From an optimization exercise on the open Yosys and OpenROAD flow, aimed at small area; shortcuts taken in it are not production practice.
Function was checked by simulation only, so behaviour that the tests miss may differ from the original.
Some runs may be left out. An edit can pass the tests and still lose a function that they never use.
No activity file was given, so power comes from the tool's default toggle rates.

## design/flow/config.mk

```make
export PLATFORM = sky130hd
export DESIGN_NAME = intercepte
export DESIGN_NICKNAME = intercepte
export VERILOG_FILES = /design/flow/design.v
export SDC_FILE = /design/flow/constraint.sdc
export NUM_CORES = 4
export LEC_CHECK = 0
export CAP_MARGIN = 20
export CORE_MARGIN = 2
export CORE_UTILIZATION = 40
export SLEW_MARGIN = 20
```

## design/flow/constraint.sdc

```tcl
create_clock -name core_clock -period 20.0 [get_ports {clk50}]
set_input_delay 4.0000 -clock core_clock [delete_from_list [all_inputs] [get_ports {clk50}]]
set_output_delay 4.0000 -clock core_clock [all_outputs]
set_load 0.01 [all_outputs]
```

## design/flow/design.v

```verilog
module clk_div
  (
  input clk, reset,                     
  output reg clkOut                     
  );
  parameter NclkDIV= 50000000;           
  reg  [31:0] ckConta;                  
  always @(posedge clk or negedge reset)   
    begin
    if (!reset)                         
      begin
      ckConta <= 32'b0;                 
      clkOut <= 'b0;                    
      end
    else if (ckConta==NclkDIV)          
      begin
      ckConta <= 32'b0;                 
      clkOut <= ~clkOut;                
      end
    else                                
      ckConta <= ckConta + 'b1;         
    end
endmodule
module clk_div_10
  (
  input clk, reset,                     
  output reg clkOut                     
  );
  parameter NclkDIV= 5000000;           
  reg  [31:0] ckConta;                  
  always @(posedge clk or negedge reset)   
    begin
    if (!reset)                         
      begin
      ckConta <= 32'b0;                 
      clkOut <= 'b0;                    
      end
    else if (ckConta==NclkDIV)          
      begin
      ckConta <= 32'b0;                 
      clkOut <= ~clkOut;                
      end
    else                                
      ckConta <= ckConta + 'b1;         
    end
endmodule
module clk_div_5
  (
  input clk, reset,                     
  output reg clkOut                     
  );
  parameter NclkDIV= 10000000;           
  reg  [31:0] ckConta;                  
  always @(posedge clk or negedge reset)   
    begin
    if (!reset)                         
      begin
      ckConta <= 32'b0;                 
      clkOut <= 'b0;                    
      end
    else if (ckConta==NclkDIV)          
      begin
      ckConta <= 32'b0;                 
      clkOut <= ~clkOut;                
      end
    else                                
      ckConta <= ckConta + 'b1;         
    end
endmodule
module intercepte 
(
input clk50, reset,								 
input start, pause, fire,						 
input [NCHV-1:0] ChvCode,						 
output LEDGameOver,								 
output LEDPause1, LEDPause2,					 
output reg [SZGR-1:0] SR_GR,					 
output reg [SZRD-1:0] SR_RD,					 
output reg[6:0] DscM,							 
output reg[6:0] DscC,							 
output reg[6:0] DscD,							 
output reg[6:0] DscU,							 
output reg [6:0] DcrD,							 
output reg [6:0] DcrU							 
 ); 
parameter SZRD = 18;                 		 
parameter SZGR = 8;                  		 
parameter TIME_DEB = 32'd100; 		 
parameter TIME_FIRE = 32'd50; 		 
parameter TIPO_DISPLAY = 0;          		 
parameter NCHV = 8;                  		 
parameter NBITS_CHV = (NCHV<2)? 1: (NCHV<4)? 2: (NCHV<8)? 3:(NCHV<16)? 4: (NCHV<32)? 5: 6;
reg [2:0]Zout;
wire clk1Hz, clk5Hz, clk10Hz;
reg  clk1Hz_d, clk5Hz_d, clk10Hz_d;   		 
wire rise1  = clk1Hz  & ~clk1Hz_d;
wire rise5  = clk5Hz  & ~clk5Hz_d;
wire rise10 = clk10Hz & ~clk10Hz_d;
wire fall10 = ~clk10Hz & clk10Hz_d;
wire en_RD  = rise5  & Zout[0];      		 
wire en_GR  = rise10 & Zout[0];      		 
wire en_SC  = fall10 & Zout[0];      		 
wire en_CRN = rise1  & Zout[0];      		 
always @(posedge clk50 or negedge reset)
begin
	if (!reset)
	begin
		clk1Hz_d <= 1'b0;
		clk5Hz_d <= 1'b0;
		clk10Hz_d <= 1'b0;
	end
	else
	begin
		clk1Hz_d <= clk1Hz;
		clk5Hz_d <= clk5Hz;
		clk10Hz_d <= clk10Hz;
	end
end
assign LEDGameOver = Zout[2];        		 
assign LEDPause1 = Zout[1];          		 
assign LEDPause2 = Zout[1];          		 
reg [31:0] Cnt_start, Cnt_pause, Cnt_fire;
reg stb_start, stb_pause, stb_fire;
reg [2:0] Estado;                    		 
parameter INICIAL=0, JOGANDO=1, PAUSE=2, PAUSE1=3, PAUSE2=4, GAMEOVER=5;
always @ (posedge clk50 or negedge reset) 
begin
	if (!reset)                  				 
	begin
		Estado <= INICIAL;        				 
		Zout <= 3'b000;							 
	end
	else
	begin
	case (Estado)									 
		INICIAL:										 
		begin
			Zout <= 3'b000;						 
			if (stb_start == 'b1)				 
				Estado <= JOGANDO;
			else 
				Estado <= INICIAL;				 
		end
		JOGANDO:										 
		begin
			Zout <= 3'b011;						 
			if (stb_pause == 'b1)				 
				Estado <= PAUSE;
			else if ((crU == 4'b0) && (crD == 4'b0))  
				Estado <= GAMEOVER;
				else
					Estado <= JOGANDO;				 
		end
		PAUSE:										 
		begin
			Zout <= 3'b000;						 
			if (stb_pause == 'b1)				 
				Estado <= PAUSE;
			else
				Estado <= PAUSE1;					 
		end
		PAUSE1:										 
		begin
			if (stb_pause == 'b0)				 
				Estado <= PAUSE1;
			else
				Estado <= PAUSE2;					 
		end
		PAUSE2:										 
		begin
			if (stb_pause == 'b1)				 
				Estado <= PAUSE2;
			else
				Estado <= JOGANDO;				 
		end
		GAMEOVER:									 
		begin
			Estado <= GAMEOVER;					 
			Zout <= 3'b100;							 
		end          
		default:
			Estado <= INICIAL;					 
	endcase
	end
end
reg [3:0] counter1;            
reg invert_flag;              
reg [7:0] ChvCode_inv;        
always @(*) begin
	ChvCode_inv = ~ChvCode;  
end
always @(posedge clk50 or negedge reset)
begin
	if (!reset)
	begin
		SR_RD <= 18'b0;
		counter1 <= 4'b0;
		invert_flag <= 1'b0;
	end
	else if (en_RD)
	begin
		if (invert_flag == 1'b0)
		begin
			if (counter1 < NCHV)
			begin
				SR_RD <= SR_RD >> 1;
				SR_RD [17]<= ChvCode[counter1];
				counter1 <= counter1 + 1;
			end
			else
			begin
				invert_flag <= 1'b1;
				counter1 <= 4'b0;
			end
		end
		else if (invert_flag == 1'b1)
		begin
			if (counter1 < NCHV)
			begin
				SR_RD <= SR_RD >> 1;
				SR_RD [17]<= ChvCode_inv[counter1];
				counter1 <= counter1 + 1;
			end
			else
			begin
				invert_flag <= 1'b0;
				counter1 <= 4'b0;
			end
		end
	end
end
always @(posedge clk50 or negedge reset)
begin
	if (!reset)
		SR_GR <= 8'b0;
	else if (en_GR)
	begin
		SR_GR <= SR_GR << 1;
		SR_GR[0] <= stb_fire;
	end
end                        
clk_div #( .NclkDIV (249)) ckDv1		 
  (                                    		 
  .clk    ( clk50 ),                   		 
  .reset  ( reset),                    		 
  .clkOut ( clk1Hz )                   		 
  );
 clk_div_10 #( .NclkDIV (24)) ckDv10	 
  (                                    		 
  .clk    ( clk50 ),                   		 
  .reset  ( reset),                    		 
  .clkOut ( clk10Hz )                  		 
  );
  clk_div_5 #( .NclkDIV (49)) ckDv5	 
  (                                    		 
  .clk    ( clk50 ),                   		 
  .reset  ( reset),                    		 
  .clkOut ( clk5Hz )                   		 
  );
reg [3:0] crU;
reg [3:0] crD;
always@(posedge clk50 or negedge reset)
begin
	if(reset == 0) 
	begin
		crU <= 4'd9;
		crD <= 4'd5;
	end
	else if(en_CRN && crU > 4'd0)
	begin
		crU <= crU-4'd1;
	end
		else if(en_CRN && crD == 0)
		begin
			crD <=4'd0;
			crU <=4'd0;
		end
			else if(en_CRN)
			begin
				crD <= crD - 4'd1;
				crU <= 4'd9;
	end
end
always @(posedge clk50 or negedge reset)
begin
	if (!reset)
		DcrU <= 7'b0010000;
	else if (rise1)
	case(crU)                    
      4'b0000: DcrU <= 7'b1000000;
      4'b0001: DcrU <= 7'b1111001;
      4'b0010: DcrU <= 7'b0100100;
      4'b0011: DcrU <= 7'b0110000;
      4'b0100: DcrU <= 7'b0011001;
      4'b0101: DcrU <= 7'b0010010;
      4'b0110: DcrU <= 7'b0000010;
      4'b0111: DcrU <= 7'b1111000;
      4'b1000: DcrU <= 7'b0000000;
      4'b1001: DcrU <= 7'b0010000;
		default: DcrU <= 7'b0111111;
	endcase
end
always @(posedge clk50 or negedge reset)
begin
	if (!reset)
		DcrD <= 7'b0010010;
	else if (rise1)
	case(crD)                    
		4'b0000: DcrD <= 7'b1000000;
		4'b0001: DcrD <= 7'b1111001;
		4'b0010: DcrD <= 7'b0100100;
		4'b0011: DcrD <= 7'b0110000;
		4'b0100: DcrD <= 7'b0011001;
      4'b0101: DcrD <= 7'b0010010;
      4'b0110: DcrD <= 7'b0000010;
      4'b0111: DcrD <= 7'b1111000;
      4'b1000: DcrD <= 7'b0000000;
      4'b1001: DcrD <= 7'b0010000;
      default: DcrD <= 7'b0111111;
   endcase
end 
reg [3:0] scrM;
reg [3:0] scrC;
reg [3:0] scrD;
reg [3:0] scrU;
reg signed [15:0] score, temp_score;       
always @(posedge clk50 or negedge reset)
begin
	if (!reset)
		begin
			score <= 0;     
		end
	else if (en_SC && (SR_GR[7] == 'b1) && (SR_RD[0] == 'b1))  
		begin
			score <= score + 50;   
		end
	else if (en_SC && (SR_GR[7] == 'b1) && (SR_RD[0] == 'b0))  
		begin
			score <= score - 5;   
		end
	else if (en_SC && (SR_GR[7] == 'b0) && (SR_RD[0] == 'b1))
		begin
				score <= score - 5;   
		end
end
parameter MAXSCORE_MIL = 9999;
reg [1:0] estados_score;
always @(posedge clk50 or negedge reset)
begin
	if (!reset)
		begin
			temp_score <= 0;
			estados_score <= 2'b00;     
			scrM <= 4'd0;
			scrC <= 4'd0;
			scrD <= 4'd0;
			scrU <= 4'd0;
		end	
    else if (score >= MAXSCORE_MIL && estados_score == 2'b00)
		begin
			temp_score <= 9999;
			estados_score <= 2'b01;
		end
	else if (score < 0 && estados_score == 2'b00)
			begin
				temp_score <= 0;
				estados_score <= 2'b01;
			end
	else if (estados_score == 2'b00)
		begin
			temp_score <= score;
			estados_score <= 2'b01;
		end
	else if (estados_score == 2'b01)
		begin
        scrM <= (temp_score / 16'sd1000);     
		  scrC <= (temp_score % 16'sd1000) / 16'sd100;
		  scrD <= (temp_score % 16'sd100) / 16'sd10;
		  scrU <= (temp_score % 16'sd10);
		  estados_score <= 2'b10;
		end
	else if (estados_score == 2'b10)
		estados_score <= 2'b00;
end
always @(posedge clk50 or negedge reset)
begin
	if (!reset)
		DscM <= 7'b1000000;
	else
	case(scrM)                    
      4'b0000: DscM <= 7'b1000000;
      4'b0001: DscM <= 7'b1111001;
      4'b0010: DscM <= 7'b0100100;
      4'b0011: DscM <= 7'b0110000;
      4'b0100: DscM <= 7'b0011001;
      4'b0101: DscM <= 7'b0010010;
      4'b0110: DscM <= 7'b0000010;
      4'b0111: DscM <= 7'b1111000;
      4'b1000: DscM <= 7'b0000000;
      4'b1001: DscM <= 7'b0010000;
      default: DscM <= 7'b0111111;
	endcase
end
always @(posedge clk50 or negedge reset)
begin
	if (!reset)
		DscC <= 7'b1000000;
	else
	case(scrC)                    
      4'b0000: DscC <= 7'b1000000;
      4'b0001: DscC <= 7'b1111001;
      4'b0010: DscC <= 7'b0100100;
      4'b0011: DscC <= 7'b0110000;
      4'b0100: DscC <= 7'b0011001;
      4'b0101: DscC <= 7'b0010010;
      4'b0110: DscC <= 7'b0000010;
      4'b0111: DscC <= 7'b1111000;
      4'b1000: DscC <= 7'b0000000;
      4'b1001: DscC <= 7'b0010000;
      default: DscC <= 7'b0111111;
	endcase
	end
always @(posedge clk50 or negedge reset)
begin
	if (!reset)
		DscD <= 7'b1000000;
	else
	case(scrD)                    
      4'b0000: DscD <= 7'b1000000;
      4'b0001: DscD <= 7'b1111001;
      4'b0010: DscD <= 7'b0100100;
      4'b0011: DscD <= 7'b0110000;
      4'b0100: DscD <= 7'b0011001;
      4'b0101: DscD <= 7'b0010010;
      4'b0110: DscD <= 7'b0000010;
      4'b0111: DscD <= 7'b1111000;
      4'b1000: DscD <= 7'b0000000;
      4'b1001: DscD <= 7'b0010000;
      default: DscD <= 7'b0111111;
	endcase
end
always @(posedge clk50 or negedge reset)
begin
	if (!reset)
		DscU <= 7'b1000000;
	else
	case(scrU)                    
      4'b0000: DscU <= 7'b1000000;
      4'b0001: DscU <= 7'b1111001;
      4'b0010: DscU <= 7'b0100100;
      4'b0011: DscU <= 7'b0110000;
      4'b0100: DscU <= 7'b0011001;
      4'b0101: DscU <= 7'b0010010;
      4'b0110: DscU <= 7'b0000010;
      4'b0111: DscU <= 7'b1111000;
      4'b1000: DscU <= 7'b0000000;
      4'b1001: DscU <= 7'b0010000;
      default: DscU <= 7'b0111111;
	endcase
end
reg [1:0] stt_fired;									 
always @(posedge clk50 or negedge reset)		 
begin
	if (reset=='b0)									 
	begin
		Cnt_fire <= 32'b0;							 
		stb_fire <= 'b0;								 
		stt_fired <= 2'b00;							 
	end
	else													 
	begin													 
		if ((fire=='b0) && (stt_fired==2'b00))	 
		begin
			stt_fired <= 2'b01;						 
			stb_fire <= 'b1;							 
			Cnt_fire <= TIME_FIRE;					 
		end
		else if ((Cnt_fire > 0) && (stt_fired==2'b01))
		begin
			Cnt_fire <= Cnt_fire - 1;				 
		end
			else if ((Cnt_fire == 0) && (stt_fired==2'b01))
			begin
				stt_fired <= 2'b10;					 
				stb_fire <= 'b0;						 
			end
				else if ((fire=='b1) && (stt_fired==2'b10))  
				begin
					stt_fired <= 2'b11;				 
					Cnt_fire <= TIME_FIRE;			 
				end
					else if ((Cnt_fire > 0) && (stt_fired==2'b11))
					begin
						Cnt_fire <= Cnt_fire - 1;		 
					end
						else if ((Cnt_fire == 0) && (stt_fired==2'b11))
						begin
							stt_fired <= 2'b00;			 
						end
		end
end
always @(posedge clk50 or negedge reset) 
begin
	if (reset=='b0)										 
	begin
		Cnt_start <= TIME_DEB;							 
		stb_start <= 'b0;									 
	end
	else														 
	begin
		if ((start=='b0) && (stb_start=='b0))		 
			stb_start <= 'b1;              			 
		else if ((stb_start=='b1) && (Cnt_start>32'b0))  
			Cnt_start <= Cnt_start-1;     			 
			else if ((start=='b1) && (Cnt_start==32'b0))  
			begin
				Cnt_start <= TIME_DEB;					 
				stb_start <= 'b0;							 
			end
	end
end
always @(posedge clk50 or negedge reset) 
begin
	if (reset=='b0)										 
	begin
		Cnt_pause <= TIME_DEB;							 
		stb_pause <= 'b0;									 
	end
	else														 
	begin
		if ((pause=='b0) && (stb_pause=='b0))		 
			stb_pause <= 'b1;								 
			else if ((stb_pause=='b1) && (Cnt_pause>32'b0))  
				Cnt_pause <= Cnt_pause-1;				 
				else if ((pause=='b1) && (Cnt_pause==32'b0))  
				begin
					Cnt_pause <= TIME_DEB;				 
					stb_pause <= 'b0;						 
				end
	end
end
endmodule
```

## design/flow/run.sh

```bash
#!/bin/bash
# synth_recipe.tcl (not shown) runs the flow's synth.tcl, then flattens the netlist and writes it again
# the make line also repeats each setting of config.mk as NAME=value (left out here)
make -C /OpenROAD-flow-scripts/flow DESIGN_CONFIG=/design/flow/config.mk WORK_HOME=/design/flow/orfs CLKGATE_MAP_FILE= SYNTH_SCRIPT=/design/flow/synth_recipe.tcl finish
```

**Run 1: cells coloured by class**

Fill, decap, tap and diode cells in grey.
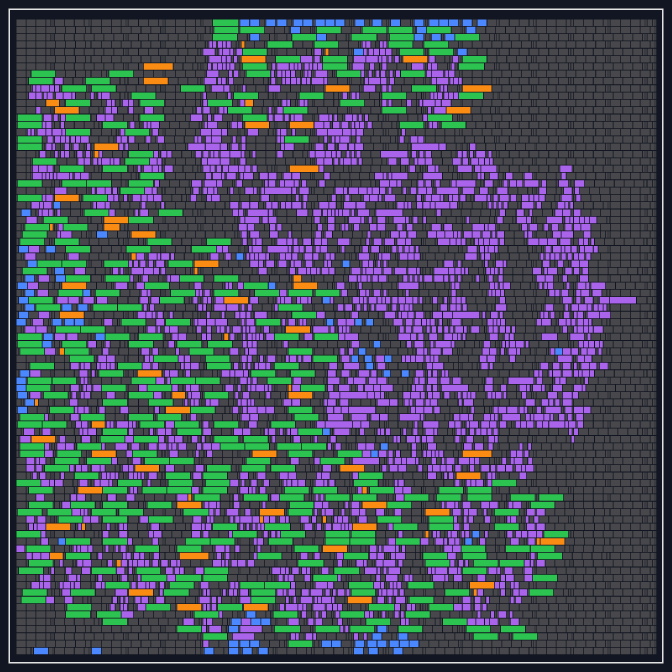
- sequential cells: green (cells 339; share of their area 34%)
- remaining buffers and delay cells: blue (cells 108; share of their area 4.2%)
- remaining logic cells: purple (cells 2089; share of their area 56%)
- clock drivers and dummy loads: orange (cells 72; share of their area 5.4%)
final instance area: 25700 sq um
Rows: 87

**Run 1: M4 wires**

Cells faint in the background.
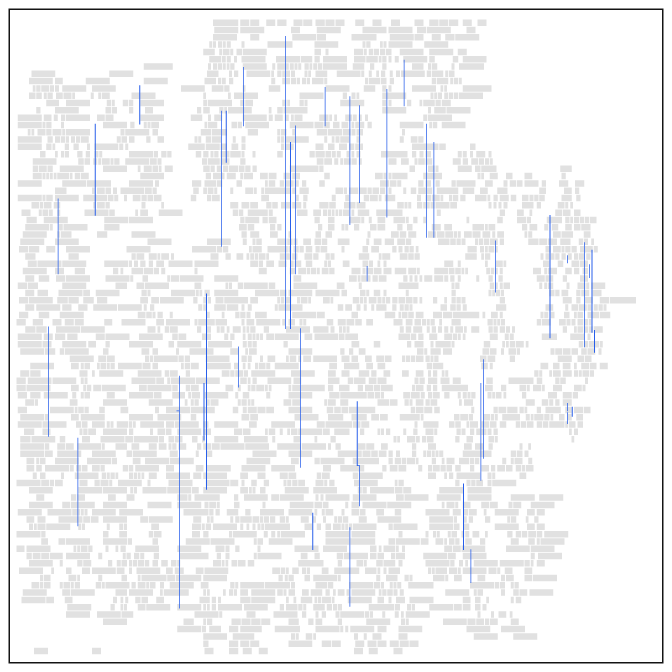
- share of all routed wire: 2.5%
- wire length on this layer: 1320 um
- nets with wire on the layer: 29
- longest straight run: 109 um
routed via count: 19093
DRT Wirelength: 52.5 mm

==> flow_metrics.env, run 1 <==
export IMPL_status="timing/DRC/antenna clean"
export IMPL_syn_inst=2538
export IMPL_cts_tree="done"
export IMPL_combPwrFrac_pct=11.9
export IMPL_start_util_pct=40.4
export IMPL_cp_data_arrival_time_ns=12.09
export IMPL_slowest_stage="xor2_1"
export IMPL_pg_seq_w=0.000808
export IMPL_p_int_w=0.00128
export IMPL_cts_root_buf="clkbuf_16"
export IMPL_port_buffer_count=83
export IMPL_grtUsageTotal_pct=17.6
export IMPL_slew_headroom_pct=27.3
export IMPL_tns_ns=0
export IMPL_fin_crit_sh_pct=58.5
export IMPL_synth_common_cells="dfrtp_1 (322), nor2_1 (246), nand2_1 (245)"
export IMPL_swShare_pct=27.0
export IMPL_cp_start_kind="flop"
export IMPL_synth_area_leaders="dfrtp_1 (35%), xnor2_1 (6.2%), nor2_1 (4.1%)"
export IMPL_insertedDiodeCount=0
export IMPL_multi_input_cells=2020
export IMPL_gr_total_overflow=0
export IMPL_criticalPathCategory="reg -> reg"
export IMPL_seq_area_share_pct=33.1
export IMPL_signal_buffers=108
export IMPL_seq_cells=339
export IMPL_crit_required_ns=20.39
export IMPL_layout_nonclk_buf_share_pct=4.00
export IMPL_taps=756
export IMPL_n_clock_buffer=58
export IMPL_coreArea_sq_um=56400
export IMPL_path_buf_inv=2
export IMPL_synthesis_nets=2609
export IMPL_clock_path_buffers=3
export IMPL_viasPerCell=5.68
export IMPL_cts_setup_buffers=0
export IMPL_post_cts_resized=0
export IMPL_path_delay_family="compound AO/OA/AOI/OAI gates"
export IMPL_multi_input_area_sq_um=13600
export IMPL_place_ws_ns=8.49
export IMPL_synth_edf_count=0
export IMPL_dominant_cells="multi-input gates"
export IMPL_n_all_inverters=69
export IMPL_synth_top_family_by_area="simple AND/OR/NAND/NOR gates"
export IMPL_leakage_nw=11.1
export IMPL_maxSlewViolCount=0
export IMPL_regArea_sq_um=8500
export IMPL_clk_share_pct=5.24
export IMPL_tightestPinTransition_ns=1.09
export IMPL_postCtsHoldBufs=0
export IMPL_drive_gt1_share_pct=9.66
export IMPL_cts_buffers=40
export IMPL_worst_path_largest_cell_delay_ns=0.81
export IMPL_fin_ws_ns=8.30
export IMPL_yosys_area_top_type="dfrtp_1"
export IMPL_p_seq_share_pct=46.0
export IMPL_pg_clk_w=0.000738
export IMPL_synthToLayoutAreaGrowth_pct=12.6
export IMPL_num_nets_final=2649
export IMPL_first_iter_violations=1243
export IMPL_drc_errors=0
export IMPL_clk_pin_slew_ns=0.06
export IMPL_cpMostUsedCell="nor2_1"
export IMPL_drv_cap=0
export IMPL_clock_fmax_mhz=85.5
export IMPL_cts_num_sinks=339
export IMPL_antenna_found_initial=0
export IMPL_dpl_cell_area_sq_um=24300
export IMPL_grt_max_degree=110
export IMPL_cp_max_fo=14
export IMPL_min_period_ns=11.70
export IMPL_yosysUniqueCellTypes=135
export IMPL_power_top_group="sequential cells"
export IMPL_powerDensity_nw_per_um2=68.4
export IMPL_power_switching_w=0.000475
export IMPL_routabilityCongestion=0.877
export IMPL_syn_area_sq_um=22800
export IMPL_cts_htree_levels=2
export IMPL_first_global_vias=18551
export IMPL_synthFlopType="dfrtp_1"
export IMPL_numPlacedInstances=3292
export IMPL_yosys_area_share_simple_pct=21.9
export IMPL_yosysWarnings=4
export IMPL_yosysMostFrequentCell="dfrtp_1"
export IMPL_yosysTopAreaCellShare_pct=35.4
export IMPL_wl_per_cell_um=15.6
export IMPL_grt_pass1_wl_mm=89.8
export IMPL_ys_seq_elements=339
export IMPL_hold_viol=0
export IMPL_postRouteAntennaNets=0
export IMPL_rsz0062_at_grt="no"
**Run 1: full-chip view from the flow's report step**

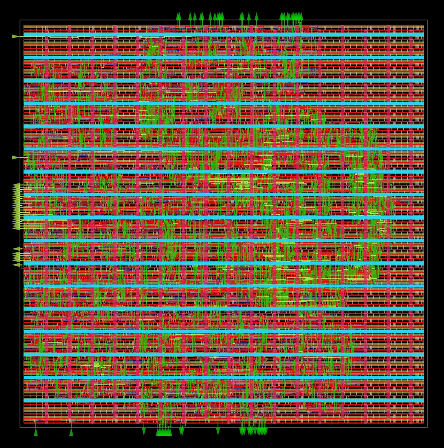
Die Ht: 243 um
DIE AREA: 58900 sq um
final core utilization: 45.5%
Die Wd: 243 um
fin cells: 3364

## run 1: cell usage in the layout, fill, tap and decap left out, types with 10 or more instances in the layout
cell,netlist,layout
dfrtp_1,322,322
nand2_1,245,245
nor2_1,246,245
xnor2_1,162,160
o21ai_0,131,131
a21oi_1,115,114
nand3_1,95,95
xor2_1,87,86
clkdlybuf4s50_1,0,82
nor3_1,78,78
inv_1,67,67
nor4_1,60,60
ha_1,58,58
nand4_1,48,48
clkbuf_16,0,41
mux2_2,36,36
mux2i_1,35,35
a31oi_1,34,34
nand2b_1,30,30
o21ai_1,30,30
and3_1,29,29
o31ai_1,28,28
and2_1,28,28
buf_4,3,24
or3_1,22,22
a211oi_1,22,22
or4_1,21,21
a21o_1,20,20
o211ai_1,20,20
or2_2,19,19
dfstp_2,17,17
o22ai_1,16,16
clkbuf_1,75,13
a22oi_1,12,12
nor2b_1,12,12
o21a_1,11,11
a211o_1,10,10
o2111ai_1,10,10
nand3b_1,10,10
and4_1,10,10
## run 1: routing by layer
metal  part of all wire [%]  GRT usage [%]  vias up
met5                      0              0        -
met2                     45           28.2      434
li1                       -              -     9391
met4                    2.5           5.72        0
met3                    4.6           2.79       97
met1                     47           24.3     9171
## run 1: worst paths after layout
path | start | to | slack [ns] | cells past startpoint
worst max register to register | temp_score[0] | scrD[2] | 8.30 | 36
min in group asynchronous | reset | Cnt_start[29] | 3.46 | 1
worst min-delay path | ckDv5.clkOut | clk5Hz_d | 0.43 | 0
max in group asynchronous | reset | scrM[0] | 13.56 | 4
worst max-delay path | temp_score[0] | scrD[2] | 8.30 | 36
worst min register to register | ckDv5.clkOut | clk5Hz_d | 0.43 | 0
## run 1: sequential cells by signal, summed over array words and instances (netlist names), 8 cells and up
name	flops
Cnt_fire	32
Cnt_pause	32
Cnt_start	32
SR_GR	8
SR_RD	18
ckDv1.ckConta	32
ckDv10.ckConta	32
ckDv5.ckConta	32
score	16
temp_score	16
## run 1: worst register-to-register path, delay by kind of cell (launching register included)
| kind | cells | cell delay (ns) |
|---|---|---|
| xor+xnor | 3 | 1.37 |
| flops | 1 | 0.45 |
| simple gates | 10 | 2.75 |
| fa+ha+maj | 2 | 0.52 |
| compound gates | 18 | 5.83 |
| buf+inv | 2 | 0.30 |
| mux | 1 | 0.35 |
**Run 1: met2 routing**

Bar = 50 um.
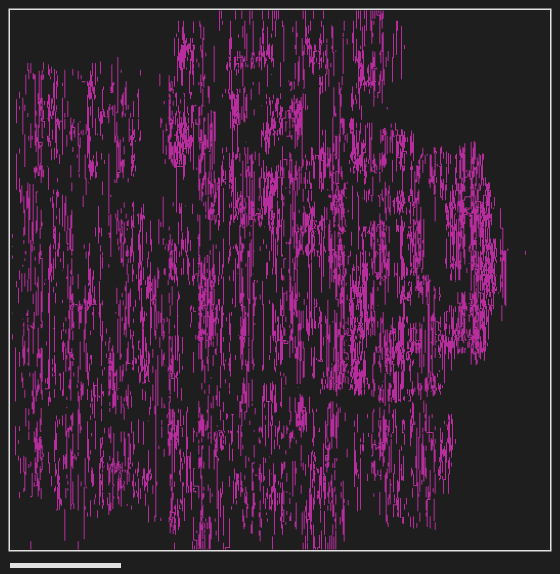

## Run 2: files that changed since run 1, shown whole
==> design/flow/design.v <==
module intercepte
(
input clk50, reset,
input start, pause, fire,
input [NCHV-1:0] ChvCode,
output LEDGameOver,
output LEDPause1, LEDPause2,
output reg [SZGR-1:0] SR_GR,
output reg [SZRD-1:0] SR_RD,
output [6:0] DscM,
output [6:0] DscC,
output [6:0] DscD,
output [6:0] DscU,
output [6:0] DcrD,
output [6:0] DcrU
);
parameter SZRD = 18;
parameter SZGR = 8;
parameter NCHV = 8;
function [6:0] seg7;
	input [3:0] v;
	reg a, b, c, d, e, f, g;
	begin
		a = v[3] | v[1] | (v[2] & v[0]) | (~v[2] & ~v[0]);
		b = ~v[2] | (~v[1] & ~v[0]) | (v[1] & v[0]);
		c = v[2] | ~v[1] | v[0];
		d = v[3] | (~v[2] & ~v[0]) | (~v[2] & v[1]) | (v[1] & ~v[0]) | (v[2] & ~v[1] & v[0]);
		e = (~v[2] & ~v[0]) | (v[1] & ~v[0]);
		f = v[3] | (~v[1] & ~v[0]) | (v[2] & ~v[1]) | (v[2] & ~v[0]);
		g = v[3] | (~v[2] & v[1]) | (v[2] & ~v[1]) | (v[1] & ~v[0]);
		seg7 = ~{g, f, e, d, c, b, a};
	end
endfunction
reg [4:0] tx, ty;
wire tick = tx[4] & tx[3];
always @(posedge clk50 or negedge reset)
begin
	if (!reset)
	begin
		tx <= 5'd24;
		ty <= 5'd0;
	end
	else
	begin
		tx <= tick ? 5'd0 : tx + 5'd1;
		if (tick)
			ty <= (ty[4] & ty[1] & ty[0]) ? 5'd0 : ty + 5'd1;
	end
end
wire ev_gr = tick & ty[0];
wire ev_sc = tick & ~ty[0];
wire ev_rd = tick & ty[1] & ~ty[0];
wire ev_1  = tick & (ty[3:0] == 4'b1010);
reg [1:0] es;
always @(posedge clk50 or negedge reset)
	if (!reset)
		es <= 2'b00;
	else
		es <= {es[0], ~(es[0] | es[1])};
reg [6:0] pc;
wire p_idle = pc[6] & pc[5] & pc[4];
wire p_end  = pc[6] & pc[5] & pc[2] & ~pc[0];
wire stb_pause = ~p_idle;
always @(posedge clk50 or negedge reset)
	if (!reset)
		pc <= 7'h7f;
	else if (p_end)
	begin
		if (pause)
			pc <= 7'h7f;
	end
	else if (~p_idle | ~pause)
		pc <= pc + 7'd1;
reg fh;
reg [5:0] fc;
wire f_idle = fc[5] & fc[4] & fc[3];
wire f_end  = fc[5] & fc[4] & fc[1] & ~fc[0];
wire stb_fire = ~fh & ~f_idle;
always @(posedge clk50 or negedge reset)
	if (!reset)
	begin
		fh <= 1'b0;
		fc <= 6'h3f;
	end
	else if (f_end)
	begin
		fc <= 6'h3f;
		fh <= ~fh;
	end
	else if (~f_idle | (fire == fh))
		fc <= fc + 6'd1;
reg [2:0] sD;
reg [3:0] sU;
reg cf;
wire       u_bor = cf & (sU == 4'd0);
wire [3:0] cU = u_bor ? 4'd9 : sU - {3'b0, cf};
wire [2:0] cD = sD - {2'b0, u_bor};
wire cz = (sD == 3'd0) & (sU[3:1] == 3'd0) & (sU[0] == cf);
localparam S_I0 = 3'b000, S_I1 = 3'b001, S_JOG = 3'b011, S_PA = 3'b010,
           S_P1 = 3'b110, S_P2 = 3'b111, S_GO = 3'b101;
reg [2:0] st;
reg run;
always @(posedge clk50 or negedge reset)
	if (!reset)
	begin
		st <= S_I0;
		run <= 1'b0;
	end
	else
	begin
		run <= (st == S_JOG);
		case (st)
			S_I0: st <= start ? S_I0 : S_I1;
			S_I1: st <= S_JOG;
			S_JOG: st <= stb_pause ? S_PA : (cz ? S_GO : S_JOG);
			S_PA: st <= stb_pause ? S_PA : S_P1;
			S_P1: st <= stb_pause ? S_P2 : S_P1;
			S_P2: st <= stb_pause ? S_P2 : S_JOG;
			default: st <= S_GO;
		endcase
	end
assign LEDPause1 = run;
assign LEDPause2 = run;
assign LEDGameOver = st[2] & ~st[1] & ~run;
always @(posedge clk50 or negedge reset)
	if (!reset)
	begin
		sD <= 3'd5;
		sU <= 4'd9;
		cf <= 1'b0;
	end
	else if (ev_1)
	begin
		sD <= cD;
		sU <= cU;
		cf <= run & ~cz;
	end
assign DcrU = seg7(sU);
assign DcrD = seg7({1'b0, sD});
reg [3:0] rc;        
reg inv;
always @(posedge clk50 or negedge reset)
	if (!reset)
	begin
		SR_RD <= 18'b0;
		rc <= 4'd0;
		inv <= 1'b0;
	end
	else if (ev_rd & run)
	begin
		if (rc[3])
		begin
			rc <= 4'd0;
			inv <= ~inv;
		end
		else
		begin
			SR_RD <= {ChvCode[rc[2:0]] ^ inv, SR_RD[17:1]};
			rc <= rc + 4'd1;
		end
	end
always @(posedge clk50 or negedge reset)
	if (!reset)
		SR_GR <= 8'b0;
	else if (ev_gr & run)
		SR_GR <= {SR_GR[6:0], stb_fire};
reg pa, ps;          
wire hit  = SR_GR[7] & SR_RD[0];
wire miss = SR_GR[7] ^ SR_RD[0];
wire apply = es[1] & (tx[2] | tx[1]);
always @(posedge clk50 or negedge reset)
	if (!reset)
	begin
		pa <= 1'b0;
		ps <= 1'b0;
	end
	else
	begin
		pa <= (ev_sc & run & hit) | (pa & ~apply);
		ps <= (ev_sc & run & miss) | (ps & ~apply);
	end
reg [2:0] sq;
reg [3:0] s3, s2, s1, s0;
wire       a_c1 = s1[3] | (s1[2] & (s1[1] | s1[0]));
wire [3:0] a_1  = a_c1 ? s1 - 4'd5 : s1 + 4'd5;
wire       a_c2 = a_c1 & s2[3] & s2[0];
wire [3:0] a_2  = a_c1 ? (a_c2 ? 4'd0 : s2 + 4'd1) : s2;
wire       a_c3 = a_c2 & s3[3] & s3[0];
wire [3:0] a_3  = a_c2 ? (a_c3 ? 4'd0 : s3 + 4'd1) : s3;
wire [2:0] a_q  = sq + {2'b0, a_c3};
wire       a_w  = (sq == 3'd3) & s3[1] & s2[2] & s2[1] & s2[0] & (s1[2] | s1[1] | (s1[0] & s0[3]));
wire       w_c0 = s0[3] | (s0[2] & s0[1]);
wire [3:0] w_0  = w_c0 ? s0 - 4'd6 : s0 + 4'd4;
wire [3:0] w_1  = s1 + 4'd1 + {3'b0, w_c0};
wire       m_b0 = ~(s0[3] | (s0[2] & (s0[1] | s0[0])));
wire [3:0] m_0  = m_b0 ? s0 + 4'd5 : s0 - 4'd5;
wire       m_b1 = m_b0 & (s1 == 4'd0);
wire [3:0] m_1  = m_b0 ? (s1 == 4'd0 ? 4'd9 : s1 - 4'd1) : s1;
wire       m_b2 = m_b1 & (s2 == 4'd0);
wire [3:0] m_2  = m_b1 ? (s2 == 4'd0 ? 4'd9 : s2 - 4'd1) : s2;
wire       m_b3 = m_b2 & (s3 == 4'd0);
wire [3:0] m_3  = m_b2 ? (s3 == 4'd0 ? 4'd9 : s3 - 4'd1) : s3;
wire [2:0] m_q  = sq - {2'b0, m_b3};
wire       m_w  = (sq == 3'd4) & ~s3[3] & ~s2[3] & ~s2[2] & ~s2[0] & ~s1[3] & ~s1[2]
                  & ~s0[3] & ~(s0[2] & s0[1] & s0[0]);
always @(posedge clk50 or negedge reset)
	if (!reset)
	begin
		sq <= 3'd0;
		s3 <= 4'd0;
		s2 <= 4'd0;
		s1 <= 4'd0;
		s0 <= 4'd0;
	end
	else if (apply & pa)
	begin
		if (a_w)
		begin
			sq <= 3'd4;
			s3 <= 4'd7;
			s2 <= 4'd2;
			s1 <= w_1;
			s0 <= w_0;
		end
		else
		begin
			sq <= a_q;
			s3 <= a_3;
			s2 <= a_2;
			s1 <= a_1;
		end
	end
	else if (apply & ps)
	begin
		if (m_w)
		begin
			sq <= 3'd3;
			s3 <= 4'd2;
			s2 <= 4'd7;
			s1 <= 4'd6;
			s0 <= s0 + 4'd1;
		end
		else
		begin
			sq <= m_q;
			s3 <= m_3;
			s2 <= m_2;
			s1 <= m_1;
			s0 <= m_0;
		end
	end
wire inr = (sq == 3'd0);
wire big = ~sq[2] & ~inr;
assign DscM = seg7(inr ? s3 : {big, 2'b0, big});
assign DscC = seg7(inr ? s2 : {big, 2'b0, big});
assign DscD = seg7(inr ? s1 : {big, 2'b0, big});
assign DscU = seg7(inr ? s0 : {big, 2'b0, big});
endmodule
**Run 2: met2 routing**

Bar = 20 um.
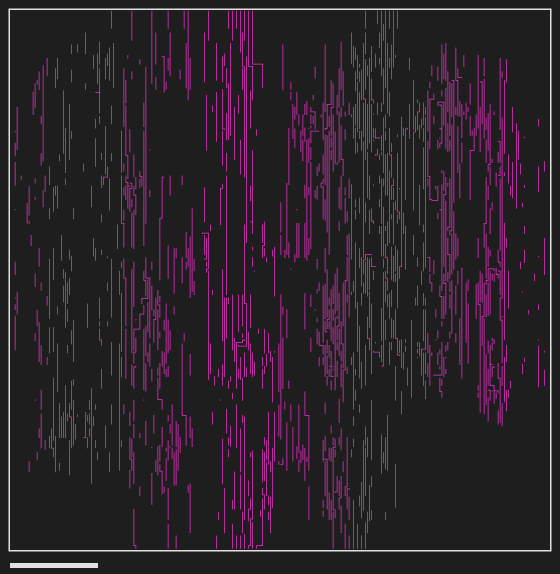
- share of all routed wire: 47%
- wire length on this layer: 6140 um
routed via count: 4799
met2 Usage GRT: 28.3%
DRT Wirelength: 13.2 mm

**Run 2: full-chip view from the flow's report step**

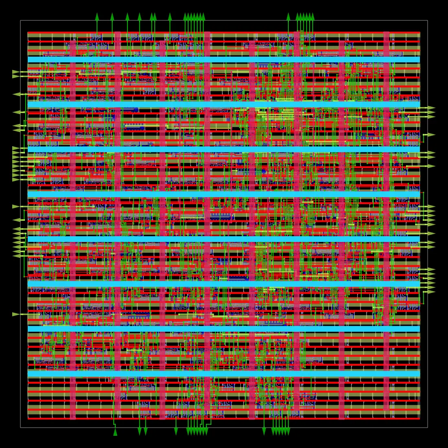
final core utilization: 49.5%
DIE AREA: 15200 sq um
Rows: 43
final instance area: 6870 sq um
fin cells: 854

==> flow_metrics.env, run 2 <==
export IMPL_synth_edf_count=0
export IMPL_final_setup_viol_count=0
export IMPL_synth_xor_area_share_pct=4.61
export IMPL_min_period_ns=6.52
export IMPL_regArea_sq_um=2280
export IMPL_worstSetupEndpointType="output pin"
export IMPL_synthFlopType="dfrtp_1"
export IMPL_crit_required_ns=16.00
export IMPL_syn_inst=610
export IMPL_fin_crit_sh_pct=32.6
export IMPL_syn_avg_cell_area_sq_um=9.35
export IMPL_cts_root_buf="clkbuf_16"
export IMPL_leakage_nw=2.95
export IMPL_ys_seq_elements=90
export IMPL_routabilityCongestion=0.873
export IMPL_drive_gt1_share_pct=12.2
export IMPL_grt_pass1_wl_mm=21.7
export IMPL_coreArea_sq_um=13900
export IMPL_yosysMostFrequentCell="dfrtp_1"
export IMPL_criticalPathCategory="reg -> out"
export IMPL_dr_pass1_iters=5
export IMPL_num_nets_final=712
export IMPL_maxSlewViolCount=0
export IMPL_final_common_cell="clkdlybuf4s50_1"
export IMPL_wl_per_cell_um=15.4
export IMPL_synth_common_cells="dfrtp_1 (71), nand2_1 (61), a21oi_1 (37)"
export IMPL_powerDensity_nw_per_um2=57.0
export IMPL_ir_drop_uv=36.0
export IMPL_synthAdderAreaFrac_pct=6.91
export IMPL_clk_pin_slew_ns=0.07
export IMPL_largest_register="SR_RD"
export IMPL_layout_common_cells="clkdlybuf4s50_1 (82), dfrtp_1 (71), nand2_1 (61), a21oi_1 (37)"
export IMPL_yosys_area_share_simple_pct=18.3
export IMPL_viasPerCell=5.62
export IMPL_rsz0062_at_grt="no"
export IMPL_cts_setup_buffers=0
export IMPL_port_buffer_count=83
export IMPL_cts_buffers=9
export IMPL_cp_max_fo=20
export IMPL_die_h_um=123
export IMPL_clock_fmax_mhz=153
export IMPL_tns_ns=0
export IMPL_hold_viol=0
export IMPL_synthesis_nets=653
export IMPL_synth_mux_area_share_pct=7.59
export IMPL_grtUsageTotal_pct=17.7
export IMPL_insertedDiodeCount=0
export IMPL_synth_top_family_by_area="simple AND/OR/NAND/NOR gates"
export IMPL_multi_input_area_sq_um=3150
export IMPL_synth_async_reset_ratio_pct=100
export IMPL_antenna_found_initial=0
export IMPL_yosysWarnings=1
export IMPL_yosysTopAreaCellShare_pct=31.2
export IMPL_slew_headroom_pct=47.6
export IMPL_synthToLayoutAreaGrowth_pct=20.5
export IMPL_syn_area_sq_um=5700
export IMPL_yosysUniqueCellTypes=75
export IMPL_first_global_vias=4545
export IMPL_drv_cap=0
export IMPL_yosysSeqAreaShare_pct=39.9
export IMPL_clock_path_buffers=2
export IMPL_tightestPinTransition_ns=0.786
export IMPL_dp_hpwl_mm=9.20
export IMPL_first_iter_violations=375
export IMPL_cp_start_kind="flop"
export IMPL_postRouteAntennaNets=0
export IMPL_synth_compound_area_share_pct=17.9
export IMPL_cts_tree="done"
export IMPL_largest_register_ffs=18
export IMPL_gr_total_overflow=0
export IMPL_post_cts_resized=0
export IMPL_nFillCells=1302
export IMPL_largest_registers="SR_RD: 18 flops, SR_GR: 8 flops, pc: 7 flops"
export IMPL_cp_data_arrival_time_ns=2.52
export IMPL_cts_num_sinks=90
export IMPL_synth_area_leaders="dfrtp_1 (31%), dfstp_2 (8.8%), ha_1 (6.4%)"
export IMPL_hold_class="reg -> reg"
export IMPL_drc_errors=0
export IMPL_num_io_pins=84
export IMPL_dieWidth_um=123
export IMPL_clock_skew_final_ns=0.00704
export IMPL_status="timing/DRC/antenna clean"
export IMPL_grt_max_degree=66
export IMPL_start_util_pct=41.1
export IMPL_postCtsHoldBufs=0
export IMPL_yosys_area_top_type="dfrtp_1"
export IMPL_cts_htree_levels=3
export IMPL_clk_latency_ns=0.34
==> run 2: worst paths after layout <==
| kind | from | endpoint | slack (ns) | cells past startpoint |
|---|---|---|---|---|
| max | sq[2] | DscM[0] | 13.48 | 3 |
| min | es[0] | es[1] | 0.38 | 0 |
| max reg2reg | s0[1] | s0[3] | 17.24 | 9 |
| min reg2reg | es[0] | es[1] | 0.38 | 0 |
| max in group asynchronous | reset | s1[1] | 15.32 | 2 |
| min in group asynchronous | reset | SR_RD[12] | 3.57 | 1 |
==> run 2: cell type report <==
type	count	share of cell area, %
Sequential cell	90	33.1
Inverter	24	1.31
Clock buffer	12	3.59
Multi-Input combinational cell	458	45.9
Tap cell	180	3.28
Clock inverter	4	0.419
Timing Repair Buffer	86	12.4
==> run 2: critical path: stages (launching register included) <==
cell and delay, ns:
dfrtp_1 0.51, or3_1 0.72, nor4_1 0.35, clkdlybuf4s50_1 0.60
==> run 2: metrics by stage <==
step                power, W  std cells  setup slack [ns]  area [sq um]  hold slack (ns)
finish              0.000391        854             13.48          6870            0.382
global route        0.000412        854             13.31          6870            0.407
CTS                 0.000398        854             13.50          6870            0.380
detailed placement  0.000237        838             13.87          6600            0.359
global placement    0.000235        838             13.90          6600            0.361
floorplan           0.000225        610             14.60          5700            0.355
==> run 2: where the power goes <==
part	switching, W	total [W]	internal, W
logic	0.0000152	0.0000299	0.0000147
registers	0.00000903	0.000204	0.000195
clock network	0.0000701	0.000158	0.0000877
==> run 2: routing by layer <==
metal / part of all wire (%) / GRT usage, %
met5: 0 / 0
met1: 47 / 23.5
met2: 47 / 28.3
met4: 2.3 / 7.03
met3: 4.1 / 3.74
==> run 2: cells by family (layout without fill, tap and decap cells) <==
kind of cell / count (synthesis) / count (layout)
compound gates: 157 / 157
buf+inv: 62 / 126
simple gates: 203 / 203
mux: 37 / 37
flops: 90 / 90
fa+ha+maj: 31 / 31
xor+xnor: 30 / 30
**Run 2: met3 routing**

Bar = 20 um.
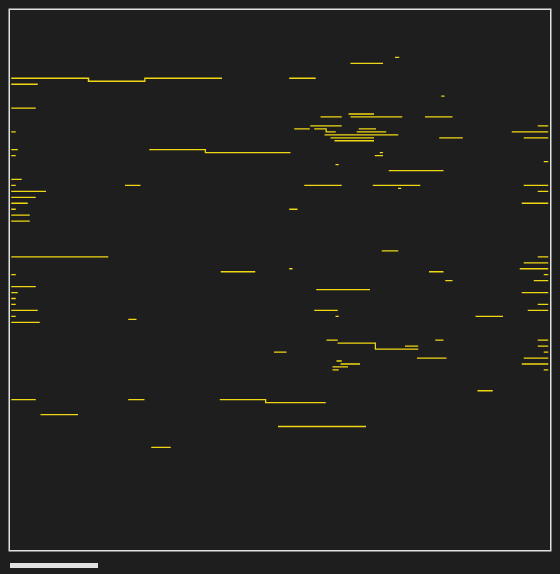

--- run 3 (changed files replaced; the others as in run 2) ---
removed: design/flow/run.sh
==> design/flow/design.v <==
module intercepte
(
input clk50, reset,
input start, pause, fire,
input [NCHV-1:0] ChvCode,
output LEDGameOver,
output LEDPause1, LEDPause2,
output reg [SZGR-1:0] SR_GR,
output reg [SZRD-1:0] SR_RD,
output [6:0] DscM,
output [6:0] DscC,
output [6:0] DscD,
output [6:0] DscU,
output [6:0] DcrD,
output [6:0] DcrU
);
parameter SZRD = 18;
parameter SZGR = 8;
parameter NCHV = 8;
function [6:0] seg7;
	input [3:0] v;
	seg7 = {(~v[3] & ~v[2] & ~v[1]) | (v[2] & v[1] & v[0]),
	        (~v[2] & v[1]) | (~v[3] & ~v[2] & v[0]) | (v[1] & v[0]),
	        (v[2] & ~v[1]) | v[0],
	        (v[2] & ~v[1] & ~v[0]) | (~v[3] & ~v[2] & ~v[1] & v[0]) | (v[2] & v[1] & v[0]),
	        ~v[2] & v[1] & ~v[0],
	        (v[2] & v[1] & ~v[0]) | (v[2] & ~v[1] & v[0]),
	        (~v[3] & ~v[2] & ~v[1] & v[0]) | (v[2] & ~v[1] & ~v[0])};
endfunction
function [6:0] seg7q;
	input h;
	input [2:0] m;
	seg7q = {(~h & ~m[2] & ~m[1]) | (h & m[1] & ~m[0]),
	         (m[1] & ~m[0]) | (~h & m[0]),
	         ~((~h & ~m[2] & ~m[0]) | (h & m[0])),
	         ~((~h & ~m[2] & ~m[0]) | (m[1] & m[0]) | (h & ~m[1])),
	         ~h & m[1] & ~m[0],
	         h & ~m[2] & ~m[1],
	         (~h & ~m[1] & m[0]) | (~h & m[2])};
endfunction
reg [4:0] tx, ty;
wire tick = tx[4] & tx[3];
always @(posedge clk50 or negedge reset)
begin
	if (!reset)
	begin
		tx <= 5'd24;
		ty <= 5'd0;
	end
	else
	begin
		tx <= tick ? 5'd0 : tx + 5'd1;
		if (tick)
			ty <= (ty[4] & ty[1] & ty[0]) ? 5'd0 : ty + 5'd1;
	end
end
wire ev_gr = tick & ty[0];
wire ev_sc = tick & ~ty[0];
wire ev_rd = tick & ty[1] & ~ty[0];
wire ev_1  = tick & (ty[3:0] == 4'b1010);
reg [1:0] es;
always @(posedge clk50 or negedge reset)
	if (!reset)
		es <= 2'b00;
	else
		es <= {es[0], ~(es[0] | es[1])};
reg [6:0] pc;
wire p_idle = pc[6] & pc[5] & pc[4];
wire p_end  = pc[6] & pc[5] & pc[2] & ~pc[0];
wire stb_pause = ~p_idle;
always @(posedge clk50 or negedge reset)
	if (!reset)
		pc <= 7'h7f;
	else if (p_end)
	begin
		if (pause)
			pc <= 7'h7f;
	end
	else if (~p_idle | ~pause)
		pc <= pc + 7'd1;
reg fh;
reg [5:0] fc;
wire f_idle = fc[5] & fc[4] & fc[3];
wire f_end  = fc[5] & fc[4] & fc[1] & ~fc[0];
wire stb_fire = ~fh & ~f_idle;
always @(posedge clk50 or negedge reset)
	if (!reset)
	begin
		fh <= 1'b0;
		fc <= 6'h3f;
	end
	else if (f_end)
	begin
		fc <= 6'h3f;
		fh <= ~fh;
	end
	else if (~f_idle | (fire == fh))
		fc <= fc + 6'd1;
reg [2:0] sD;
reg [3:0] sU;
reg cf;
wire       u_bor = cf & (sU == 4'd0);
wire [3:0] cU = u_bor ? 4'd9 : sU - {3'b0, cf};
wire [2:0] cD = sD - {2'b0, u_bor};
wire cz = (sD == 3'd0) & (sU[3:1] == 3'd0) & (sU[0] == cf);
localparam S_I0 = 3'b000, S_I1 = 3'b001, S_JOG = 3'b011, S_PA = 3'b010,
           S_P1 = 3'b110, S_P2 = 3'b111, S_GO = 3'b101;
reg [2:0] st;
reg run;
always @(posedge clk50 or negedge reset)
	if (!reset)
	begin
		st <= S_I0;
		run <= 1'b0;
	end
	else
	begin
		run <= (st == S_JOG);
		case (st)
			S_I0: st <= start ? S_I0 : S_I1;
			S_I1: st <= S_JOG;
			S_JOG: st <= stb_pause ? S_PA : (cz ? S_GO : S_JOG);
			S_PA: st <= stb_pause ? S_PA : S_P1;
			S_P1: st <= stb_pause ? S_P2 : S_P1;
			S_P2: st <= stb_pause ? S_P2 : S_JOG;
			default: st <= S_GO;
		endcase
	end
assign LEDPause1 = run;
assign LEDPause2 = run;
assign LEDGameOver = st[2] & ~st[1] & ~run;
always @(posedge clk50 or negedge reset)
	if (!reset)
	begin
		sD <= 3'd5;
		sU <= 4'd9;
		cf <= 1'b0;
	end
	else if (ev_1)
	begin
		sD <= cD;
		sU <= cU;
		cf <= run & ~cz;
	end
assign DcrU = seg7(sU);
assign DcrD = seg7({1'b0, sD});
reg [3:0] rc;        
reg inv;
always @(posedge clk50 or negedge reset)
	if (!reset)
	begin
		SR_RD <= 18'b0;
		rc <= 4'd0;
		inv <= 1'b0;
	end
	else if (ev_rd & run)
	begin
		if (rc[3])
		begin
			rc <= 4'd0;
			inv <= ~inv;
		end
		else
		begin
			SR_RD <= {ChvCode[rc[2:0]] ^ inv, SR_RD[17:1]};
			rc <= rc + 4'd1;
		end
	end
always @(posedge clk50 or negedge reset)
	if (!reset)
		SR_GR <= 8'b0;
	else if (ev_gr & run)
		SR_GR <= {SR_GR[6:0], stb_fire};
reg pa, ps;          
wire hit  = SR_GR[7] & SR_RD[0];
wire miss = SR_GR[7] ^ SR_RD[0];
wire apply = es[1] & (tx[2] | tx[1]);
always @(posedge clk50 or negedge reset)
	if (!reset)
	begin
		pa <= 1'b0;
		ps <= 1'b0;
	end
	else
	begin
		pa <= (ev_sc & run & hit) | (pa & ~apply);
		ps <= (ev_sc & run & miss) | (ps & ~apply);
	end
reg [2:0] sq;
reg h3, h2, h1, h0;
reg [2:0] m3, m2, m1, m0;
wire a_c2 = h1;
wire a_c3 = a_c2 & h2 & m2[2];
wire a_cq = a_c3 & h3 & m3[2];
wire b_1 = ~h0;
wire b_2 = b_1 & ~h1 & (m1 == 3'd0);
wire b_3 = b_2 & ~h2 & (m2 == 3'd0);
wire b_q = b_3 & ~h3 & (m3 == 3'd0);
wire a_w = (sq == 3'd3) & m3[1] & h2 & m2[1] &
           (h1 | m1[2] | m1[1] | (m1[0] & h0 & (m0[2] | (m0[1] & m0[0]))));
wire       w_nz = (m0 != 3'd0);
wire       w_c = h0 & w_nz;
reg        w_h1;
reg  [2:0] w_m1;
always @(*)
	case ({w_c, h1, m1})
		5'b0_0_001: {w_h1, w_m1} = {1'b0, 3'd2};
		5'b0_0_010: {w_h1, w_m1} = {1'b0, 3'd3};
		5'b0_0_011: {w_h1, w_m1} = {1'b0, 3'd4};
		5'b0_0_100: {w_h1, w_m1} = {1'b1, 3'd0};
		5'b0_1_000: {w_h1, w_m1} = {1'b1, 3'd1};
		5'b0_1_001: {w_h1, w_m1} = {1'b1, 3'd2};
		5'b1_0_001: {w_h1, w_m1} = {1'b0, 3'd3};
		5'b1_0_010: {w_h1, w_m1} = {1'b0, 3'd4};
		5'b1_0_011: {w_h1, w_m1} = {1'b1, 3'd0};
		5'b1_0_100: {w_h1, w_m1} = {1'b1, 3'd1};
		5'b1_1_000: {w_h1, w_m1} = {1'b1, 3'd2};
		default:    {w_h1, w_m1} = {1'b1, 3'd3};
	endcase
wire m_w = (sq == 3'd4) & ~m3[2] & ~m3[0] & ~h2 & ~m2[2] & ~m2[0] & ~h1 & ~m1[2] &
           (~h0 | (~m0[2] & ~m0[1]));
always @(posedge clk50 or negedge reset)
	if (!reset)
	begin
		sq <= 3'd0;
		{h3, h2, h1, h0} <= 4'b0;
		{m3, m2, m1, m0} <= 12'b0;
	end
	else if (apply & pa)
	begin
		if (a_w)
		begin
			sq <= 3'd4;
			h3 <= 1'b1; m3 <= 3'd2;
			h2 <= 1'b0; m2 <= 3'd2;
			h1 <= w_h1; m1 <= w_m1;
			h0 <= h0 ^ w_nz;
			m0 <= w_nz ? m0 - 3'd1 : 3'd4;
		end
		else
		begin
			h1 <= ~h1;
			if (a_c2)
			begin
				m2 <= m2[2] ? 3'd0 : m2 + 3'd1;
				if (m2[2]) h2 <= ~h2;
			end
			if (a_c3)
			begin
				m3 <= m3[2] ? 3'd0 : m3 + 3'd1;
				if (m3[2]) h3 <= ~h3;
			end
			if (a_cq) sq <= sq + 3'd1;
		end
	end
	else if (apply & ps)
	begin
		if (m_w)
		begin
			sq <= 3'd3;
			h3 <= 1'b0; m3 <= 3'd2;
			h2 <= 1'b1; m2 <= 3'd2;
			h1 <= 1'b1; m1 <= 3'd1;
			m0 <= m0[2] ? 3'd0 : m0 + 3'd1;
			if (m0[2]) h0 <= 1'b1;
		end
		else
		begin
			h0 <= ~h0;
			if (b_1)
			begin
				m1 <= (m1 == 3'd0) ? 3'd4 : m1 - 3'd1;
				if (m1 == 3'd0) h1 <= ~h1;
			end
			if (b_2)
			begin
				m2 <= (m2 == 3'd0) ? 3'd4 : m2 - 3'd1;
				if (m2 == 3'd0) h2 <= ~h2;
			end
			if (b_3)
			begin
				m3 <= (m3 == 3'd0) ? 3'd4 : m3 - 3'd1;
				if (m3 == 3'd0) h3 <= ~h3;
			end
			if (b_q) sq <= sq - 3'd1;
		end
	end
wire inr = (sq == 3'd0);
wire big = ~sq[2] & ~inr;
assign DscM = seg7q(inr ? h3 : big, inr ? m3 : {big, 2'b0});
assign DscC = seg7q(inr ? h2 : big, inr ? m2 : {big, 2'b0});
assign DscD = seg7q(inr ? h1 : big, inr ? m1 : {big, 2'b0});
assign DscU = seg7q(inr ? h0 : big, inr ? m0 : {big, 2'b0});
endmodule
==> design/flow/flow/run.sh <==
#!/bin/bash
# Standard ORFS layout, with the smallest buffer on the ports.
set -e
export BUFFER_PORTS_ARGS="-buffer_cell sky130_fd_sc_hd__buf_1"
bash standard.sh > standard.log 2>&1
==> design/flow/standard.sh <==
#!/bin/bash
# synth_recipe.tcl (not shown) runs the flow's synth.tcl, then flattens the netlist and writes it again
# the make line also repeats each setting of config.mk as NAME=value (left out here)
make -C /OpenROAD-flow-scripts/flow DESIGN_CONFIG=/design/flow/config.mk WORK_HOME=/design/flow/orfs CLKGATE_MAP_FILE= SYNTH_SCRIPT=/design/flow/synth_recipe.tcl "${@:-finish}"
**Run 3: met3 routing**

Bar = 20 um.
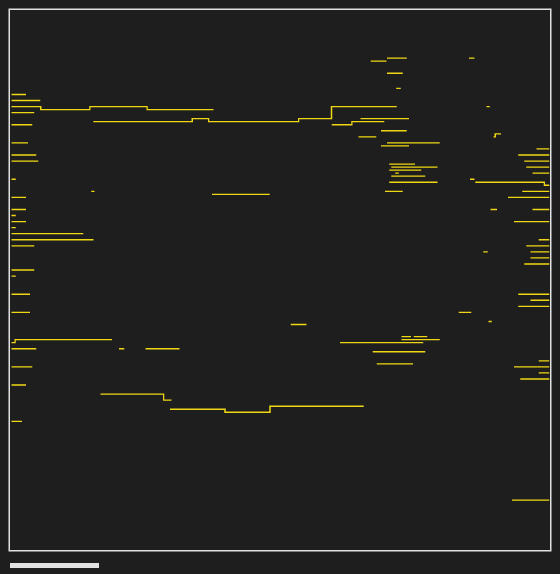
- nets with wire on the layer: 76
- wire length on this layer: 633 um
DRT Wirelength: 11.6 mm
routed via count: 4421
Global Route met3 Usage: 4.23%

==> flow_metrics.env, run 3 <==
export IMPL_final_common_cell="buf_1"
export IMPL_synthAdderAreaFrac_pct=7.27
export IMPL_drive_gt1_share_pct=13.9
export IMPL_synth_xor_area_share_pct=2.70
export IMPL_yosysWarnings=1
export IMPL_yosysSeqAreaShare_pct=41.3
export IMPL_combPwrFrac_pct=7.3
export IMPL_routabilityCongestion=0.848
export IMPL_cp_max_fo=20
export IMPL_synthesis_nets=604
export IMPL_clock_power_share_pct=41.2
export IMPL_postCtsHoldBufs=0
export IMPL_final_setup_viol_count=0
export IMPL_num_io_pins=84
export IMPL_drc_errors=0
export IMPL_tightestPinTransition_ns=0.843
export IMPL_ir_drop_uv=53.8
export IMPL_synth_top_family_by_area="compound AO/OA/AOI/OAI gates"
export IMPL_crit_required_ns=16.00
export IMPL_hold_class="reg -> reg"
export IMPL_holdWs_ns=0.380
export IMPL_cts_root_buf="clkbuf_16"
export IMPL_tns_ns=0
export IMPL_wl_per_cell_um=14.4
export IMPL_min_period_ns=6.36
export IMPL_yosys_area_top_type="dfrtp_1"
export IMPL_criticalPathCategory="reg -> out"
export IMPL_largest_register="SR_RD"
export IMPL_powerDensity_nw_per_um2=63.8
export IMPL_slew_headroom_pct=43.0
export IMPL_p_seq_share_pct=51.5
export IMPL_synth_compound_area_share_pct=18.2
export IMPL_start_util_pct=41.2
export IMPL_yosys_area_share_simple_pct=16.0
export IMPL_grtUsageTotal_pct=16.6
export IMPL_synthToLayoutAreaGrowth_pct=11.8
export IMPL_swShare_pct=25.3
export IMPL_fin_ws_ns=13.64
export IMPL_coreArea_sq_um=13300
export IMPL_cp_start_kind="flop"
export IMPL_port_buffer_count=83
export IMPL_drv_cap=0
export IMPL_largest_register_ffs=18
export IMPL_ys_seq_elements=90
export IMPL_first_iter_violations=320
export IMPL_gr_total_overflow=0
export IMPL_antenna_found_initial=0
export IMPL_synth_common_cells="dfrtp_1 (71), nand2_1 (47), a21oi_1 (39)"
export IMPL_synth_async_reset_ratio_pct=100
export IMPL_insertedDiodeCount=0
export IMPL_fin_crit_sh_pct=31.8
export IMPL_synth_area_leaders="dfrtp_1 (32%), dfstp_2 (9.1%), ha_1 (7.3%)"
export IMPL_num_nets_final=668
export IMPL_leakage_nw=2.76
export IMPL_hold_viol=0
export IMPL_syn_area_sq_um=5510
export IMPL_largest_registers="SR_RD: 18 flops, SR_GR: 8 flops, pc: 7 flops"
export IMPL_worstSetupEndpointType="output pin"
export IMPL_power_switching_w=0.0000992
export IMPL_maxSlewViolCount=0
export IMPL_clk_latency_ns=0.35
export IMPL_clock_skew_final_ns=0.0103
export IMPL_cts_setup_buffers=0
export IMPL_dieArea_sq_um=14700
export IMPL_cts_tree="done"
export IMPL_fin_util_pct=46.1
export IMPL_first_global_vias=4194
export IMPL_status="timing/DRC/antenna clean"
export IMPL_cts_buffers=9
export IMPL_cp_data_arrival_time_ns=2.36
export IMPL_clock_path_buffers=2
export IMPL_layout_common_cells="buf_1 (82), dfrtp_1 (71), nand2_1 (47), a21oi_1 (39), nor2_1 (35)"
export IMPL_nFillCells=1296
export IMPL_place_ws_ns=13.98
export IMPL_syn_inst=559
export IMPL_synth_mux_area_share_pct=9.25
export IMPL_post_cts_resized=0
export IMPL_viasPerCell=5.50
export IMPL_yosysMostFrequentCell="dfrtp_1"
export IMPL_dr_pass1_iters=4
export IMPL_clk_pin_slew_ns=0.06
export IMPL_yosysTopAreaCellShare_pct=32.3
export IMPL_p_int_w=0.000293
export IMPL_rsz0062_at_grt="no"
export IMPL_grt_max_degree=82
export IMPL_yosysUniqueCellTypes=73
export IMPL_clock_fmax_mhz=157
export IMPL_grt_pass1_wl_mm=20.0
export IMPL_cts_htree_levels=3
export IMPL_rows=42
export IMPL_syn_avg_cell_area_sq_um=9.85
export IMPL_postRouteAntennaNets=0
export IMPL_synth_edf_count=0
export IMPL_cts_num_sinks=90
export IMPL_synthFlopType="dfrtp_1"
export IMPL_dieWidth_um=121
export IMPL_dp_hpwl_mm=8.21
export IMPL_die_h_um=121
**Run 3: met2 routing**

Bar = 20 um.
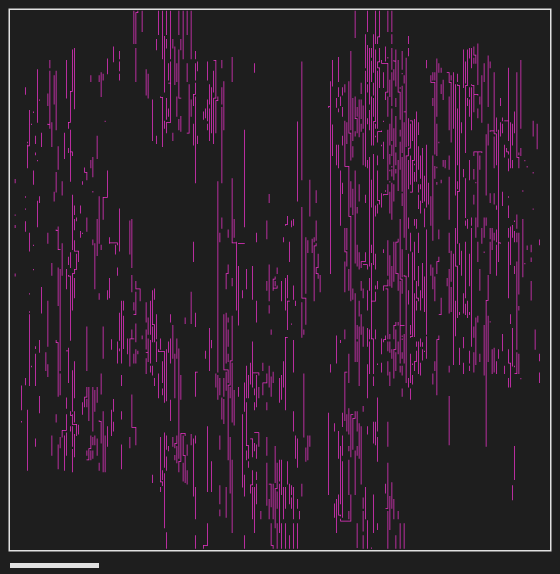
- longest straight run: 43.2 um
- nets with wire on the layer: 567
- main direction: vertical
- wire length on this layer: 5260 um
- share of all routed wire: 45%
met2 Usage GRT: 26.2%

-- run 3: cell types whose count changed in the layout (fill, tap and decap cells not counted), moves of 5 or more --
cell             change
o21ai_1              -6
buf_1               +82
o32ai_1              +5
mux2i_1              +5
xnor2_1             -12
o21ai_0              -6
nand3_1             -10
inv_1                +5
clkdlybuf4s50_1     -82
nand2_1             -14
-- run 3: final cells by class --
class,count,area (sq um),share of cell area [%]
Multi-Input combinational cell,409,2950,47.8
Tap cell,176,220,3.58
Sequential cell,90,2280,37.0
Inverter,29,109,1.77
Timing Repair Buffer,84,327,5.30
Clock buffer,10,229,3.72
Clock inverter,6,51.3,0.833
-- run 3: stage by stage --
stage | power, W | std cells | area [sq um]
2_1_floorplan | 0.000225 | 559 | 5510
3_3_place_gp | 0.000233 | 788 | 5870
3_5_place_dp | 0.000235 | 788 | 5870
4_1_cts | 0.000398 | 804 | 6150
5_1_grt | 0.000411 | 804 | 6160
6_report | 0.000393 | 804 | 6160
-- run 3: path summary, 6_finish.rpt --
check,start,to,slack [ns],cells past startpoint
worst max-delay path,sq[0],DscM[3],13.64,5
worst min-delay path,es[0],es[1],0.38,0
worst max register to register,m1[1],h3,17.30,8
worst min register to register,es[0],es[1],0.38,0
max in group asynchronous,reset,m3[0],15.51,2
min in group asynchronous,reset,m0[2],3.51,1
-- run 3: cells by family (layout without fill, tap and decap cells) --
logic type,Yosys count,in the layout
adder cells (fa/ha/maj),32,32
AO/OA/AOI/OAI,149,149
multiplexers,44,44
AND/OR/NAND/NOR,167,167
buffers and inverters,60,129
flip-flops,90,90
XOR/XNOR,17,17
-- run 3: power groups by stage --
stage               Sequential [W]  Clock (W)  Combinational [W]
finish                    0.000202   0.000162          0.0000286
global route              0.000203   0.000174          0.0000330
CTS                       0.000202   0.000167          0.0000293
detailed placement        0.000205          0          0.0000297
global placement          0.000206          0          0.0000280
floorplan                 0.000204          0          0.0000210
-- run 3: critical path, stage by stage, from the launching register on --
cell and delay, ns:
dfrtp_1 0.38, inv_1 0.12, ha_1 0.34, nand2_1 0.46
a2111oi_0 0.53, buf_1 0.19
-- run 3: layer usage --
metal	vias up	track usage [%]	wire (um)
li1	2167	-	-
met1	2121	22.7	5560
met2	119	26.2	5260
met3	14	4.23	633
met4	0	4.89	159
met5	-	0	0
**Run 3: cells coloured by class**

Fill, decap, tap and diode cells in grey.
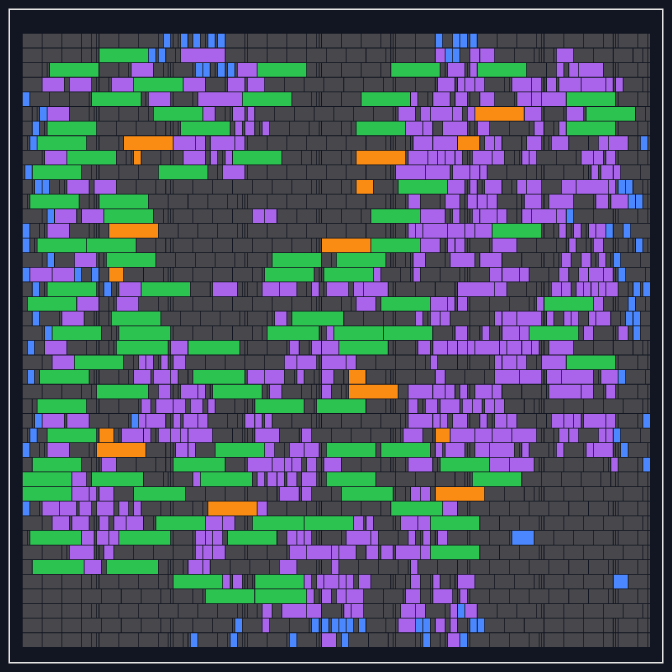

==> run 3 -> run 4 <==
==> design/flow/flow/run.sh (replaced) <==
#!/bin/bash
# ORFS layout through standard.sh, with:
#  - synthesis: ORFS's script without the full-adder extraction and with an area-oriented
#    ABC script (registers are untouched: same passes, flattening and names);
#  - the smallest buffer (buf_1) on the ports.
set -euo pipefail
here=$(pwd)
export ADDER_MAP_FILE=
export AREA_ABC_SCRIPT=$here/flow/area.abc
export BUFFER_PORTS_ARGS="-buffer_cell sky130_fd_sc_hd__buf_1"
bash standard.sh SYNTH_SCRIPT=$here/flow/synth.tcl synth > synth.log 2>&1
bash standard.sh SYNTH_SCRIPT=$here/flow/synth.tcl finish > layout.log 2>&1
==> design/flow/flow/area.abc (new file) <==
strash
ifraig
dc2
strash
dch -f
map -a
topo
==> design/flow/flow/synth.tcl (new file) <==
# ORFS synthesis as synth_recipe.tcl runs it (no fsm/share passes, flattened, function nets
# renamed), with an area-oriented ABC script in place of ORFS's.
proc synth {args} { yosys synth -nofsm -noshare {*}$args }
proc abc {args} {
  set i [lsearch $args -script]
  if {$i >= 0} { lset args [expr {$i + 1}] $::env(AREA_ABC_SCRIPT) }
  yosys abc {*}$args
}
source $::env(SCRIPTS_DIR)/synth.tcl
# left out here: clear keep_hierarchy, flatten, clean up, hide names made inside functions, write 1_2_yosys.v
**Run 4: cells coloured by class**

Fill, decap, tap and diode cells in grey.
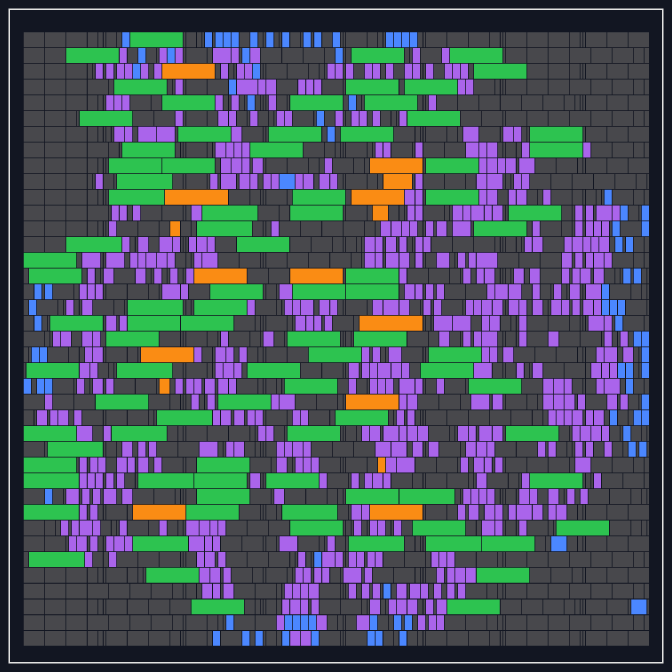
- clock drivers and dummy loads: orange (cells 16; share of their area 6.0%)
- remaining logic cells: purple (cells 543; share of their area 45%)
- remaining buffers and delay cells: blue (cells 85; share of their area 6.2%)
- sequential cells: green (cells 90; share of their area 42%)
Core Area: 11500 sq um
Seq/total area: 41.1%
Rows: 39
final core utilization: 48.3%

==> flow_metrics.env, run 4 <==
export IMPL_tns_ns=0
export IMPL_syn_area_sq_um=4710
export IMPL_slew_headroom_pct=35.8
export IMPL_grtUsageTotal_pct=17.7
export IMPL_criticalPathCategory="reg -> out"
export IMPL_clock_skew_final_ns=0.00513
export IMPL_regArea_sq_um=2280
export IMPL_hold_class="reg -> reg"
export IMPL_dp_hpwl_mm=7.88
export IMPL_port_buffer_count=83
export IMPL_grt_pass1_wl_mm=18.7
export IMPL_routabilityCongestion=0.892
export IMPL_path_cells="nor2_1 > clkinv_1 > nor2_1 > clkinv_1 > nor2_1 > nand2_1 > o22ai_1 > buf_1"
export IMPL_dr_pass1_iters=4
export IMPL_path_delay_family="simple AND/OR/NAND/NOR gates"
export IMPL_num_nets_final=742
export IMPL_synth_common_cells="nand2_1 (139), nor2_1 (115), clkinv_1 (87)"
export IMPL_synthesis_nets=647
export IMPL_fin_crit_sh_pct=34.5
export IMPL_dieWidth_um=113
export IMPL_post_cts_resized=0
export IMPL_leakage_nw=2.52
export IMPL_yosysTopAreaCellShare_pct=37.7
export IMPL_ys_seq_elements=90
export IMPL_postCtsHoldBufs=0
export IMPL_slowest_stage="nor2_1"
export IMPL_cts_buffers=9
export IMPL_clk_pin_slew_ns=0.06
export IMPL_synthToLayoutAreaGrowth_pct=17.5
export IMPL_cts_htree_levels=3
export IMPL_clock_path_buffers=2
export IMPL_clk_latency_ns=0.33
export IMPL_cp_start_kind="flop"
export IMPL_powerDensity_nw_per_um2=86.4
export IMPL_largest_registers="SR_RD: 18 flops, SR_GR: 8 flops, pc: 7 flops"
export IMPL_power_total_w=0.000479
export IMPL_multi_input_area_sq_um=2110
export IMPL_dieArea_sq_um=12700
export IMPL_cp_data_arrival_time_ns=2.89
export IMPL_tightestPinTransition_ns=0.963
export IMPL_drv_cap=0
export IMPL_ir_drop_uv=65.1
export IMPL_crit_required_ns=16.00
export IMPL_wl_per_cell_um=12.2
export IMPL_worst_path_largest_cell_delay_ns=0.56
export IMPL_rsz0062_at_grt="no"
export IMPL_viasPerCell=5.06
export IMPL_cpMostUsedCell="nor2_1"
export IMPL_largest_register_ffs=18
export IMPL_synth_edf_count=0
export IMPL_grt_max_degree=78
export IMPL_vias=4441
export IMPL_yosysWarnings=1
export IMPL_layout_common_cells="nand2_1 (139), nor2_1 (115), clkinv_1 (87), buf_1 (82), dfrtp_1 (71)"
export IMPL_status="timing/DRC/antenna clean"
export IMPL_largest_register="SR_RD"
export IMPL_gr_total_overflow=0
export IMPL_yosysMostFrequentCell="nand2_1"
export IMPL_final_setup_viol_count=0
export IMPL_maxSlewViolCount=0
export IMPL_clock_fmax_mhz=145
export IMPL_worstSetupEndpointType="output pin"
export IMPL_min_period_ns=6.89
export IMPL_antenna_found_initial=0
export IMPL_cts_num_sinks=90
export IMPL_postRouteAntennaNets=0
export IMPL_path_buf_inv=3
export IMPL_start_util_pct=41.1
export IMPL_drive_gt1_share_pct=5.59
export IMPL_cts_setup_buffers=0
export IMPL_syn_inst=634
export IMPL_final_common_cell="nand2_1"
export IMPL_synth_area_leaders="dfrtp_1 (38%), nand2_1 (11%), dfstp_2 (11%)"
export IMPL_synth_async_reset_ratio_pct=100
export IMPL_cts_root_buf="clkbuf_16"
**Run 4: full-chip view from the flow's report step**

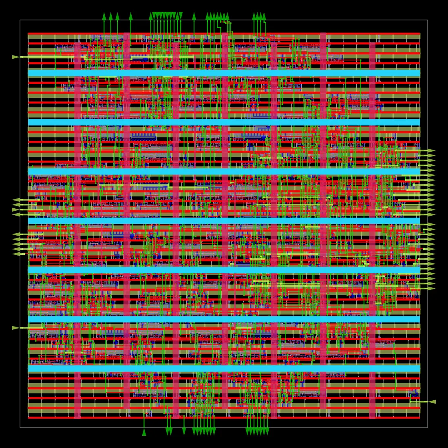
DRT Wirelength: 10.7 mm
Die Ht: 113 um

run 4: cell count changes in the layout (fill, tap and decap cells not counted), moves of 29 or more:
| cell | change |
|---|---|
| mux2_2 | -31 |
| nand2_1 | +92 |
| ha_1 | -32 |
| inv_1 | -29 |
| nor2_1 | +80 |
| clkinv_1 | +87 |
run 4: layer usage:
| layer | GRT usage (%) | wire length, um | vias to the layer above |
|---|---|---|---|
| li1 | - | - | 2285 |
| met1 | 24.2 | 5170 | 2039 |
| met2 | 28.5 | 4890 | 103 |
| met3 | 2.48 | 434 | 14 |
| met4 | 6.91 | 185 | 0 |
| met5 | 0 | 0 | - |
run 4: kinds of logic (layout without fill, tap and decap cells):
family | Yosys count | after routing | share of synthesized area, %
xor+xnor | 11 | 11 | 2.04
simple gates | 313 | 313 | 27.1
flops | 90 | 90 | 48.3
compound gates | 132 | 132 | 15.5
buf+inv | 88 | 188 | 7.09
run 4: final cells by class:
cell class / instances / share of cell area (%)
Inverter: 87 / 5.90
Clock buffer: 11 / 4.38
Tap cell: 143 / 3.23
Clock inverter: 5 / 1.40
Multi-Input combinational cell: 456 / 38.0
Sequential cell: 90 / 41.1
Timing Repair Buffer: 85 / 5.96
run 4: path summary, 6_finish.rpt:
check	startpoint	slack (ns)	to	cells past startpoint
setup / recovery	sq[0]	13.11	DscD[6]	8
hold / removal	es[0]	0.38	es[1]	0
setup reg to reg	h1	16.73	sq[2]	9
hold reg to reg	es[0]	0.38	es[1]	0
max in group asynchronous	reset	15.26	h3	2
min in group asynchronous	reset	3.53	m0[1]	1
run 4: power breakdown:
part,leakage [nW],internal (W),switching (W),total [W]
sequential,1.17,0.000208,0.0000128,0.000221
combinational,1.19,0.0000279,0.0000496,0.0000774
clock,0.156,0.000112,0.0000680,0.000180
run 4: through the flow:
stage	area (sq um)	util (%)	setup WS (ns)	hold slack [ns]	cells
2_1_floorplan	4710	-	14.00	0.355	634
3_3_place_gp	5220	45.5	13.64	0.363	861
3_5_place_dp	5220	45.5	13.50	0.372	861
4_1_cts	5540	48.3	13.13	0.379	877
5_1_grt	5540	48.3	12.76	0.400	877
6_report	5540	48.3	13.11	0.377	877
**Run 4: met2 routing**

Bar = 20 um.
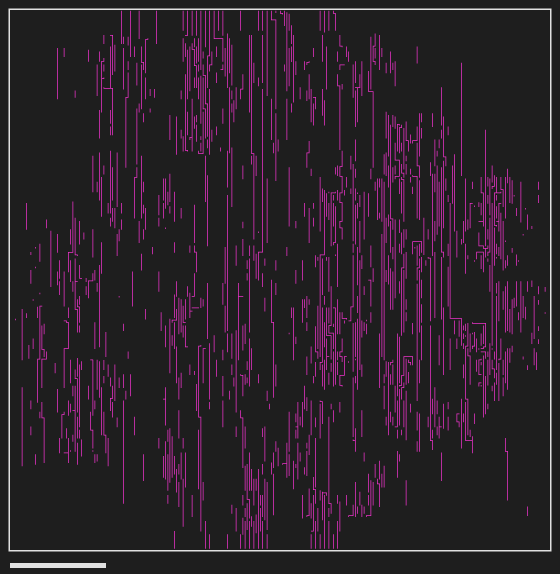

==> run 4 -> run 5 <==
--- a/design/flow/flow/run.sh
+++ b/design/flow/flow/run.sh
@@ -10,2 +10,3 @@
 export BUFFER_PORTS_ARGS="-buffer_cell sky130_fd_sc_hd__buf_1"
+export CTS_ARGS="-sink_clustering_enable -repair_clock_nets -buf_list sky130_fd_sc_hd__clkbuf_8 -dont_use_dummy_load"
 bash standard.sh SYNTH_SCRIPT=$here/flow/synth.tcl synth > synth.log 2>&1
**Run 5: met2 routing**

Bar = 20 um.
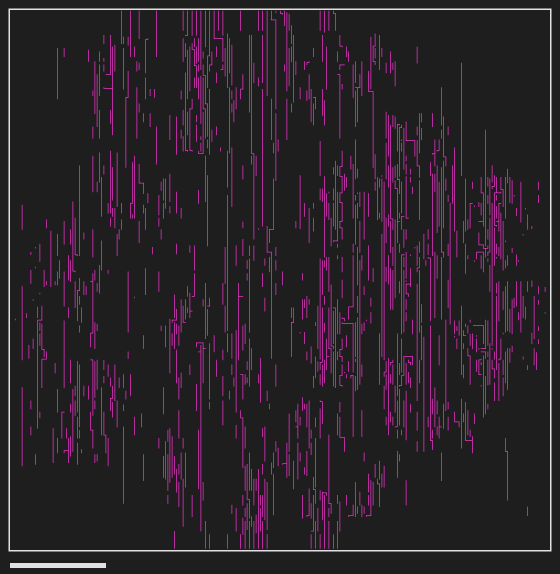
- wire length on this layer: 4890 um
- main direction: vertical
routed via count: 4412
met2 Usage GRT: 28.3%
DRT Wirelength: 10.6 mm

**Run 5: met3 routing**

Bar = 20 um.
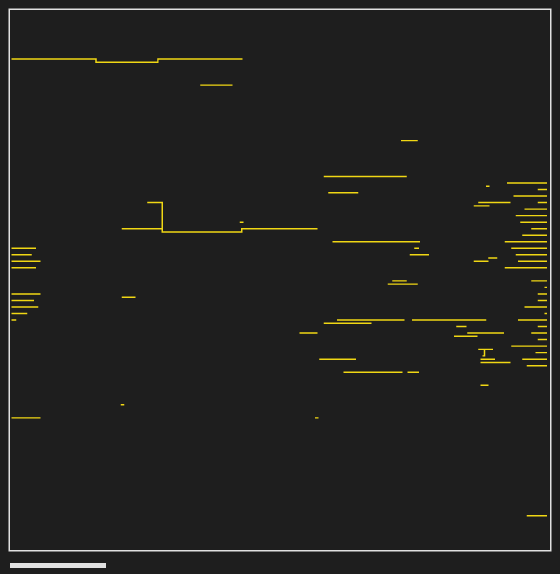
- wire length on this layer: 439 um
- longest straight run: 17.9 um
- main direction: horizontal
- share of all routed wire: 4.2%
- nets with wire on the layer: 64
Global Route met3 Usage: 2.65%

==> flow_metrics.env, run 5 <==
export IMPL_tightestPinTransition_ns=0.972
export IMPL_synth_xor_area_share_pct=2.04
export IMPL_yosys_area_share_simple_pct=27.1
export IMPL_dieArea_sq_um=12700
export IMPL_synthAdderAreaFrac_pct=0
export IMPL_holdPathEnd="es[1]"
export IMPL_synth_compound_area_share_pct=15.5
export IMPL_cts_setup_buffers=0
export IMPL_final_common_cell="nand2_1"
export IMPL_worstSetupEndpointType="output pin"
export IMPL_clock_fmax_mhz=145
export IMPL_dr_pass1_iters=5
export IMPL_layout_common_cells="nand2_1 (139), nor2_1 (115), clkinv_1 (87), buf_1 (82), dfrtp_1 (71)"
export IMPL_insertedDiodeCount=0
export IMPL_status="timing/DRC/antenna clean"
export IMPL_synth_common_cells="nand2_1 (139), nor2_1 (115), clkinv_1 (87)"
export IMPL_maxSlewViolCount=0
export IMPL_cts_buffers=9
export IMPL_grt_pass1_wl_mm=18.6
export IMPL_reg2reg_depth=9
export IMPL_path_buf_inv=3
export IMPL_numPlacedInstances=861
export IMPL_grt_max_degree=78
export IMPL_clk_latency_ns=0.34
export IMPL_synth_edf_count=0
export IMPL_antenna_found_initial=0
export IMPL_dp_hpwl_mm=7.88
export IMPL_synth_async_reset_ratio_pct=100
export IMPL_leakage_nw=2.43
export IMPL_gr_total_overflow=0
export IMPL_rsz0062_at_grt="no"
export IMPL_cts_htree_levels=3
export IMPL_yosysMostFrequentCell="nand2_1"
export IMPL_hold_start="es[0]"
export IMPL_yosysSeqAreaShare_pct=48.3
export IMPL_largest_register_ffs=18
export IMPL_min_path_cells=0
export IMPL_grtUsageTotal_pct=17.5
export IMPL_criticalPathCategory="reg -> out"
export IMPL_coreArea_sq_um=11500
export IMPL_synth_top_family_by_area="simple AND/OR/NAND/NOR gates"
export IMPL_drive_gt1_share_pct=4.81
export IMPL_dieWidth_um=113
export IMPL_postCtsHoldBufs=0
export IMPL_synthToLayoutAreaGrowth_pct=13.3
export IMPL_ys_seq_elements=90
export IMPL_syn_area_sq_um=4710
export IMPL_timing_rr_start="h1"
export IMPL_syn_inst=634
export IMPL_largest_registers="SR_RD: 18 flops, SR_GR: 8 flops, pc: 7 flops"
export IMPL_fin_crit_sh_pct=34.5
export IMPL_final_cells=870
export IMPL_synth_area_leaders="dfrtp_1 (38%), nand2_1 (11%), dfstp_2 (11%)"
export IMPL_path_delay_family="simple AND/OR/NAND/NOR gates"
export IMPL_cp_data_arrival_time_ns=2.89
export IMPL_hold_viol=0
export IMPL_synth_mux_area_share_pct=0
export IMPL_clock_skew_final_ns=0.0152
export IMPL_slew_headroom_pct=35.2
export IMPL_min_period_ns=6.89
export IMPL_yosys_area_top_type="dfrtp_1"
export IMPL_yosysTopAreaCellShare_pct=37.7
export IMPL_powerDensity_nw_per_um2=73.5
export IMPL_first_iter_violations=250
export IMPL_rows=39
export IMPL_num_io_pins=84
export IMPL_tns_ns=0
export IMPL_syn_avg_cell_area_sq_um=7.44
export IMPL_wl_per_cell_um=12.2
export IMPL_cp_max_fo=11
export IMPL_first_global_vias=4103
export IMPL_slowest_stage="nor2_1"
export IMPL_drv_cap=0
export IMPL_synthesis_nets=647
export IMPL_clk_pin_slew_ns=0.07
export IMPL_ir_drop_uv=59.6
export IMPL_start_util_pct=41.1
export IMPL_viasPerCell=5.07
export IMPL_worst_path_largest_cell_delay_ns=0.56
export IMPL_die_h_um=113
export IMPL_path_cells="nor2_1 > clkinv_1 > nor2_1 > clkinv_1 > nor2_1 > nand2_1 > o22ai_1 > buf_1"
export IMPL_drc_errors=0
export IMPL_clock_path_buffers=2
export IMPL_yosysWarnings=1
export IMPL_cts_tree="done"
export IMPL_postRouteAntennaNets=0
export IMPL_cts_root_buf="clkbuf_8"
export IMPL_nFillCells=1158
export IMPL_synthFlopType="dfrtp_1"
export IMPL_post_cts_resized=0
export IMPL_largest_register="SR_RD"
export IMPL_port_buffer_count=83
export IMPL_yosysUniqueCellTypes=30
export IMPL_num_nets_final=742
export IMPL_cts_num_sinks=90
export IMPL_routabilityCongestion=0.892
export IMPL_worstReg2RegEnd="sq[2]"
export IMPL_holdWs_ns=0.380
export IMPL_crit_required_ns=16.00
export IMPL_hold_class="reg -> reg"
export IMPL_cpMostUsedCell="nor2_1"
export IMPL_r2r_slack_ns=16.73
export IMPL_cp_start_kind="flop"
export IMPL_final_setup_viol_count=0
[run 5: where the power goes]
| part | internal, W | leakage, nW | total (W) | switching [W] |
|---|---|---|---|---|
| Combinational | 0.0000279 | 1.19 | 0.0000775 | 0.0000496 |
| Clock | 0.0000404 | 0.0647 | 0.0000946 | 0.0000542 |
| Sequential | 0.000208 | 1.17 | 0.000221 | 0.0000128 |
| Total | 0.000276 | 2.43 | 0.000393 | 0.000117 |
[run 5: cells by family (layout without fill, tap and decap cells)]
| group | count (synthesis) | count (layout) |
|---|---|---|
| AO/OA/AOI/OAI | 132 | 132 |
| XOR/XNOR | 11 | 11 |
| buffers and inverters | 88 | 181 |
| flip-flops | 90 | 90 |
| AND/OR/NAND/NOR | 313 | 313 |
[run 5: worst max path at each step]
stage,from,endpoint,cells after the start
after CTS,sq[0],DscD[6],8
after floorplan,sq[1],DscD[6],7
final,sq[0],DscD[6],8
after global placement,sq[1],DscD[6],8
after detailed placement,sq[0],DscD[6],8
after global routing,sq[1],DscD[6],8
[run 5: cell type report]
cell class	count	area (sq um)	share of cell area (%)
tap	143	179	3.35
clock buffer	9	124	2.32
timing repair buffer	85	330	6.18
multi-input combinational	456	2110	39.4
sequential	90	2280	42.6
inverter	87	327	6.11
[run 5: metrics by stage]
| step | worst slack (ns) | total power, W | area (sq um) | utilization [%] |
|---|---|---|---|---|
| after floorplan | 14.00 | 0.000283 | 4710 | - |
| after global placement | 13.64 | 0.000300 | 5220 | 45.5 |
| after detailed placement | 13.50 | 0.000303 | 5220 | 45.5 |
| after CTS | 13.11 | 0.000399 | 5340 | 46.6 |
| after global routing | 12.74 | 0.000423 | 5340 | 46.6 |
| final | 13.11 | 0.000393 | 5340 | 46.6 |
[run 5: metal layers]
layer / wire length (um) / part of all wire, % / global-route usage [%]
met1: 5100 / 48 / 24.2
met2: 4890 / 46 / 28.3
met4: 150 / 1.4 / 5.93
met5: 0 / 0 / 0
met3: 438 / 4.1 / 2.65
**Run 5: sequential cells grouped by signal name**

Other sequential cells in the stronger grey, the rest of the logic in the fainter grey.
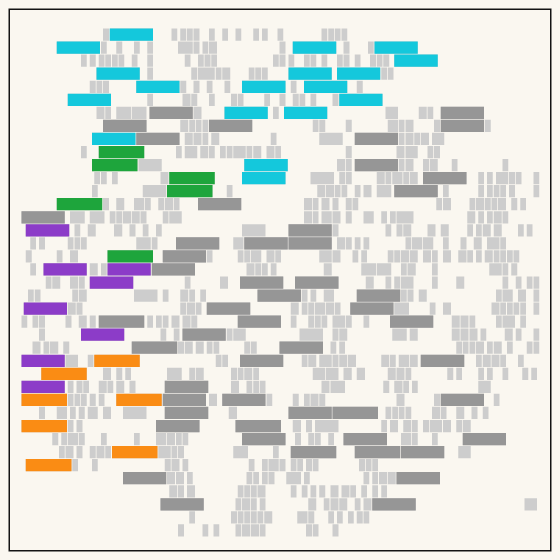

==> run 5 -> run 6 <==
--- a/design/flow/flow/run.sh
+++ b/design/flow/flow/run.sh
@@ -4,3 +4,4 @@
 #    ABC script (registers are untouched: same passes, flattening and names);
-#  - the smallest buffer (buf_1) on the ports.
+#  - the smallest buffer (buf_1) on the ports;
+#  - a clock tree of clkbuf_8 without dummy loads.
 set -euo pipefail
==> design/flow/flow/area.abc (replaced) <==
&get -n
&st
&deepsyn -T 60
&put
strash
dch -f
if -K 4 -a
mfs2 -a
strash
dch -f
amap
topo
**Run 6: sequential cells grouped by signal name**

Other sequential cells in the stronger grey, the rest of the logic in the fainter grey.
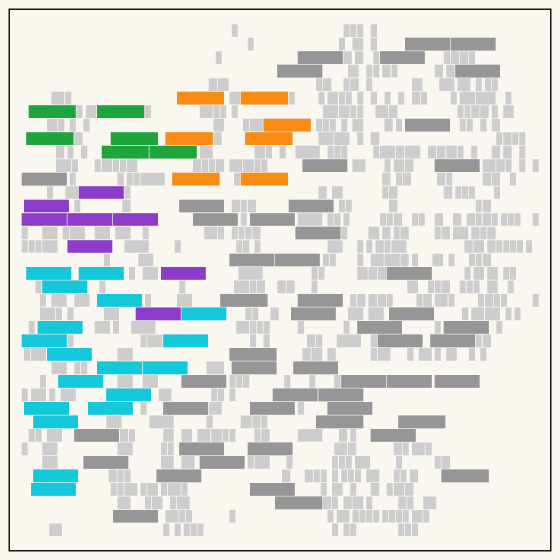
- `pc`: orange (sequential cells 7; where top centre)
- `SR_GR`: purple (sequential cells 8; where middle left)
- `SR_RD`: cyan (sequential cells 18)
- `fc`: green (sequential cells 6; where upper left)
seq pwr: 0.000225 W
register area: 2280 sq um
final core utilization: 46.5%
Seq/total area: 45.4%

==> flow_metrics.env, run 6 <==
export IMPL_largest_register_ffs=18
export IMPL_antenna_found_initial=0
export IMPL_min_period_ns=6.64
export IMPL_status="timing/DRC/antenna clean"
export IMPL_routabilityCongestion=0.892
export IMPL_dieArea_sq_um=11900
export IMPL_criticalPathCategory="reg -> out"
export IMPL_cts_buffers=9
export IMPL_largest_register="SR_RD"
export IMPL_final_common_cell="nor2_1"
export IMPL_drc_errors=0
export IMPL_grt_max_degree=61
export IMPL_largest_registers="SR_RD: 18 flops, SR_GR: 8 flops, pc: 7 flops"
export IMPL_timing_rr_start="m0[0]"
export IMPL_rsz0062_at_grt="no"
export IMPL_cts_htree_levels=3
export IMPL_cts_setup_buffers=0
export IMPL_dr_pass1_iters=4
export IMPL_yosysWarnings=1
export IMPL_vias=3957
export IMPL_yosysTopAreaCellShare_pct=40.4
export IMPL_start_util_pct=40.8
export IMPL_first_global_vias=3710
export IMPL_die_h_um=109
export IMPL_viasPerCell=5.36
export IMPL_yosys_area_top_type="dfrtp_1"
export IMPL_post_cts_resized=0
export IMPL_tns_ns=0
export IMPL_clock_path_buffers=2
export IMPL_crit_required_ns=16.00
export IMPL_num_io_pins=84
export IMPL_yosysUniqueCellTypes=38
export IMPL_clk_latency_ns=0.35
export IMPL_dieWidth_um=109
export IMPL_ys_seq_elements=90
export IMPL_path_cells="nor2_1 > clkinv_1 > nor2_1 > clkinv_1 > o32ai_1 > buf_1"
export IMPL_wl_per_cell_um=13.7
export IMPL_hold_start="es[0]"
export IMPL_clk_pin_slew_ns=0.08
export IMPL_cts_num_sinks=90
export IMPL_cts_root_buf="clkbuf_8"
export IMPL_syn_avg_cell_area_sq_um=8.70
export IMPL_syn_inst=506
export IMPL_grt_pass1_wl_mm=17.1
export IMPL_gr_total_overflow=0
export IMPL_synth_area_leaders="dfrtp_1 (40%), dfstp_2 (11%), nor2_1 (8.4%)"
export IMPL_wl_mm=10.1
export IMPL_clock_fmax_mhz=151
export IMPL_hold_viol=0
export IMPL_cp_start_kind="flop"
export IMPL_ir_drop_uv=55.2
export IMPL_leakage_nw=2.11
export IMPL_hold_class="reg -> reg"
export IMPL_startpoint="sq[0]"
export IMPL_num_nets_final=613
export IMPL_port_buffer_count=83
export IMPL_tightestPinTransition_ns=0.957
export IMPL_drv_cap=0
export IMPL_grtUsageTotal_pct=18.1
export IMPL_synthFlopType="dfrtp_1"
export IMPL_first_iter_violations=267
export IMPL_slowest_stage="dfrtp_1"
export IMPL_wl_met3_um=642
export IMPL_fin_crit_sh_pct=33.2
export IMPL_yosysMostFrequentCell="nor2_1"
export IMPL_synthesis_nets=519
export IMPL_postRouteAntennaNets=0
export IMPL_insertedDiodeCount=0
export IMPL_syn_area_sq_um=4400
export IMPL_layout_common_cells="nor2_1 (97), buf_1 (82), clkinv_1 (76), dfrtp_1 (71), o21ai_0 (36)"
export IMPL_maxUsedRoutingLayer="met4"
export IMPL_synthToLayoutAreaGrowth_pct=14.0
export IMPL_postCtsHoldBufs=0
export IMPL_cp_data_arrival_time_ns=2.64
export IMPL_synth_async_reset_ratio_pct=100
**Run 6: cells coloured by class**

Fill, decap, tap and diode cells in grey.
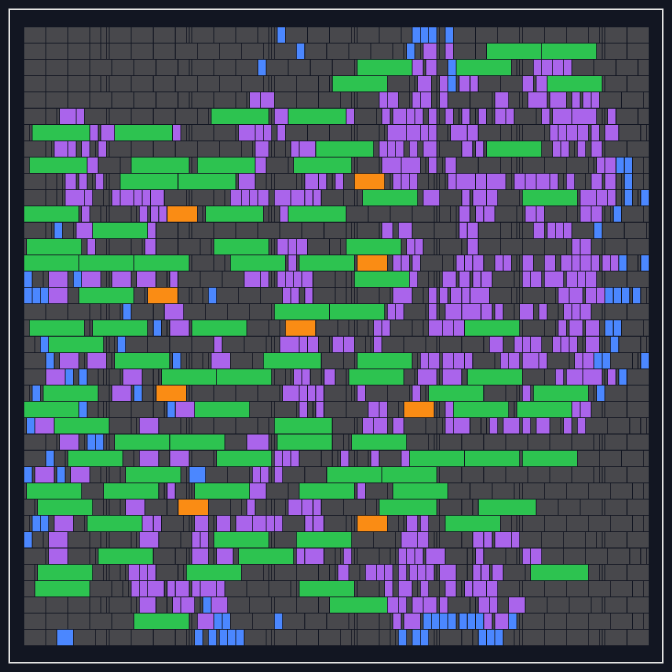
- sequential cells: green (cells 90; share of their area 47%)
- remaining buffers and delay cells: blue (cells 84; share of their area 6.7%)
- remaining logic cells: purple (cells 415; share of their area 44%)
- clock-net drivers: orange (cells 9; share of their area 2.6%)
final instance area: 5020 sq um
Rows: 38
Core Area: 10800 sq um

==> run 6: changes by cell type after synthesis, moves of 5 or more <==
cell	change
o221ai_1	+5
a31oi_1	+5
nand3_1	-18
a21oi_1	-19
o22ai_1	+9
nand2_1	-104
o22a_1	+26
nor2_1	-17
o32ai_1	+5
clkinv_1	-11
xor2_1	-10
o21ai_0	-20
==> run 6: per-stage QoR <==
step / worst slack (ns) / total power (W) / cells / instance area [sq um] / utilization (%)
6_report: 13.36 / 0.000385 / 738 / 5020 / 46.5
3_3_place_gp: 13.92 / 0.000290 / 729 / 4890 / 45.3
3_5_place_dp: 13.76 / 0.000294 / 729 / 4890 / 45.3
5_1_grt: 13.02 / 0.000412 / 738 / 5020 / 46.5
2_1_floorplan: 14.21 / 0.000276 / 506 / 4400 / -
4_1_cts: 13.37 / 0.000392 / 738 / 5020 / 46.5
==> run 6: routing by layer <==
layer	vias up	GRT usage (%)
li1	1992	-
met1	1843	24.1
met2	108	29.0
met3	14	4.06
met4	0	6.59
met5	-	0
==> run 6: kinds of logic (layout without fill, tap and decap cells) <==
kind of cell	after synthesis	after routing	share of synthesized area [%]
and+or+nand+nor	177	177	16.9
AOI/OAI and AO/OA	161	161	24.6
DFF	90	90	51.7
buffers and inverters	77	169	6.65
xor gates and xnor gates	1	1	0.199
==> run 6: path summary, 6_finish.rpt <==
kind                             end  slack [ns]  cells past startpoint
min reg2reg                    es[1]        0.38                      0
max reg2reg                    sq[2]       15.13                     20
min                            es[1]        0.38                      0
max                          DscC[0]       13.36                      6
max in group asynchronous      m0[2]       15.29                      2
min in group asynchronous  SR_RD[16]        3.59                      1
==> run 6: worst max-delay path, delay by kind of cell, from the launching register on <==
family	cells	cell delay, ns
flops	1	0.42
compound gates	1	0.41
simple gates	2	0.62
buf+inv	3	0.87
==> run 6: area by class of cell <==
| type | count | area, sq um |
|---|---|---|
| inverter | 76 | 285 |
| multi-input combinational | 339 | 1830 |
| tap | 140 | 175 |
| clock buffer | 9 | 124 |
| sequential | 90 | 2280 |
| timing repair buffer | 84 | 323 |
| fill | 1082 | 5780 |
==> run 6: power breakdown <==
group | total (W) | switching [W] | internal [W]
clock | 0.0000954 | 0.0000550 | 0.0000404
sequential | 0.000225 | 0.0000137 | 0.000211
combinational | 0.0000644 | 0.0000389 | 0.0000256
**Run 6: full-chip view from the flow's report step**

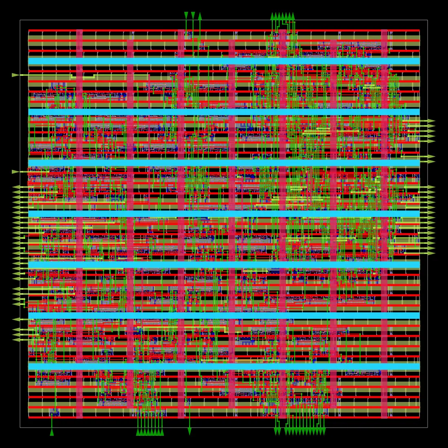

==> run 6 -> run 7 <==
==> design/flow/flow/run.sh (replaced) <==
#!/bin/bash
# ORFS layout through standard.sh, with:
#  - synthesis: ORFS's script without the full-adder extraction and with an area-oriented
#    ABC script (registers are untouched: same passes, flattening and names);
#  - the smallest buffer (buf_1) on the ports.
set -euo pipefail
here=$(pwd)
export ADDER_MAP_FILE=
export AREA_ABC_SCRIPT=$here/flow/area.abc
export BUFFER_PORTS_ARGS="-buffer_cell sky130_fd_sc_hd__buf_1"
export CTS_ARGS="-sink_clustering_enable -repair_clock_nets -buf_list {sky130_fd_sc_hd__clkbuf_2 sky130_fd_sc_hd__clkbuf_4 sky130_fd_sc_hd__clkbuf_8} -dont_use_dummy_load"
bash standard.sh SYNTH_SCRIPT=$here/flow/synth.tcl synth > synth.log 2>&1
bash standard.sh SYNTH_SCRIPT=$here/flow/synth.tcl finish > layout.log 2>&1
==> design/flow/flow/area.abc (replaced) <==
strash
ifraig
dc2
strash
dch -f
map -a
topo
**Run 7: full-chip view from the flow's report step**

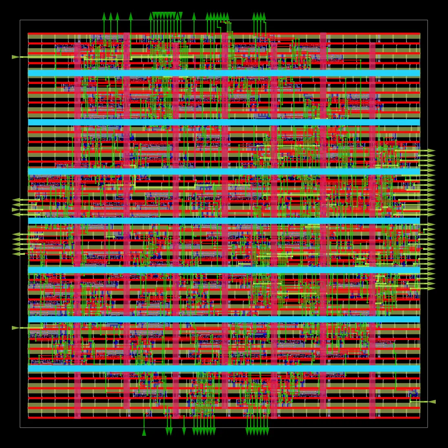
fin cells: 870
Die Wd: 113 um

==> flow_metrics.env, run 7 <==
export IMPL_dieArea_sq_um=12700
export IMPL_yosysMostFrequentCell="nand2_1"
export IMPL_gr_total_overflow=0
export IMPL_grt_pass1_wl_mm=18.6
export IMPL_dr_pass1_iters=5
export IMPL_criticalPathCategory="reg -> out"
export IMPL_routabilityCongestion=0.892
export IMPL_power_total_w=0.000393
export IMPL_cp_max_fo=11
export IMPL_worstSetupEndpointType="output pin"
export IMPL_yosysUniqueCellTypes=30
export IMPL_cts_tree="done"
export IMPL_min_period_ns=6.89
export IMPL_port_buffer_count=83
export IMPL_final_setup_viol_count=0
export IMPL_syn_area_sq_um=4710
export IMPL_cts_setup_buffers=0
export IMPL_num_io_pins=84
export IMPL_cp_data_arrival_time_ns=2.89
export IMPL_clk_pin_slew_ns=0.07
export IMPL_first_global_vias=4103
export IMPL_largest_registers="SR_RD: 18 flops, SR_GR: 8 flops, pc: 7 flops"
export IMPL_tightestPinTransition_ns=0.972
export IMPL_drc_errors=0
export IMPL_drv_cap=0
export IMPL_crit_required_ns=16.00
export IMPL_maxSlewViolCount=0
export IMPL_reg2reg_depth=9
export IMPL_yosysTopAreaCellShare_pct=37.7
export IMPL_clock_path_buffers=2
export IMPL_final_common_cell="nand2_1"
export IMPL_wl_per_cell_um=12.2
export IMPL_slew_headroom_pct=35.2
export IMPL_yosys_area_top_type="dfrtp_1"
export IMPL_powerDensity_nw_per_um2=73.5
export IMPL_num_nets_final=742
export IMPL_min_path_cells=0
export IMPL_wl_mm=10.6
export IMPL_leakage_nw=2.43
export IMPL_synth_area_leaders="dfrtp_1 (38%), nand2_1 (11%), dfstp_2 (11%)"
export IMPL_synthFlopType="dfrtp_1"
export IMPL_largest_register_ffs=18
export IMPL_dp_hpwl_mm=7.88
export IMPL_hold_viol=0
export IMPL_clock_skew_final_ns=0.0152
export IMPL_yosysWarnings=1
export IMPL_grt_max_degree=78
export IMPL_first_iter_violations=250
export IMPL_cts_root_buf="clkbuf_8"
export IMPL_place_ws_ns=13.50
export IMPL_viasPerCell=5.07
export IMPL_postCtsHoldBufs=0
export IMPL_cts_htree_levels=3
export IMPL_postRouteAntennaNets=0
export IMPL_antenna_found_initial=0
export IMPL_status="timing/DRC/antenna clean"
export IMPL_cts_buffers=9
export IMPL_grtUsageTotal_pct=17.5
export IMPL_fin_crit_sh_pct=34.5
export IMPL_ir_drop_uv=59.6
export IMPL_yosysSeqAreaShare_pct=48.3
export IMPL_syn_avg_cell_area_sq_um=7.44
export IMPL_synth_edf_count=0
export IMPL_vias=4412
export IMPL_hold_class="reg -> reg"
export IMPL_start_util_pct=41.1
export IMPL_cts_num_sinks=90
export IMPL_synth_async_reset_ratio_pct=100
export IMPL_clk_latency_ns=0.34
export IMPL_synthesis_nets=647
export IMPL_post_cts_resized=0
export IMPL_tns_ns=0
export IMPL_largest_register="SR_RD"
export IMPL_synth_common_cells="nand2_1 (139), nor2_1 (115), clkinv_1 (87)"
export IMPL_drive_gt1_share_pct=4.81
export IMPL_syn_inst=634
export IMPL_fin_ws_ns=13.11
export IMPL_rsz0062_at_grt="no"
export IMPL_synthToLayoutAreaGrowth_pct=13.3
export IMPL_clock_fmax_mhz=145
**Run 7: cells coloured by class**

Fill, decap, tap and diode cells in grey.
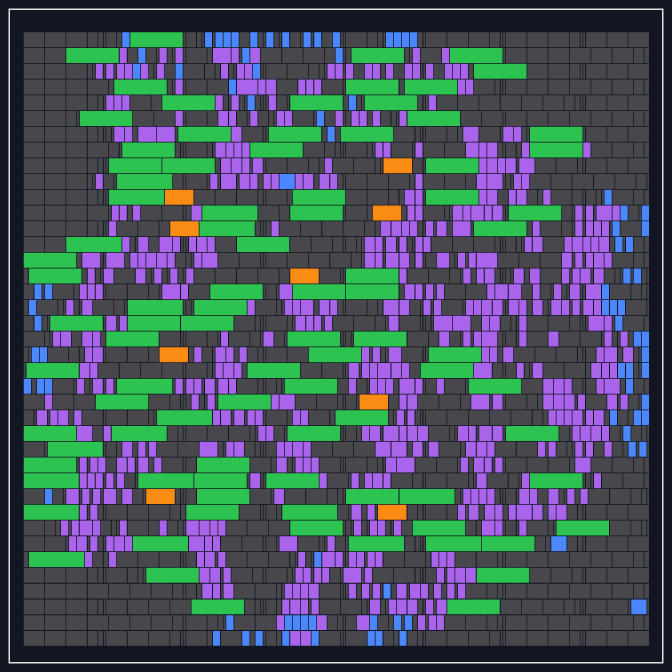
- clock-net drivers: orange (cells 9; share of their area 2.4%)
- sequential cells: green (cells 90; share of their area 44%)
- remaining buffers and delay cells: blue (cells 85; share of their area 6.4%)
- remaining logic cells: purple (cells 543; share of their area 47%)
Seq/total area: 42.6%
final core utilization: 46.6%
Core Area: 11500 sq um
final instance area: 5340 sq um
Rows: 39

==> run 7: cell types whose count changed in the layout (fill, tap and decap cells not counted), moves of 18 or more <==
cell     previous run  this run
nand2_1            35       139
o22a_1             26         0
o21ai_0            36        56
a21oi_1            26        45
nand3_1             8        26
nor2_1             97       115
==> run 7: per-stage QoR <==
| step | instances | util [%] | instance area (sq um) | hold WS (ns) |
|---|---|---|---|---|
| 2_1_floorplan | 634 | - | 4710 | 0.355 |
| 3_3_place_gp | 861 | 45.5 | 5220 | 0.363 |
| 3_5_place_dp | 861 | 45.5 | 5220 | 0.372 |
| 4_1_cts | 870 | 46.6 | 5340 | 0.383 |
| 5_1_grt | 870 | 46.6 | 5340 | 0.406 |
| 6_report | 870 | 46.6 | 5340 | 0.380 |
==> run 7: final cells by class <==
class,count,area [sq um]
Fill cell,1158,6130
Sequential cell,90,2280
Tap cell,143,179
Multi-Input combinational cell,456,2110
Clock buffer,9,124
Timing Repair Buffer,85,330
Inverter,87,327
==> run 7: power by group <==
part | internal (W) | total [W] | switching, W | leakage, nW
Combinational | 0.0000279 | 0.0000775 | 0.0000496 | 1.19
Clock | 0.0000404 | 0.0000946 | 0.0000542 | 0.0647
Sequential | 0.000208 | 0.000221 | 0.0000128 | 1.17
==> run 7: cells by family after synthesis <==
| group | Yosys count | share of synthesized area, % |
|---|---|---|
| AOI/OAI and AO/OA | 132 | 15.5 |
| xor gates and xnor gates | 11 | 2.04 |
| buffers and inverters | 88 | 7.09 |
| DFF | 90 | 48.3 |
| and+or+nand+nor | 313 | 27.1 |
==> run 7: layer usage <==
metal	vias to the layer above	GRT usage [%]	wire length, um
li1	2267	-	-
met1	2029	24.2	5100
met2	103	28.3	4890
met3	13	2.65	438
met4	0	5.93	150
met5	-	0	0
==> run 7: critical path: stages (launching register included) <==
cell	delay (ns)
dfrtp_1	0.40
nor2_1	0.27
clkinv_1	0.28
nor2_1	0.56
clkinv_1	0.34
nor2_1	0.28
nand2_1	0.13
o22ai_1	0.12
buf_1	0.17
==> run 7: path summary, 6_finish.rpt <==
| kind | end | slack (ns) | from |
|---|---|---|---|
| worst max-delay path | DscD[6] | 13.11 | sq[0] |
| worst min-delay path | es[1] | 0.38 | es[0] |
| worst max register to register | sq[2] | 16.73 | h1 |
| worst min register to register | es[1] | 0.38 | es[0] |
| max in group asynchronous | rc[0] | 15.25 | reset |
| min in group asynchronous | m0[1] | 3.52 | reset |
--- run 8 (changed files replaced; the others as in run 7) ---
==> design/flow/design.v <==
module intercepte
(
input clk50, reset,
input start, pause, fire,
input [NCHV-1:0] ChvCode,
output LEDGameOver,
output LEDPause1, LEDPause2,
output reg [SZGR-1:0] SR_GR,
output reg [SZRD-1:0] SR_RD,
output [6:0] DscM,
output [6:0] DscC,
output [6:0] DscD,
output [6:0] DscU,
output [6:0] DcrD,
output [6:0] DcrU
);
parameter SZRD = 18;
parameter SZGR = 8;
parameter NCHV = 8;
function [6:0] seg7;
	input [3:0] v;
	seg7 = {(~v[3] & ~v[2] & ~v[1]) | (v[2] & v[1] & v[0]),
	        (~v[2] & v[1]) | (~v[3] & ~v[2] & v[0]) | (v[1] & v[0]),
	        (v[2] & ~v[1]) | v[0],
	        (v[2] & ~v[1] & ~v[0]) | (~v[3] & ~v[2] & ~v[1] & v[0]) | (v[2] & v[1] & v[0]),
	        ~v[2] & v[1] & ~v[0],
	        (v[2] & v[1] & ~v[0]) | (v[2] & ~v[1] & v[0]),
	        (~v[3] & ~v[2] & ~v[1] & v[0]) | (v[2] & ~v[1] & ~v[0])};
endfunction
reg [4:0] tx_s, ty;
wire [4:0] tx = tx_s ^ 5'd24;
wire tick = tx[4] & tx[3];
always @(posedge clk50 or negedge reset)
begin
	if (!reset)
	begin
		tx_s <= 5'd0;
		ty <= 5'd0;
	end
	else
	begin
		tx_s <= (tick ? 5'd0 : tx + 5'd1) ^ 5'd24;
		if (tick)
			ty <= (ty[4] & ty[1] & ty[0]) ? 5'd0 : ty + 5'd1;
	end
end
wire ev_gr = tick & ty[0];
wire ev_sc = tick & ~ty[0];
wire ev_rd = tick & ty[1] & ~ty[0];
wire ev_1  = tick & (ty[3:0] == 4'b1010);
reg [1:0] es;
always @(posedge clk50 or negedge reset)
	if (!reset)
		es <= 2'b00;
	else
		es <= {es[0], ~(es[0] | es[1])};
reg [6:0] pc_s;
wire [6:0] pc = ~pc_s;
wire p_idle = pc[6] & pc[5] & pc[4];
wire p_end  = pc[6] & pc[5] & pc[2] & ~pc[0];
wire stb_pause = ~p_idle;
always @(posedge clk50 or negedge reset)
	if (!reset)
		pc_s <= 7'h00;
	else if (p_end)
	begin
		if (pause)
			pc_s <= 7'h00;
	end
	else if (~p_idle | ~pause)
		pc_s <= ~(pc + 7'd1);
reg fh;
reg [5:0] fc_s;
wire [5:0] fc = ~fc_s;
wire f_idle = fc[5] & fc[4] & fc[3];
wire f_end  = fc[5] & fc[4] & fc[1] & ~fc[0];
wire stb_fire = ~fh & ~f_idle;
always @(posedge clk50 or negedge reset)
	if (!reset)
	begin
		fh <= 1'b0;
		fc_s <= 6'h00;
	end
	else if (f_end)
	begin
		fc_s <= 6'h00;
		fh <= ~fh;
	end
	else if (~f_idle | (fire == fh))
		fc_s <= ~(fc + 6'd1);
reg [2:0] sD_s;
reg [3:0] sU_s;
wire [2:0] sD = sD_s ^ 3'd5;
wire [3:0] sU = sU_s ^ 4'd9;
reg cf;
wire       u_bor = cf & (sU == 4'd0);
wire [3:0] cU = u_bor ? 4'd9 : sU - {3'b0, cf};
wire [2:0] cD = sD - {2'b0, u_bor};
wire cz = (sD == 3'd0) & (sU[3:1] == 3'd0) & (sU[0] == cf);
localparam S_I0 = 3'b000, S_I1 = 3'b001, S_JOG = 3'b011, S_PA = 3'b010,
           S_P1 = 3'b110, S_P2 = 3'b111, S_GO = 3'b101;
reg [2:0] st;
reg run;
always @(posedge clk50 or negedge reset)
	if (!reset)
	begin
		st <= S_I0;
		run <= 1'b0;
	end
	else
	begin
		run <= (st == S_JOG);
		case (st)
			S_I0: st <= start ? S_I0 : S_I1;
			S_I1: st <= S_JOG;
			S_JOG: st <= stb_pause ? S_PA : (cz ? S_GO : S_JOG);
			S_PA: st <= stb_pause ? S_PA : S_P1;
			S_P1: st <= stb_pause ? S_P2 : S_P1;
			S_P2: st <= stb_pause ? S_P2 : S_JOG;
			default: st <= S_GO;
		endcase
	end
assign LEDPause1 = run;
assign LEDPause2 = run;
assign LEDGameOver = st[2] & ~st[1] & ~run;
always @(posedge clk50 or negedge reset)
	if (!reset)
	begin
		sD_s <= 3'd0;
		sU_s <= 4'd0;
		cf <= 1'b0;
	end
	else if (ev_1)
	begin
		sD_s <= cD ^ 3'd5;
		sU_s <= cU ^ 4'd9;
		cf <= run & ~cz;
	end
assign DcrU = seg7(sU);
assign DcrD = seg7({1'b0, sD});
reg [3:0] rc;        
reg inv;
always @(posedge clk50 or negedge reset)
	if (!reset)
	begin
		SR_RD <= 18'b0;
		rc <= 4'd0;
		inv <= 1'b0;
	end
	else if (ev_rd & run)
	begin
		if (rc[3])
		begin
			rc <= 4'd0;
			inv <= ~inv;
		end
		else
		begin
			SR_RD <= {ChvCode[rc[2:0]] ^ inv, SR_RD[17:1]};
			rc <= rc + 4'd1;
		end
	end
always @(posedge clk50 or negedge reset)
	if (!reset)
		SR_GR <= 8'b0;
	else if (ev_gr & run)
		SR_GR <= {SR_GR[6:0], stb_fire};
reg pa, ps;          
wire hit  = SR_GR[7] & SR_RD[0];
wire miss = SR_GR[7] ^ SR_RD[0];
wire apply = es[1] & (tx[2] | tx[1]);
always @(posedge clk50 or negedge reset)
	if (!reset)
	begin
		pa <= 1'b0;
		ps <= 1'b0;
	end
	else
	begin
		pa <= (ev_sc & run & hit) | (pa & ~apply);
		ps <= (ev_sc & run & miss) | (ps & ~apply);
	end
function [2:0] inc5;
	input [2:0] m;
	inc5 = {~((~m[2] & m[1]) | (~m[0])), (~m[1]) | (m[2] & m[0]), (~m[2])};
endfunction
function [2:0] dec5;
	input [2:0] m;
	dec5 = {(~m[0]), ~((m[1] & m[0])), (~m[1] & m[0]) | (m[2])};
endfunction
function is0;
	input [2:0] m;
	is0 = (~m[2] & ~m[0]);
endfunction
function is4;
	input [2:0] m;
	is4 = (m[1] & ~m[0]);
endfunction
function [6:0] seg7q;
	input h;
	input [2:0] m;
	seg7q = {(~h & ~m[2] & ~m[0]) | (~h & ~m[2] & m[1]) | (h & ~m[1] & m[0]),
	         ~((h & m[1]) | (~m[0])),
	         ~((~h & ~m[1]) | (h & m[1] & m[0])),
	         (~h & m[1] & ~m[0]) | (~h & ~m[2] & m[1]) | (h & ~m[1] & m[0]),
	         (~h & ~m[1] & m[0]),
	         ~((~h) | (~m[1] & m[0]) | (m[2])),
	         ~((h) | (~m[1]) | (m[2] & m[0]))};
endfunction
function w_m3p;
	input [2:0] m;
	w_m3p = (~m[1] & m[0]);
endfunction
function w_m2p;
	input [2:0] m;
	w_m2p = (~m[1] & m[0]);
endfunction
function w_m1ge2;
	input [2:0] m;
	w_m1ge2 = (~m[1] & m[0]) | (m[2]);
endfunction
function w_m1e1;
	input [2:0] m;
	w_m1e1 = (m[0]);
endfunction
function w_m0ge3;
	input [2:0] m;
	w_m0ge3 = (m[2]);
endfunction
function w_m3n;
	input [2:0] m;
	w_m3n = (~m[2]);
endfunction
function w_m2n;
	input [2:0] m;
	w_m2n = (~m[2]);
endfunction
function w_m1n;
	input [2:0] m;
	w_m1n = (m[0]);
endfunction
function w_m0le1;
	input [2:0] m;
	w_m0le1 = ~((~m[1] & m[0]) | (m[2]));
endfunction
reg [2:0] sq;
reg h3, h2, h1, h0;
reg [2:0] m3, m2, m1, m0;
wire a_c2 = h1;
wire a_c3 = a_c2 & h2 & is4(m2);
wire a_cq = a_c3 & h3 & is4(m3);
wire b_1 = ~h0;
wire b_2 = b_1 & ~h1 & is0(m1);
wire b_3 = b_2 & ~h2 & is0(m2);
wire b_q = b_3 & ~h3 & is0(m3);
wire a_w = (sq == 3'd3) & w_m3p(m3) & h2 & w_m2p(m2) &
           (h1 | w_m1ge2(m1) | (w_m1e1(m1) & h0 & w_m0ge3(m0)));
wire m_w = (sq == 3'd4) & w_m3n(m3) & ~h2 & w_m2n(m2) & ~h1 & w_m1n(m1) &
           (~h0 | w_m0le1(m0));
wire       w_nz = ~is0(m0);
wire       w_c = h0 & w_nz;
reg        w_h1;
reg  [2:0] w_m1;
always @(*)
	case ({w_c, h1, m1})
		5'b0_0_011: {w_h1, w_m1} = {1'b0, 3'b001};
		5'b0_0_001: {w_h1, w_m1} = {1'b0, 3'b111};
		5'b0_0_111: {w_h1, w_m1} = {1'b0, 3'b110};
		5'b0_0_110: {w_h1, w_m1} = {1'b1, 3'b000};
		5'b0_1_000: {w_h1, w_m1} = {1'b1, 3'b011};
		5'b0_1_011: {w_h1, w_m1} = {1'b1, 3'b001};
		5'b1_0_011: {w_h1, w_m1} = {1'b0, 3'b111};
		5'b1_0_001: {w_h1, w_m1} = {1'b0, 3'b110};
		5'b1_0_111: {w_h1, w_m1} = {1'b1, 3'b000};
		5'b1_0_110: {w_h1, w_m1} = {1'b1, 3'b011};
		5'b1_1_000: {w_h1, w_m1} = {1'b1, 3'b001};
		5'b1_1_011: {w_h1, w_m1} = {1'b1, 3'b111};
		default: {w_h1, w_m1} = {1'b0, 3'b000};
	endcase
always @(posedge clk50 or negedge reset)
	if (!reset)
	begin
		sq <= 3'd0;
		{h3, h2, h1, h0} <= 4'b0;
		{m3, m2, m1, m0} <= {4{3'b000}};
	end
	else if (apply & pa)
	begin
		if (a_w)
		begin
			sq <= 3'd4;
			h3 <= 1'b1;
			h2 <= 1'b0;
			h1 <= w_h1; m1 <= w_m1;
			h0 <= h0 ^ w_nz;
			m0 <= dec5(m0);
		end
		else
		begin
			h1 <= ~h1;
			if (a_c2)
			begin
				m2 <= inc5(m2);
				if (is4(m2)) h2 <= ~h2;
			end
			if (a_c3)
			begin
				m3 <= inc5(m3);
				if (is4(m3)) h3 <= ~h3;
			end
			if (a_cq) sq <= sq + 3'd1;
		end
	end
	else if (apply & ps)
	begin
		if (m_w)
		begin
			sq <= 3'd3;
			h3 <= 1'b0;
			h2 <= 1'b1;
			h1 <= 1'b1; m1 <= 3'b011;
			m0 <= inc5(m0);
			if (is4(m0)) h0 <= 1'b1;
		end
		else
		begin
			h0 <= ~h0;
			if (b_1)
			begin
				m1 <= dec5(m1);
				if (is0(m1)) h1 <= ~h1;
			end
			if (b_2)
			begin
				m2 <= dec5(m2);
				if (is0(m2)) h2 <= ~h2;
			end
			if (b_3)
			begin
				m3 <= dec5(m3);
				if (is0(m3)) h3 <= ~h3;
			end
			if (b_q) sq <= sq - 3'd1;
		end
	end
wire inr = (sq == 3'd0);
wire big = ~sq[2] & ~inr;
wire [2:0] m_clamp = big ? 3'b110 : 3'b000;
assign DscM = seg7q(inr ? h3 : big, inr ? m3 : m_clamp);
assign DscC = seg7q(inr ? h2 : big, inr ? m2 : m_clamp);
assign DscD = seg7q(inr ? h1 : big, inr ? m1 : m_clamp);
assign DscU = seg7q(inr ? h0 : big, inr ? m0 : m_clamp);
endmodule
==> design/flow/flow/run.sh <==
#!/bin/bash
# ORFS layout through standard.sh, with:
#  - synthesis: ORFS's script without the full-adder extraction and with an area-oriented
#    ABC script (registers are untouched: same passes, flattening and names);
#  - the smallest buffer (buf_1) on the ports;
#  - a clock tree of clkbuf_8 without dummy loads.
set -euo pipefail
here=$(pwd)
export ADDER_MAP_FILE=
export AREA_ABC_SCRIPT=$here/flow/area.abc
export BUFFER_PORTS_ARGS="-buffer_cell sky130_fd_sc_hd__buf_1"
export CTS_ARGS="-sink_clustering_enable -repair_clock_nets -buf_list sky130_fd_sc_hd__clkbuf_8 -dont_use_dummy_load"
bash standard.sh SYNTH_SCRIPT=$here/flow/synth.tcl synth > synth.log 2>&1
bash standard.sh SYNTH_SCRIPT=$here/flow/synth.tcl finish > layout.log 2>&1
==> design/flow/flow/area.abc <==
&get -n
&st
&deepsyn -T 60
&put
strash
dch -f
if -K 4 -a
mfs2 -a
strash
dch -f
amap
topo
**Run 8: met2 routing**

Bar = 20 um.
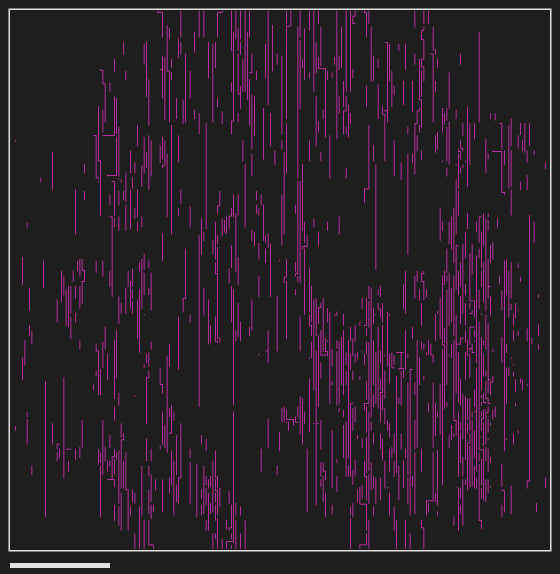
- longest straight run: 53.3 um
- nets with wire on the layer: 533
- main direction: vertical
- share of all routed wire: 47%
- wire length on this layer: 4610 um
routed via count: 3923
DRT Wirelength: 9.84 mm
met2 Usage GRT: 28.5%

**Run 8: sequential cells grouped by signal name**

Other sequential cells in the stronger grey, the rest of the logic in the fainter grey.
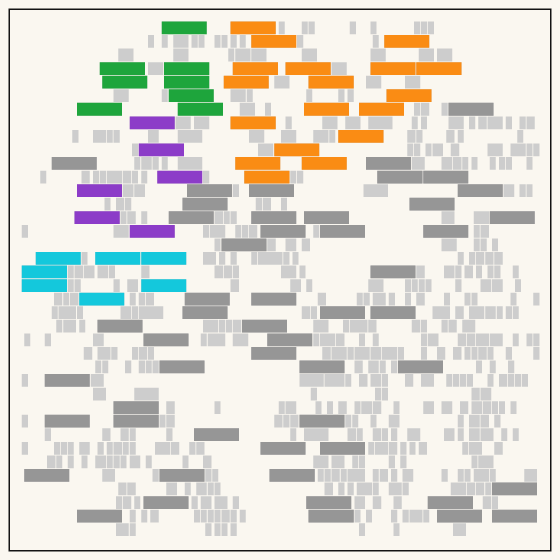
- `pc_s`: cyan (sequential cells 7; where middle left)
- `SR_GR`: green (sequential cells 8)
- `SR_RD`: orange (sequential cells 18; where top centre)
- `fc_s`: purple (sequential cells 6)
final core utilization: 46.3%
register area: 2250 sq um

==> flow_metrics.env, run 8 <==
export IMPL_post_cts_resized=0
export IMPL_final_setup_viol_count=0
export IMPL_clock_skew_final_ns=0.0172
export IMPL_antenna_found_initial=0
export IMPL_yosys_area_top_type="dfrtp_1"
export IMPL_yosysTopAreaCellShare_pct=51.8
export IMPL_fin_crit_sh_pct=35.2
export IMPL_postCtsHoldBufs=0
export IMPL_leakage_nw=2.11
export IMPL_start_util_pct=40.5
export IMPL_yosys_area_share_simple_pct=18.6
export IMPL_rsz0062_at_grt="no"
export IMPL_maxSlewViolCount=0
export IMPL_cts_num_sinks=90
export IMPL_startpoint="sq[1]"
export IMPL_clk_latency_ns=0.35
export IMPL_numPlacedInstances=718
export IMPL_ys_seq_elements=90
export IMPL_clk_pin_slew_ns=0.08
export IMPL_ir_drop_uv=50.7
export IMPL_synth_compound_area_share_pct=23.8
export IMPL_final_common_cell="dfrtp_1"
export IMPL_port_buffer_count=83
export IMPL_holdPathEnd="es[1]"
export IMPL_synthesis_nets=507
export IMPL_clock_path_buffers=2
export IMPL_crit_required_ns=16.00
export IMPL_hold_viol=0
export IMPL_yosysSeqAreaShare_pct=51.8
export IMPL_synthFlopType="dfrtp_1"
export IMPL_drv_cap=0
export IMPL_synthAdderAreaFrac_pct=0
export IMPL_nFillCells=1083
export IMPL_die_h_um=108
export IMPL_first_iter_violations=249
export IMPL_timing_rr_start="tx_s[2]"
export IMPL_num_io_pins=84
export IMPL_path_delay_family="buffers and inverters"
export IMPL_min_path_cells=0
export IMPL_hold_start="es[0]"
export IMPL_yosysWarnings=1
export IMPL_grt_max_degree=52
export IMPL_cts_htree_levels=3
export IMPL_dr_pass1_iters=5
export IMPL_dpl_cell_area_sq_um=4850
export IMPL_drc_errors=0
export IMPL_grt_pass1_wl_mm=16.3
export IMPL_path_buf_inv=3
export IMPL_slew_headroom_pct=55.8
export IMPL_synthToLayoutAreaGrowth_pct=14.3
export IMPL_largest_register="SR_RD"
export IMPL_syn_inst=494
export IMPL_power_total_w=0.000385
export IMPL_dp_hpwl_mm=7.35
export IMPL_syn_area_sq_um=4350
export IMPL_cts_tree="done"
export IMPL_rows=38
export IMPL_final_area_sq_um=4970
export IMPL_insertedDiodeCount=0
export IMPL_synth_area_leaders="dfrtp_1 (52%), nor2_1 (7.5%), o22a_1 (5.8%)"
export IMPL_final_cells=727
export IMPL_synth_mux_area_share_pct=0
export IMPL_syn_avg_cell_area_sq_um=8.81
export IMPL_criticalPathCategory="reg -> out"
export IMPL_slowest_stage="a2111oi_0"
export IMPL_num_nets_final=602
export IMPL_worstSetupEndpointType="output pin"
export IMPL_drive_gt1_share_pct=2.04
export IMPL_cp_start_kind="flop"
export IMPL_cts_root_buf="clkbuf_8"
export IMPL_dieWidth_um=108
export IMPL_synth_common_cells="dfrtp_1 (90), nor2_1 (87), clkinv_1 (66)"
export IMPL_powerDensity_nw_per_um2=77.5
export IMPL_cp_max_fo=13
export IMPL_grtUsageTotal_pct=17.4
export IMPL_clock_fmax_mhz=142
export IMPL_tns_ns=0
export IMPL_yosysUniqueCellTypes=43
export IMPL_cp_data_arrival_time_ns=3.05
export IMPL_min_period_ns=7.05
export IMPL_path_cells="nor2_1 > clkinv_1 > nor2_1 > clkinv_1 > a2111oi_0 > a21o_1 > buf_1"
export IMPL_reg2reg_depth=15
export IMPL_coreArea_sq_um=10700
export IMPL_synth_edf_count=0
export IMPL_synth_top_family_by_area="compound AO/OA/AOI/OAI gates"
export IMPL_tightestPinTransition_ns=0.647
export IMPL_layout_common_cells="dfrtp_1 (90), nor2_1 (87), buf_1 (82), clkinv_1 (66), nand2_1 (46)"
export IMPL_hold_class="reg -> reg"
export IMPL_synth_xor_area_share_pct=0
export IMPL_postRouteAntennaNets=0
export IMPL_synth_async_reset_ratio_pct=100
export IMPL_largest_register_ffs=18
export IMPL_first_global_vias=3587
export IMPL_status="timing/DRC/antenna clean"
export IMPL_gr_total_overflow=0
export IMPL_yosysMostFrequentCell="dfrtp_1"
export IMPL_worstReg2RegEnd="sq[2]"
export IMPL_r2r_slack_ns=16.33
export IMPL_wl_per_cell_um=13.5
export IMPL_worst_path_largest_cell_delay_ns=0.61
==> run 8: changes by cell type in the layout (fill, tap and decap cells not counted), moves of 20 or more <==
cell / previous run / this run
clkinv_1: 87 / 66
nand2_1: 139 / 46
nor2_1: 115 / 87
o21ai_0: 56 / 36
o22a_1: 0 / 29
a21oi_1: 45 / 21
==> run 8: per-layer routing <==
| layer | part of all wire [%] | vias to the layer above | global-route usage [%] |
|---|---|---|---|
| li1 | - | 1951 | - |
| met2 | 47 | 117 | 28.5 |
| met3 | 5.1 | 16 | 2.53 |
| met1 | 46 | 1839 | 23.1 |
| met5 | 0 | - | 0 |
| met4 | 1.7 | 0 | 7.51 |
==> run 8: logic make-up after synthesis <==
group | after synthesis
AND/OR/NAND/NOR | 188
flip-flops | 90
AO/OA/AOI/OAI | 149
buffers and inverters | 67
==> run 8: through the flow <==
stage / hold slack [ns] / setup WS, ns
final: 0.384 / 12.95
after global routing: 0.402 / 12.68
after CTS: 0.388 / 12.93
after detailed placement: 0.370 / 13.35
after global placement: 0.364 / 13.46
after floorplan: 0.355 / 13.70
==> run 8: worst max path at each step <==
stage / cells past startpoint / slack (ns) / endpoint
global route: 7 / 12.68 / DscU[3]
CTS: 7 / 12.93 / DscU[3]
global placement: 7 / 13.46 / DscU[3]
finish: 7 / 12.95 / DscU[3]
detailed placement: 7 / 13.35 / DscU[3]
floorplan: 6 / 13.70 / DscU[3]
==> run 8: report_power, final <==
group	total (W)	leakage, nW	internal [W]	switching (W)
combinational	0.0000668	0.855	0.0000273	0.0000395
clock	0.0000949	0.0647	0.0000404	0.0000545
sequential	0.000224	1.19	0.000206	0.0000177
total	0.000385	2.11	0.000274	0.000112
==> run 8: area by class of cell <==
type	count	area, sq um	area share (%)
clock buffer	9	124	2.49
inverter	66	248	4.98
multi-input combinational	337	1840	37.1
sequential	90	2250	45.3
tap	140	175	3.52
timing repair buffer	85	330	6.64

afterwards: timing with drivers on the ports:
Ports are ideal in the flow. The routed layouts listed here were re-timed in OpenROAD.
Step 1 (the two cells are an assumption about what drives the block):
set clk [get_ports {clk50}]
set_driving_cell -lib_cell sky130_fd_sc_hd__clkbuf_16 $clk
set_driving_cell -lib_cell sky130_fd_sc_hd__buf_2 [delete_from_list [all_inputs] $clk]
Step 2 times the ports against the registers' clock, not the clock port: input delays grow and output delays shrink by t, the midpoint of the rising clock arrivals with the driver on.
Slacks: ideal / step 1 / step 2; pairs: ideal / step 1.
| run | t (ns) | setup slack, ns | latest minus earliest clock arrival (ns) |
|---|---|---|---|
| run 1 | 0.605 | 8.300 / 8.300 / 8.300 | 0.038 / 0.037 |
| run 2 | 0.372 | 13.485 / 13.446 / 13.818 | 0.007 / 0.008 |
| run 3 | 0.376 | 13.636 / 13.601 / 13.977 | 0.011 / 0.012 |
| run 4 | 0.366 | 13.107 / 13.071 / 13.437 | 0.005 / 0.005 |
| run 5 | 0.368 | 13.107 / 13.076 / 13.444 | 0.016 / 0.016 |
| run 6 | 0.368 | 13.359 / 13.330 / 13.699 | 0.028 / 0.027 |
| run 7 | 0.368 | 13.107 / 13.076 / 13.444 | 0.016 / 0.016 |
| run 8 | 0.370 | 12.953 / 12.920 / 13.290 | 0.018 / 0.018 |
After both steps every run listed still meets setup and hold.
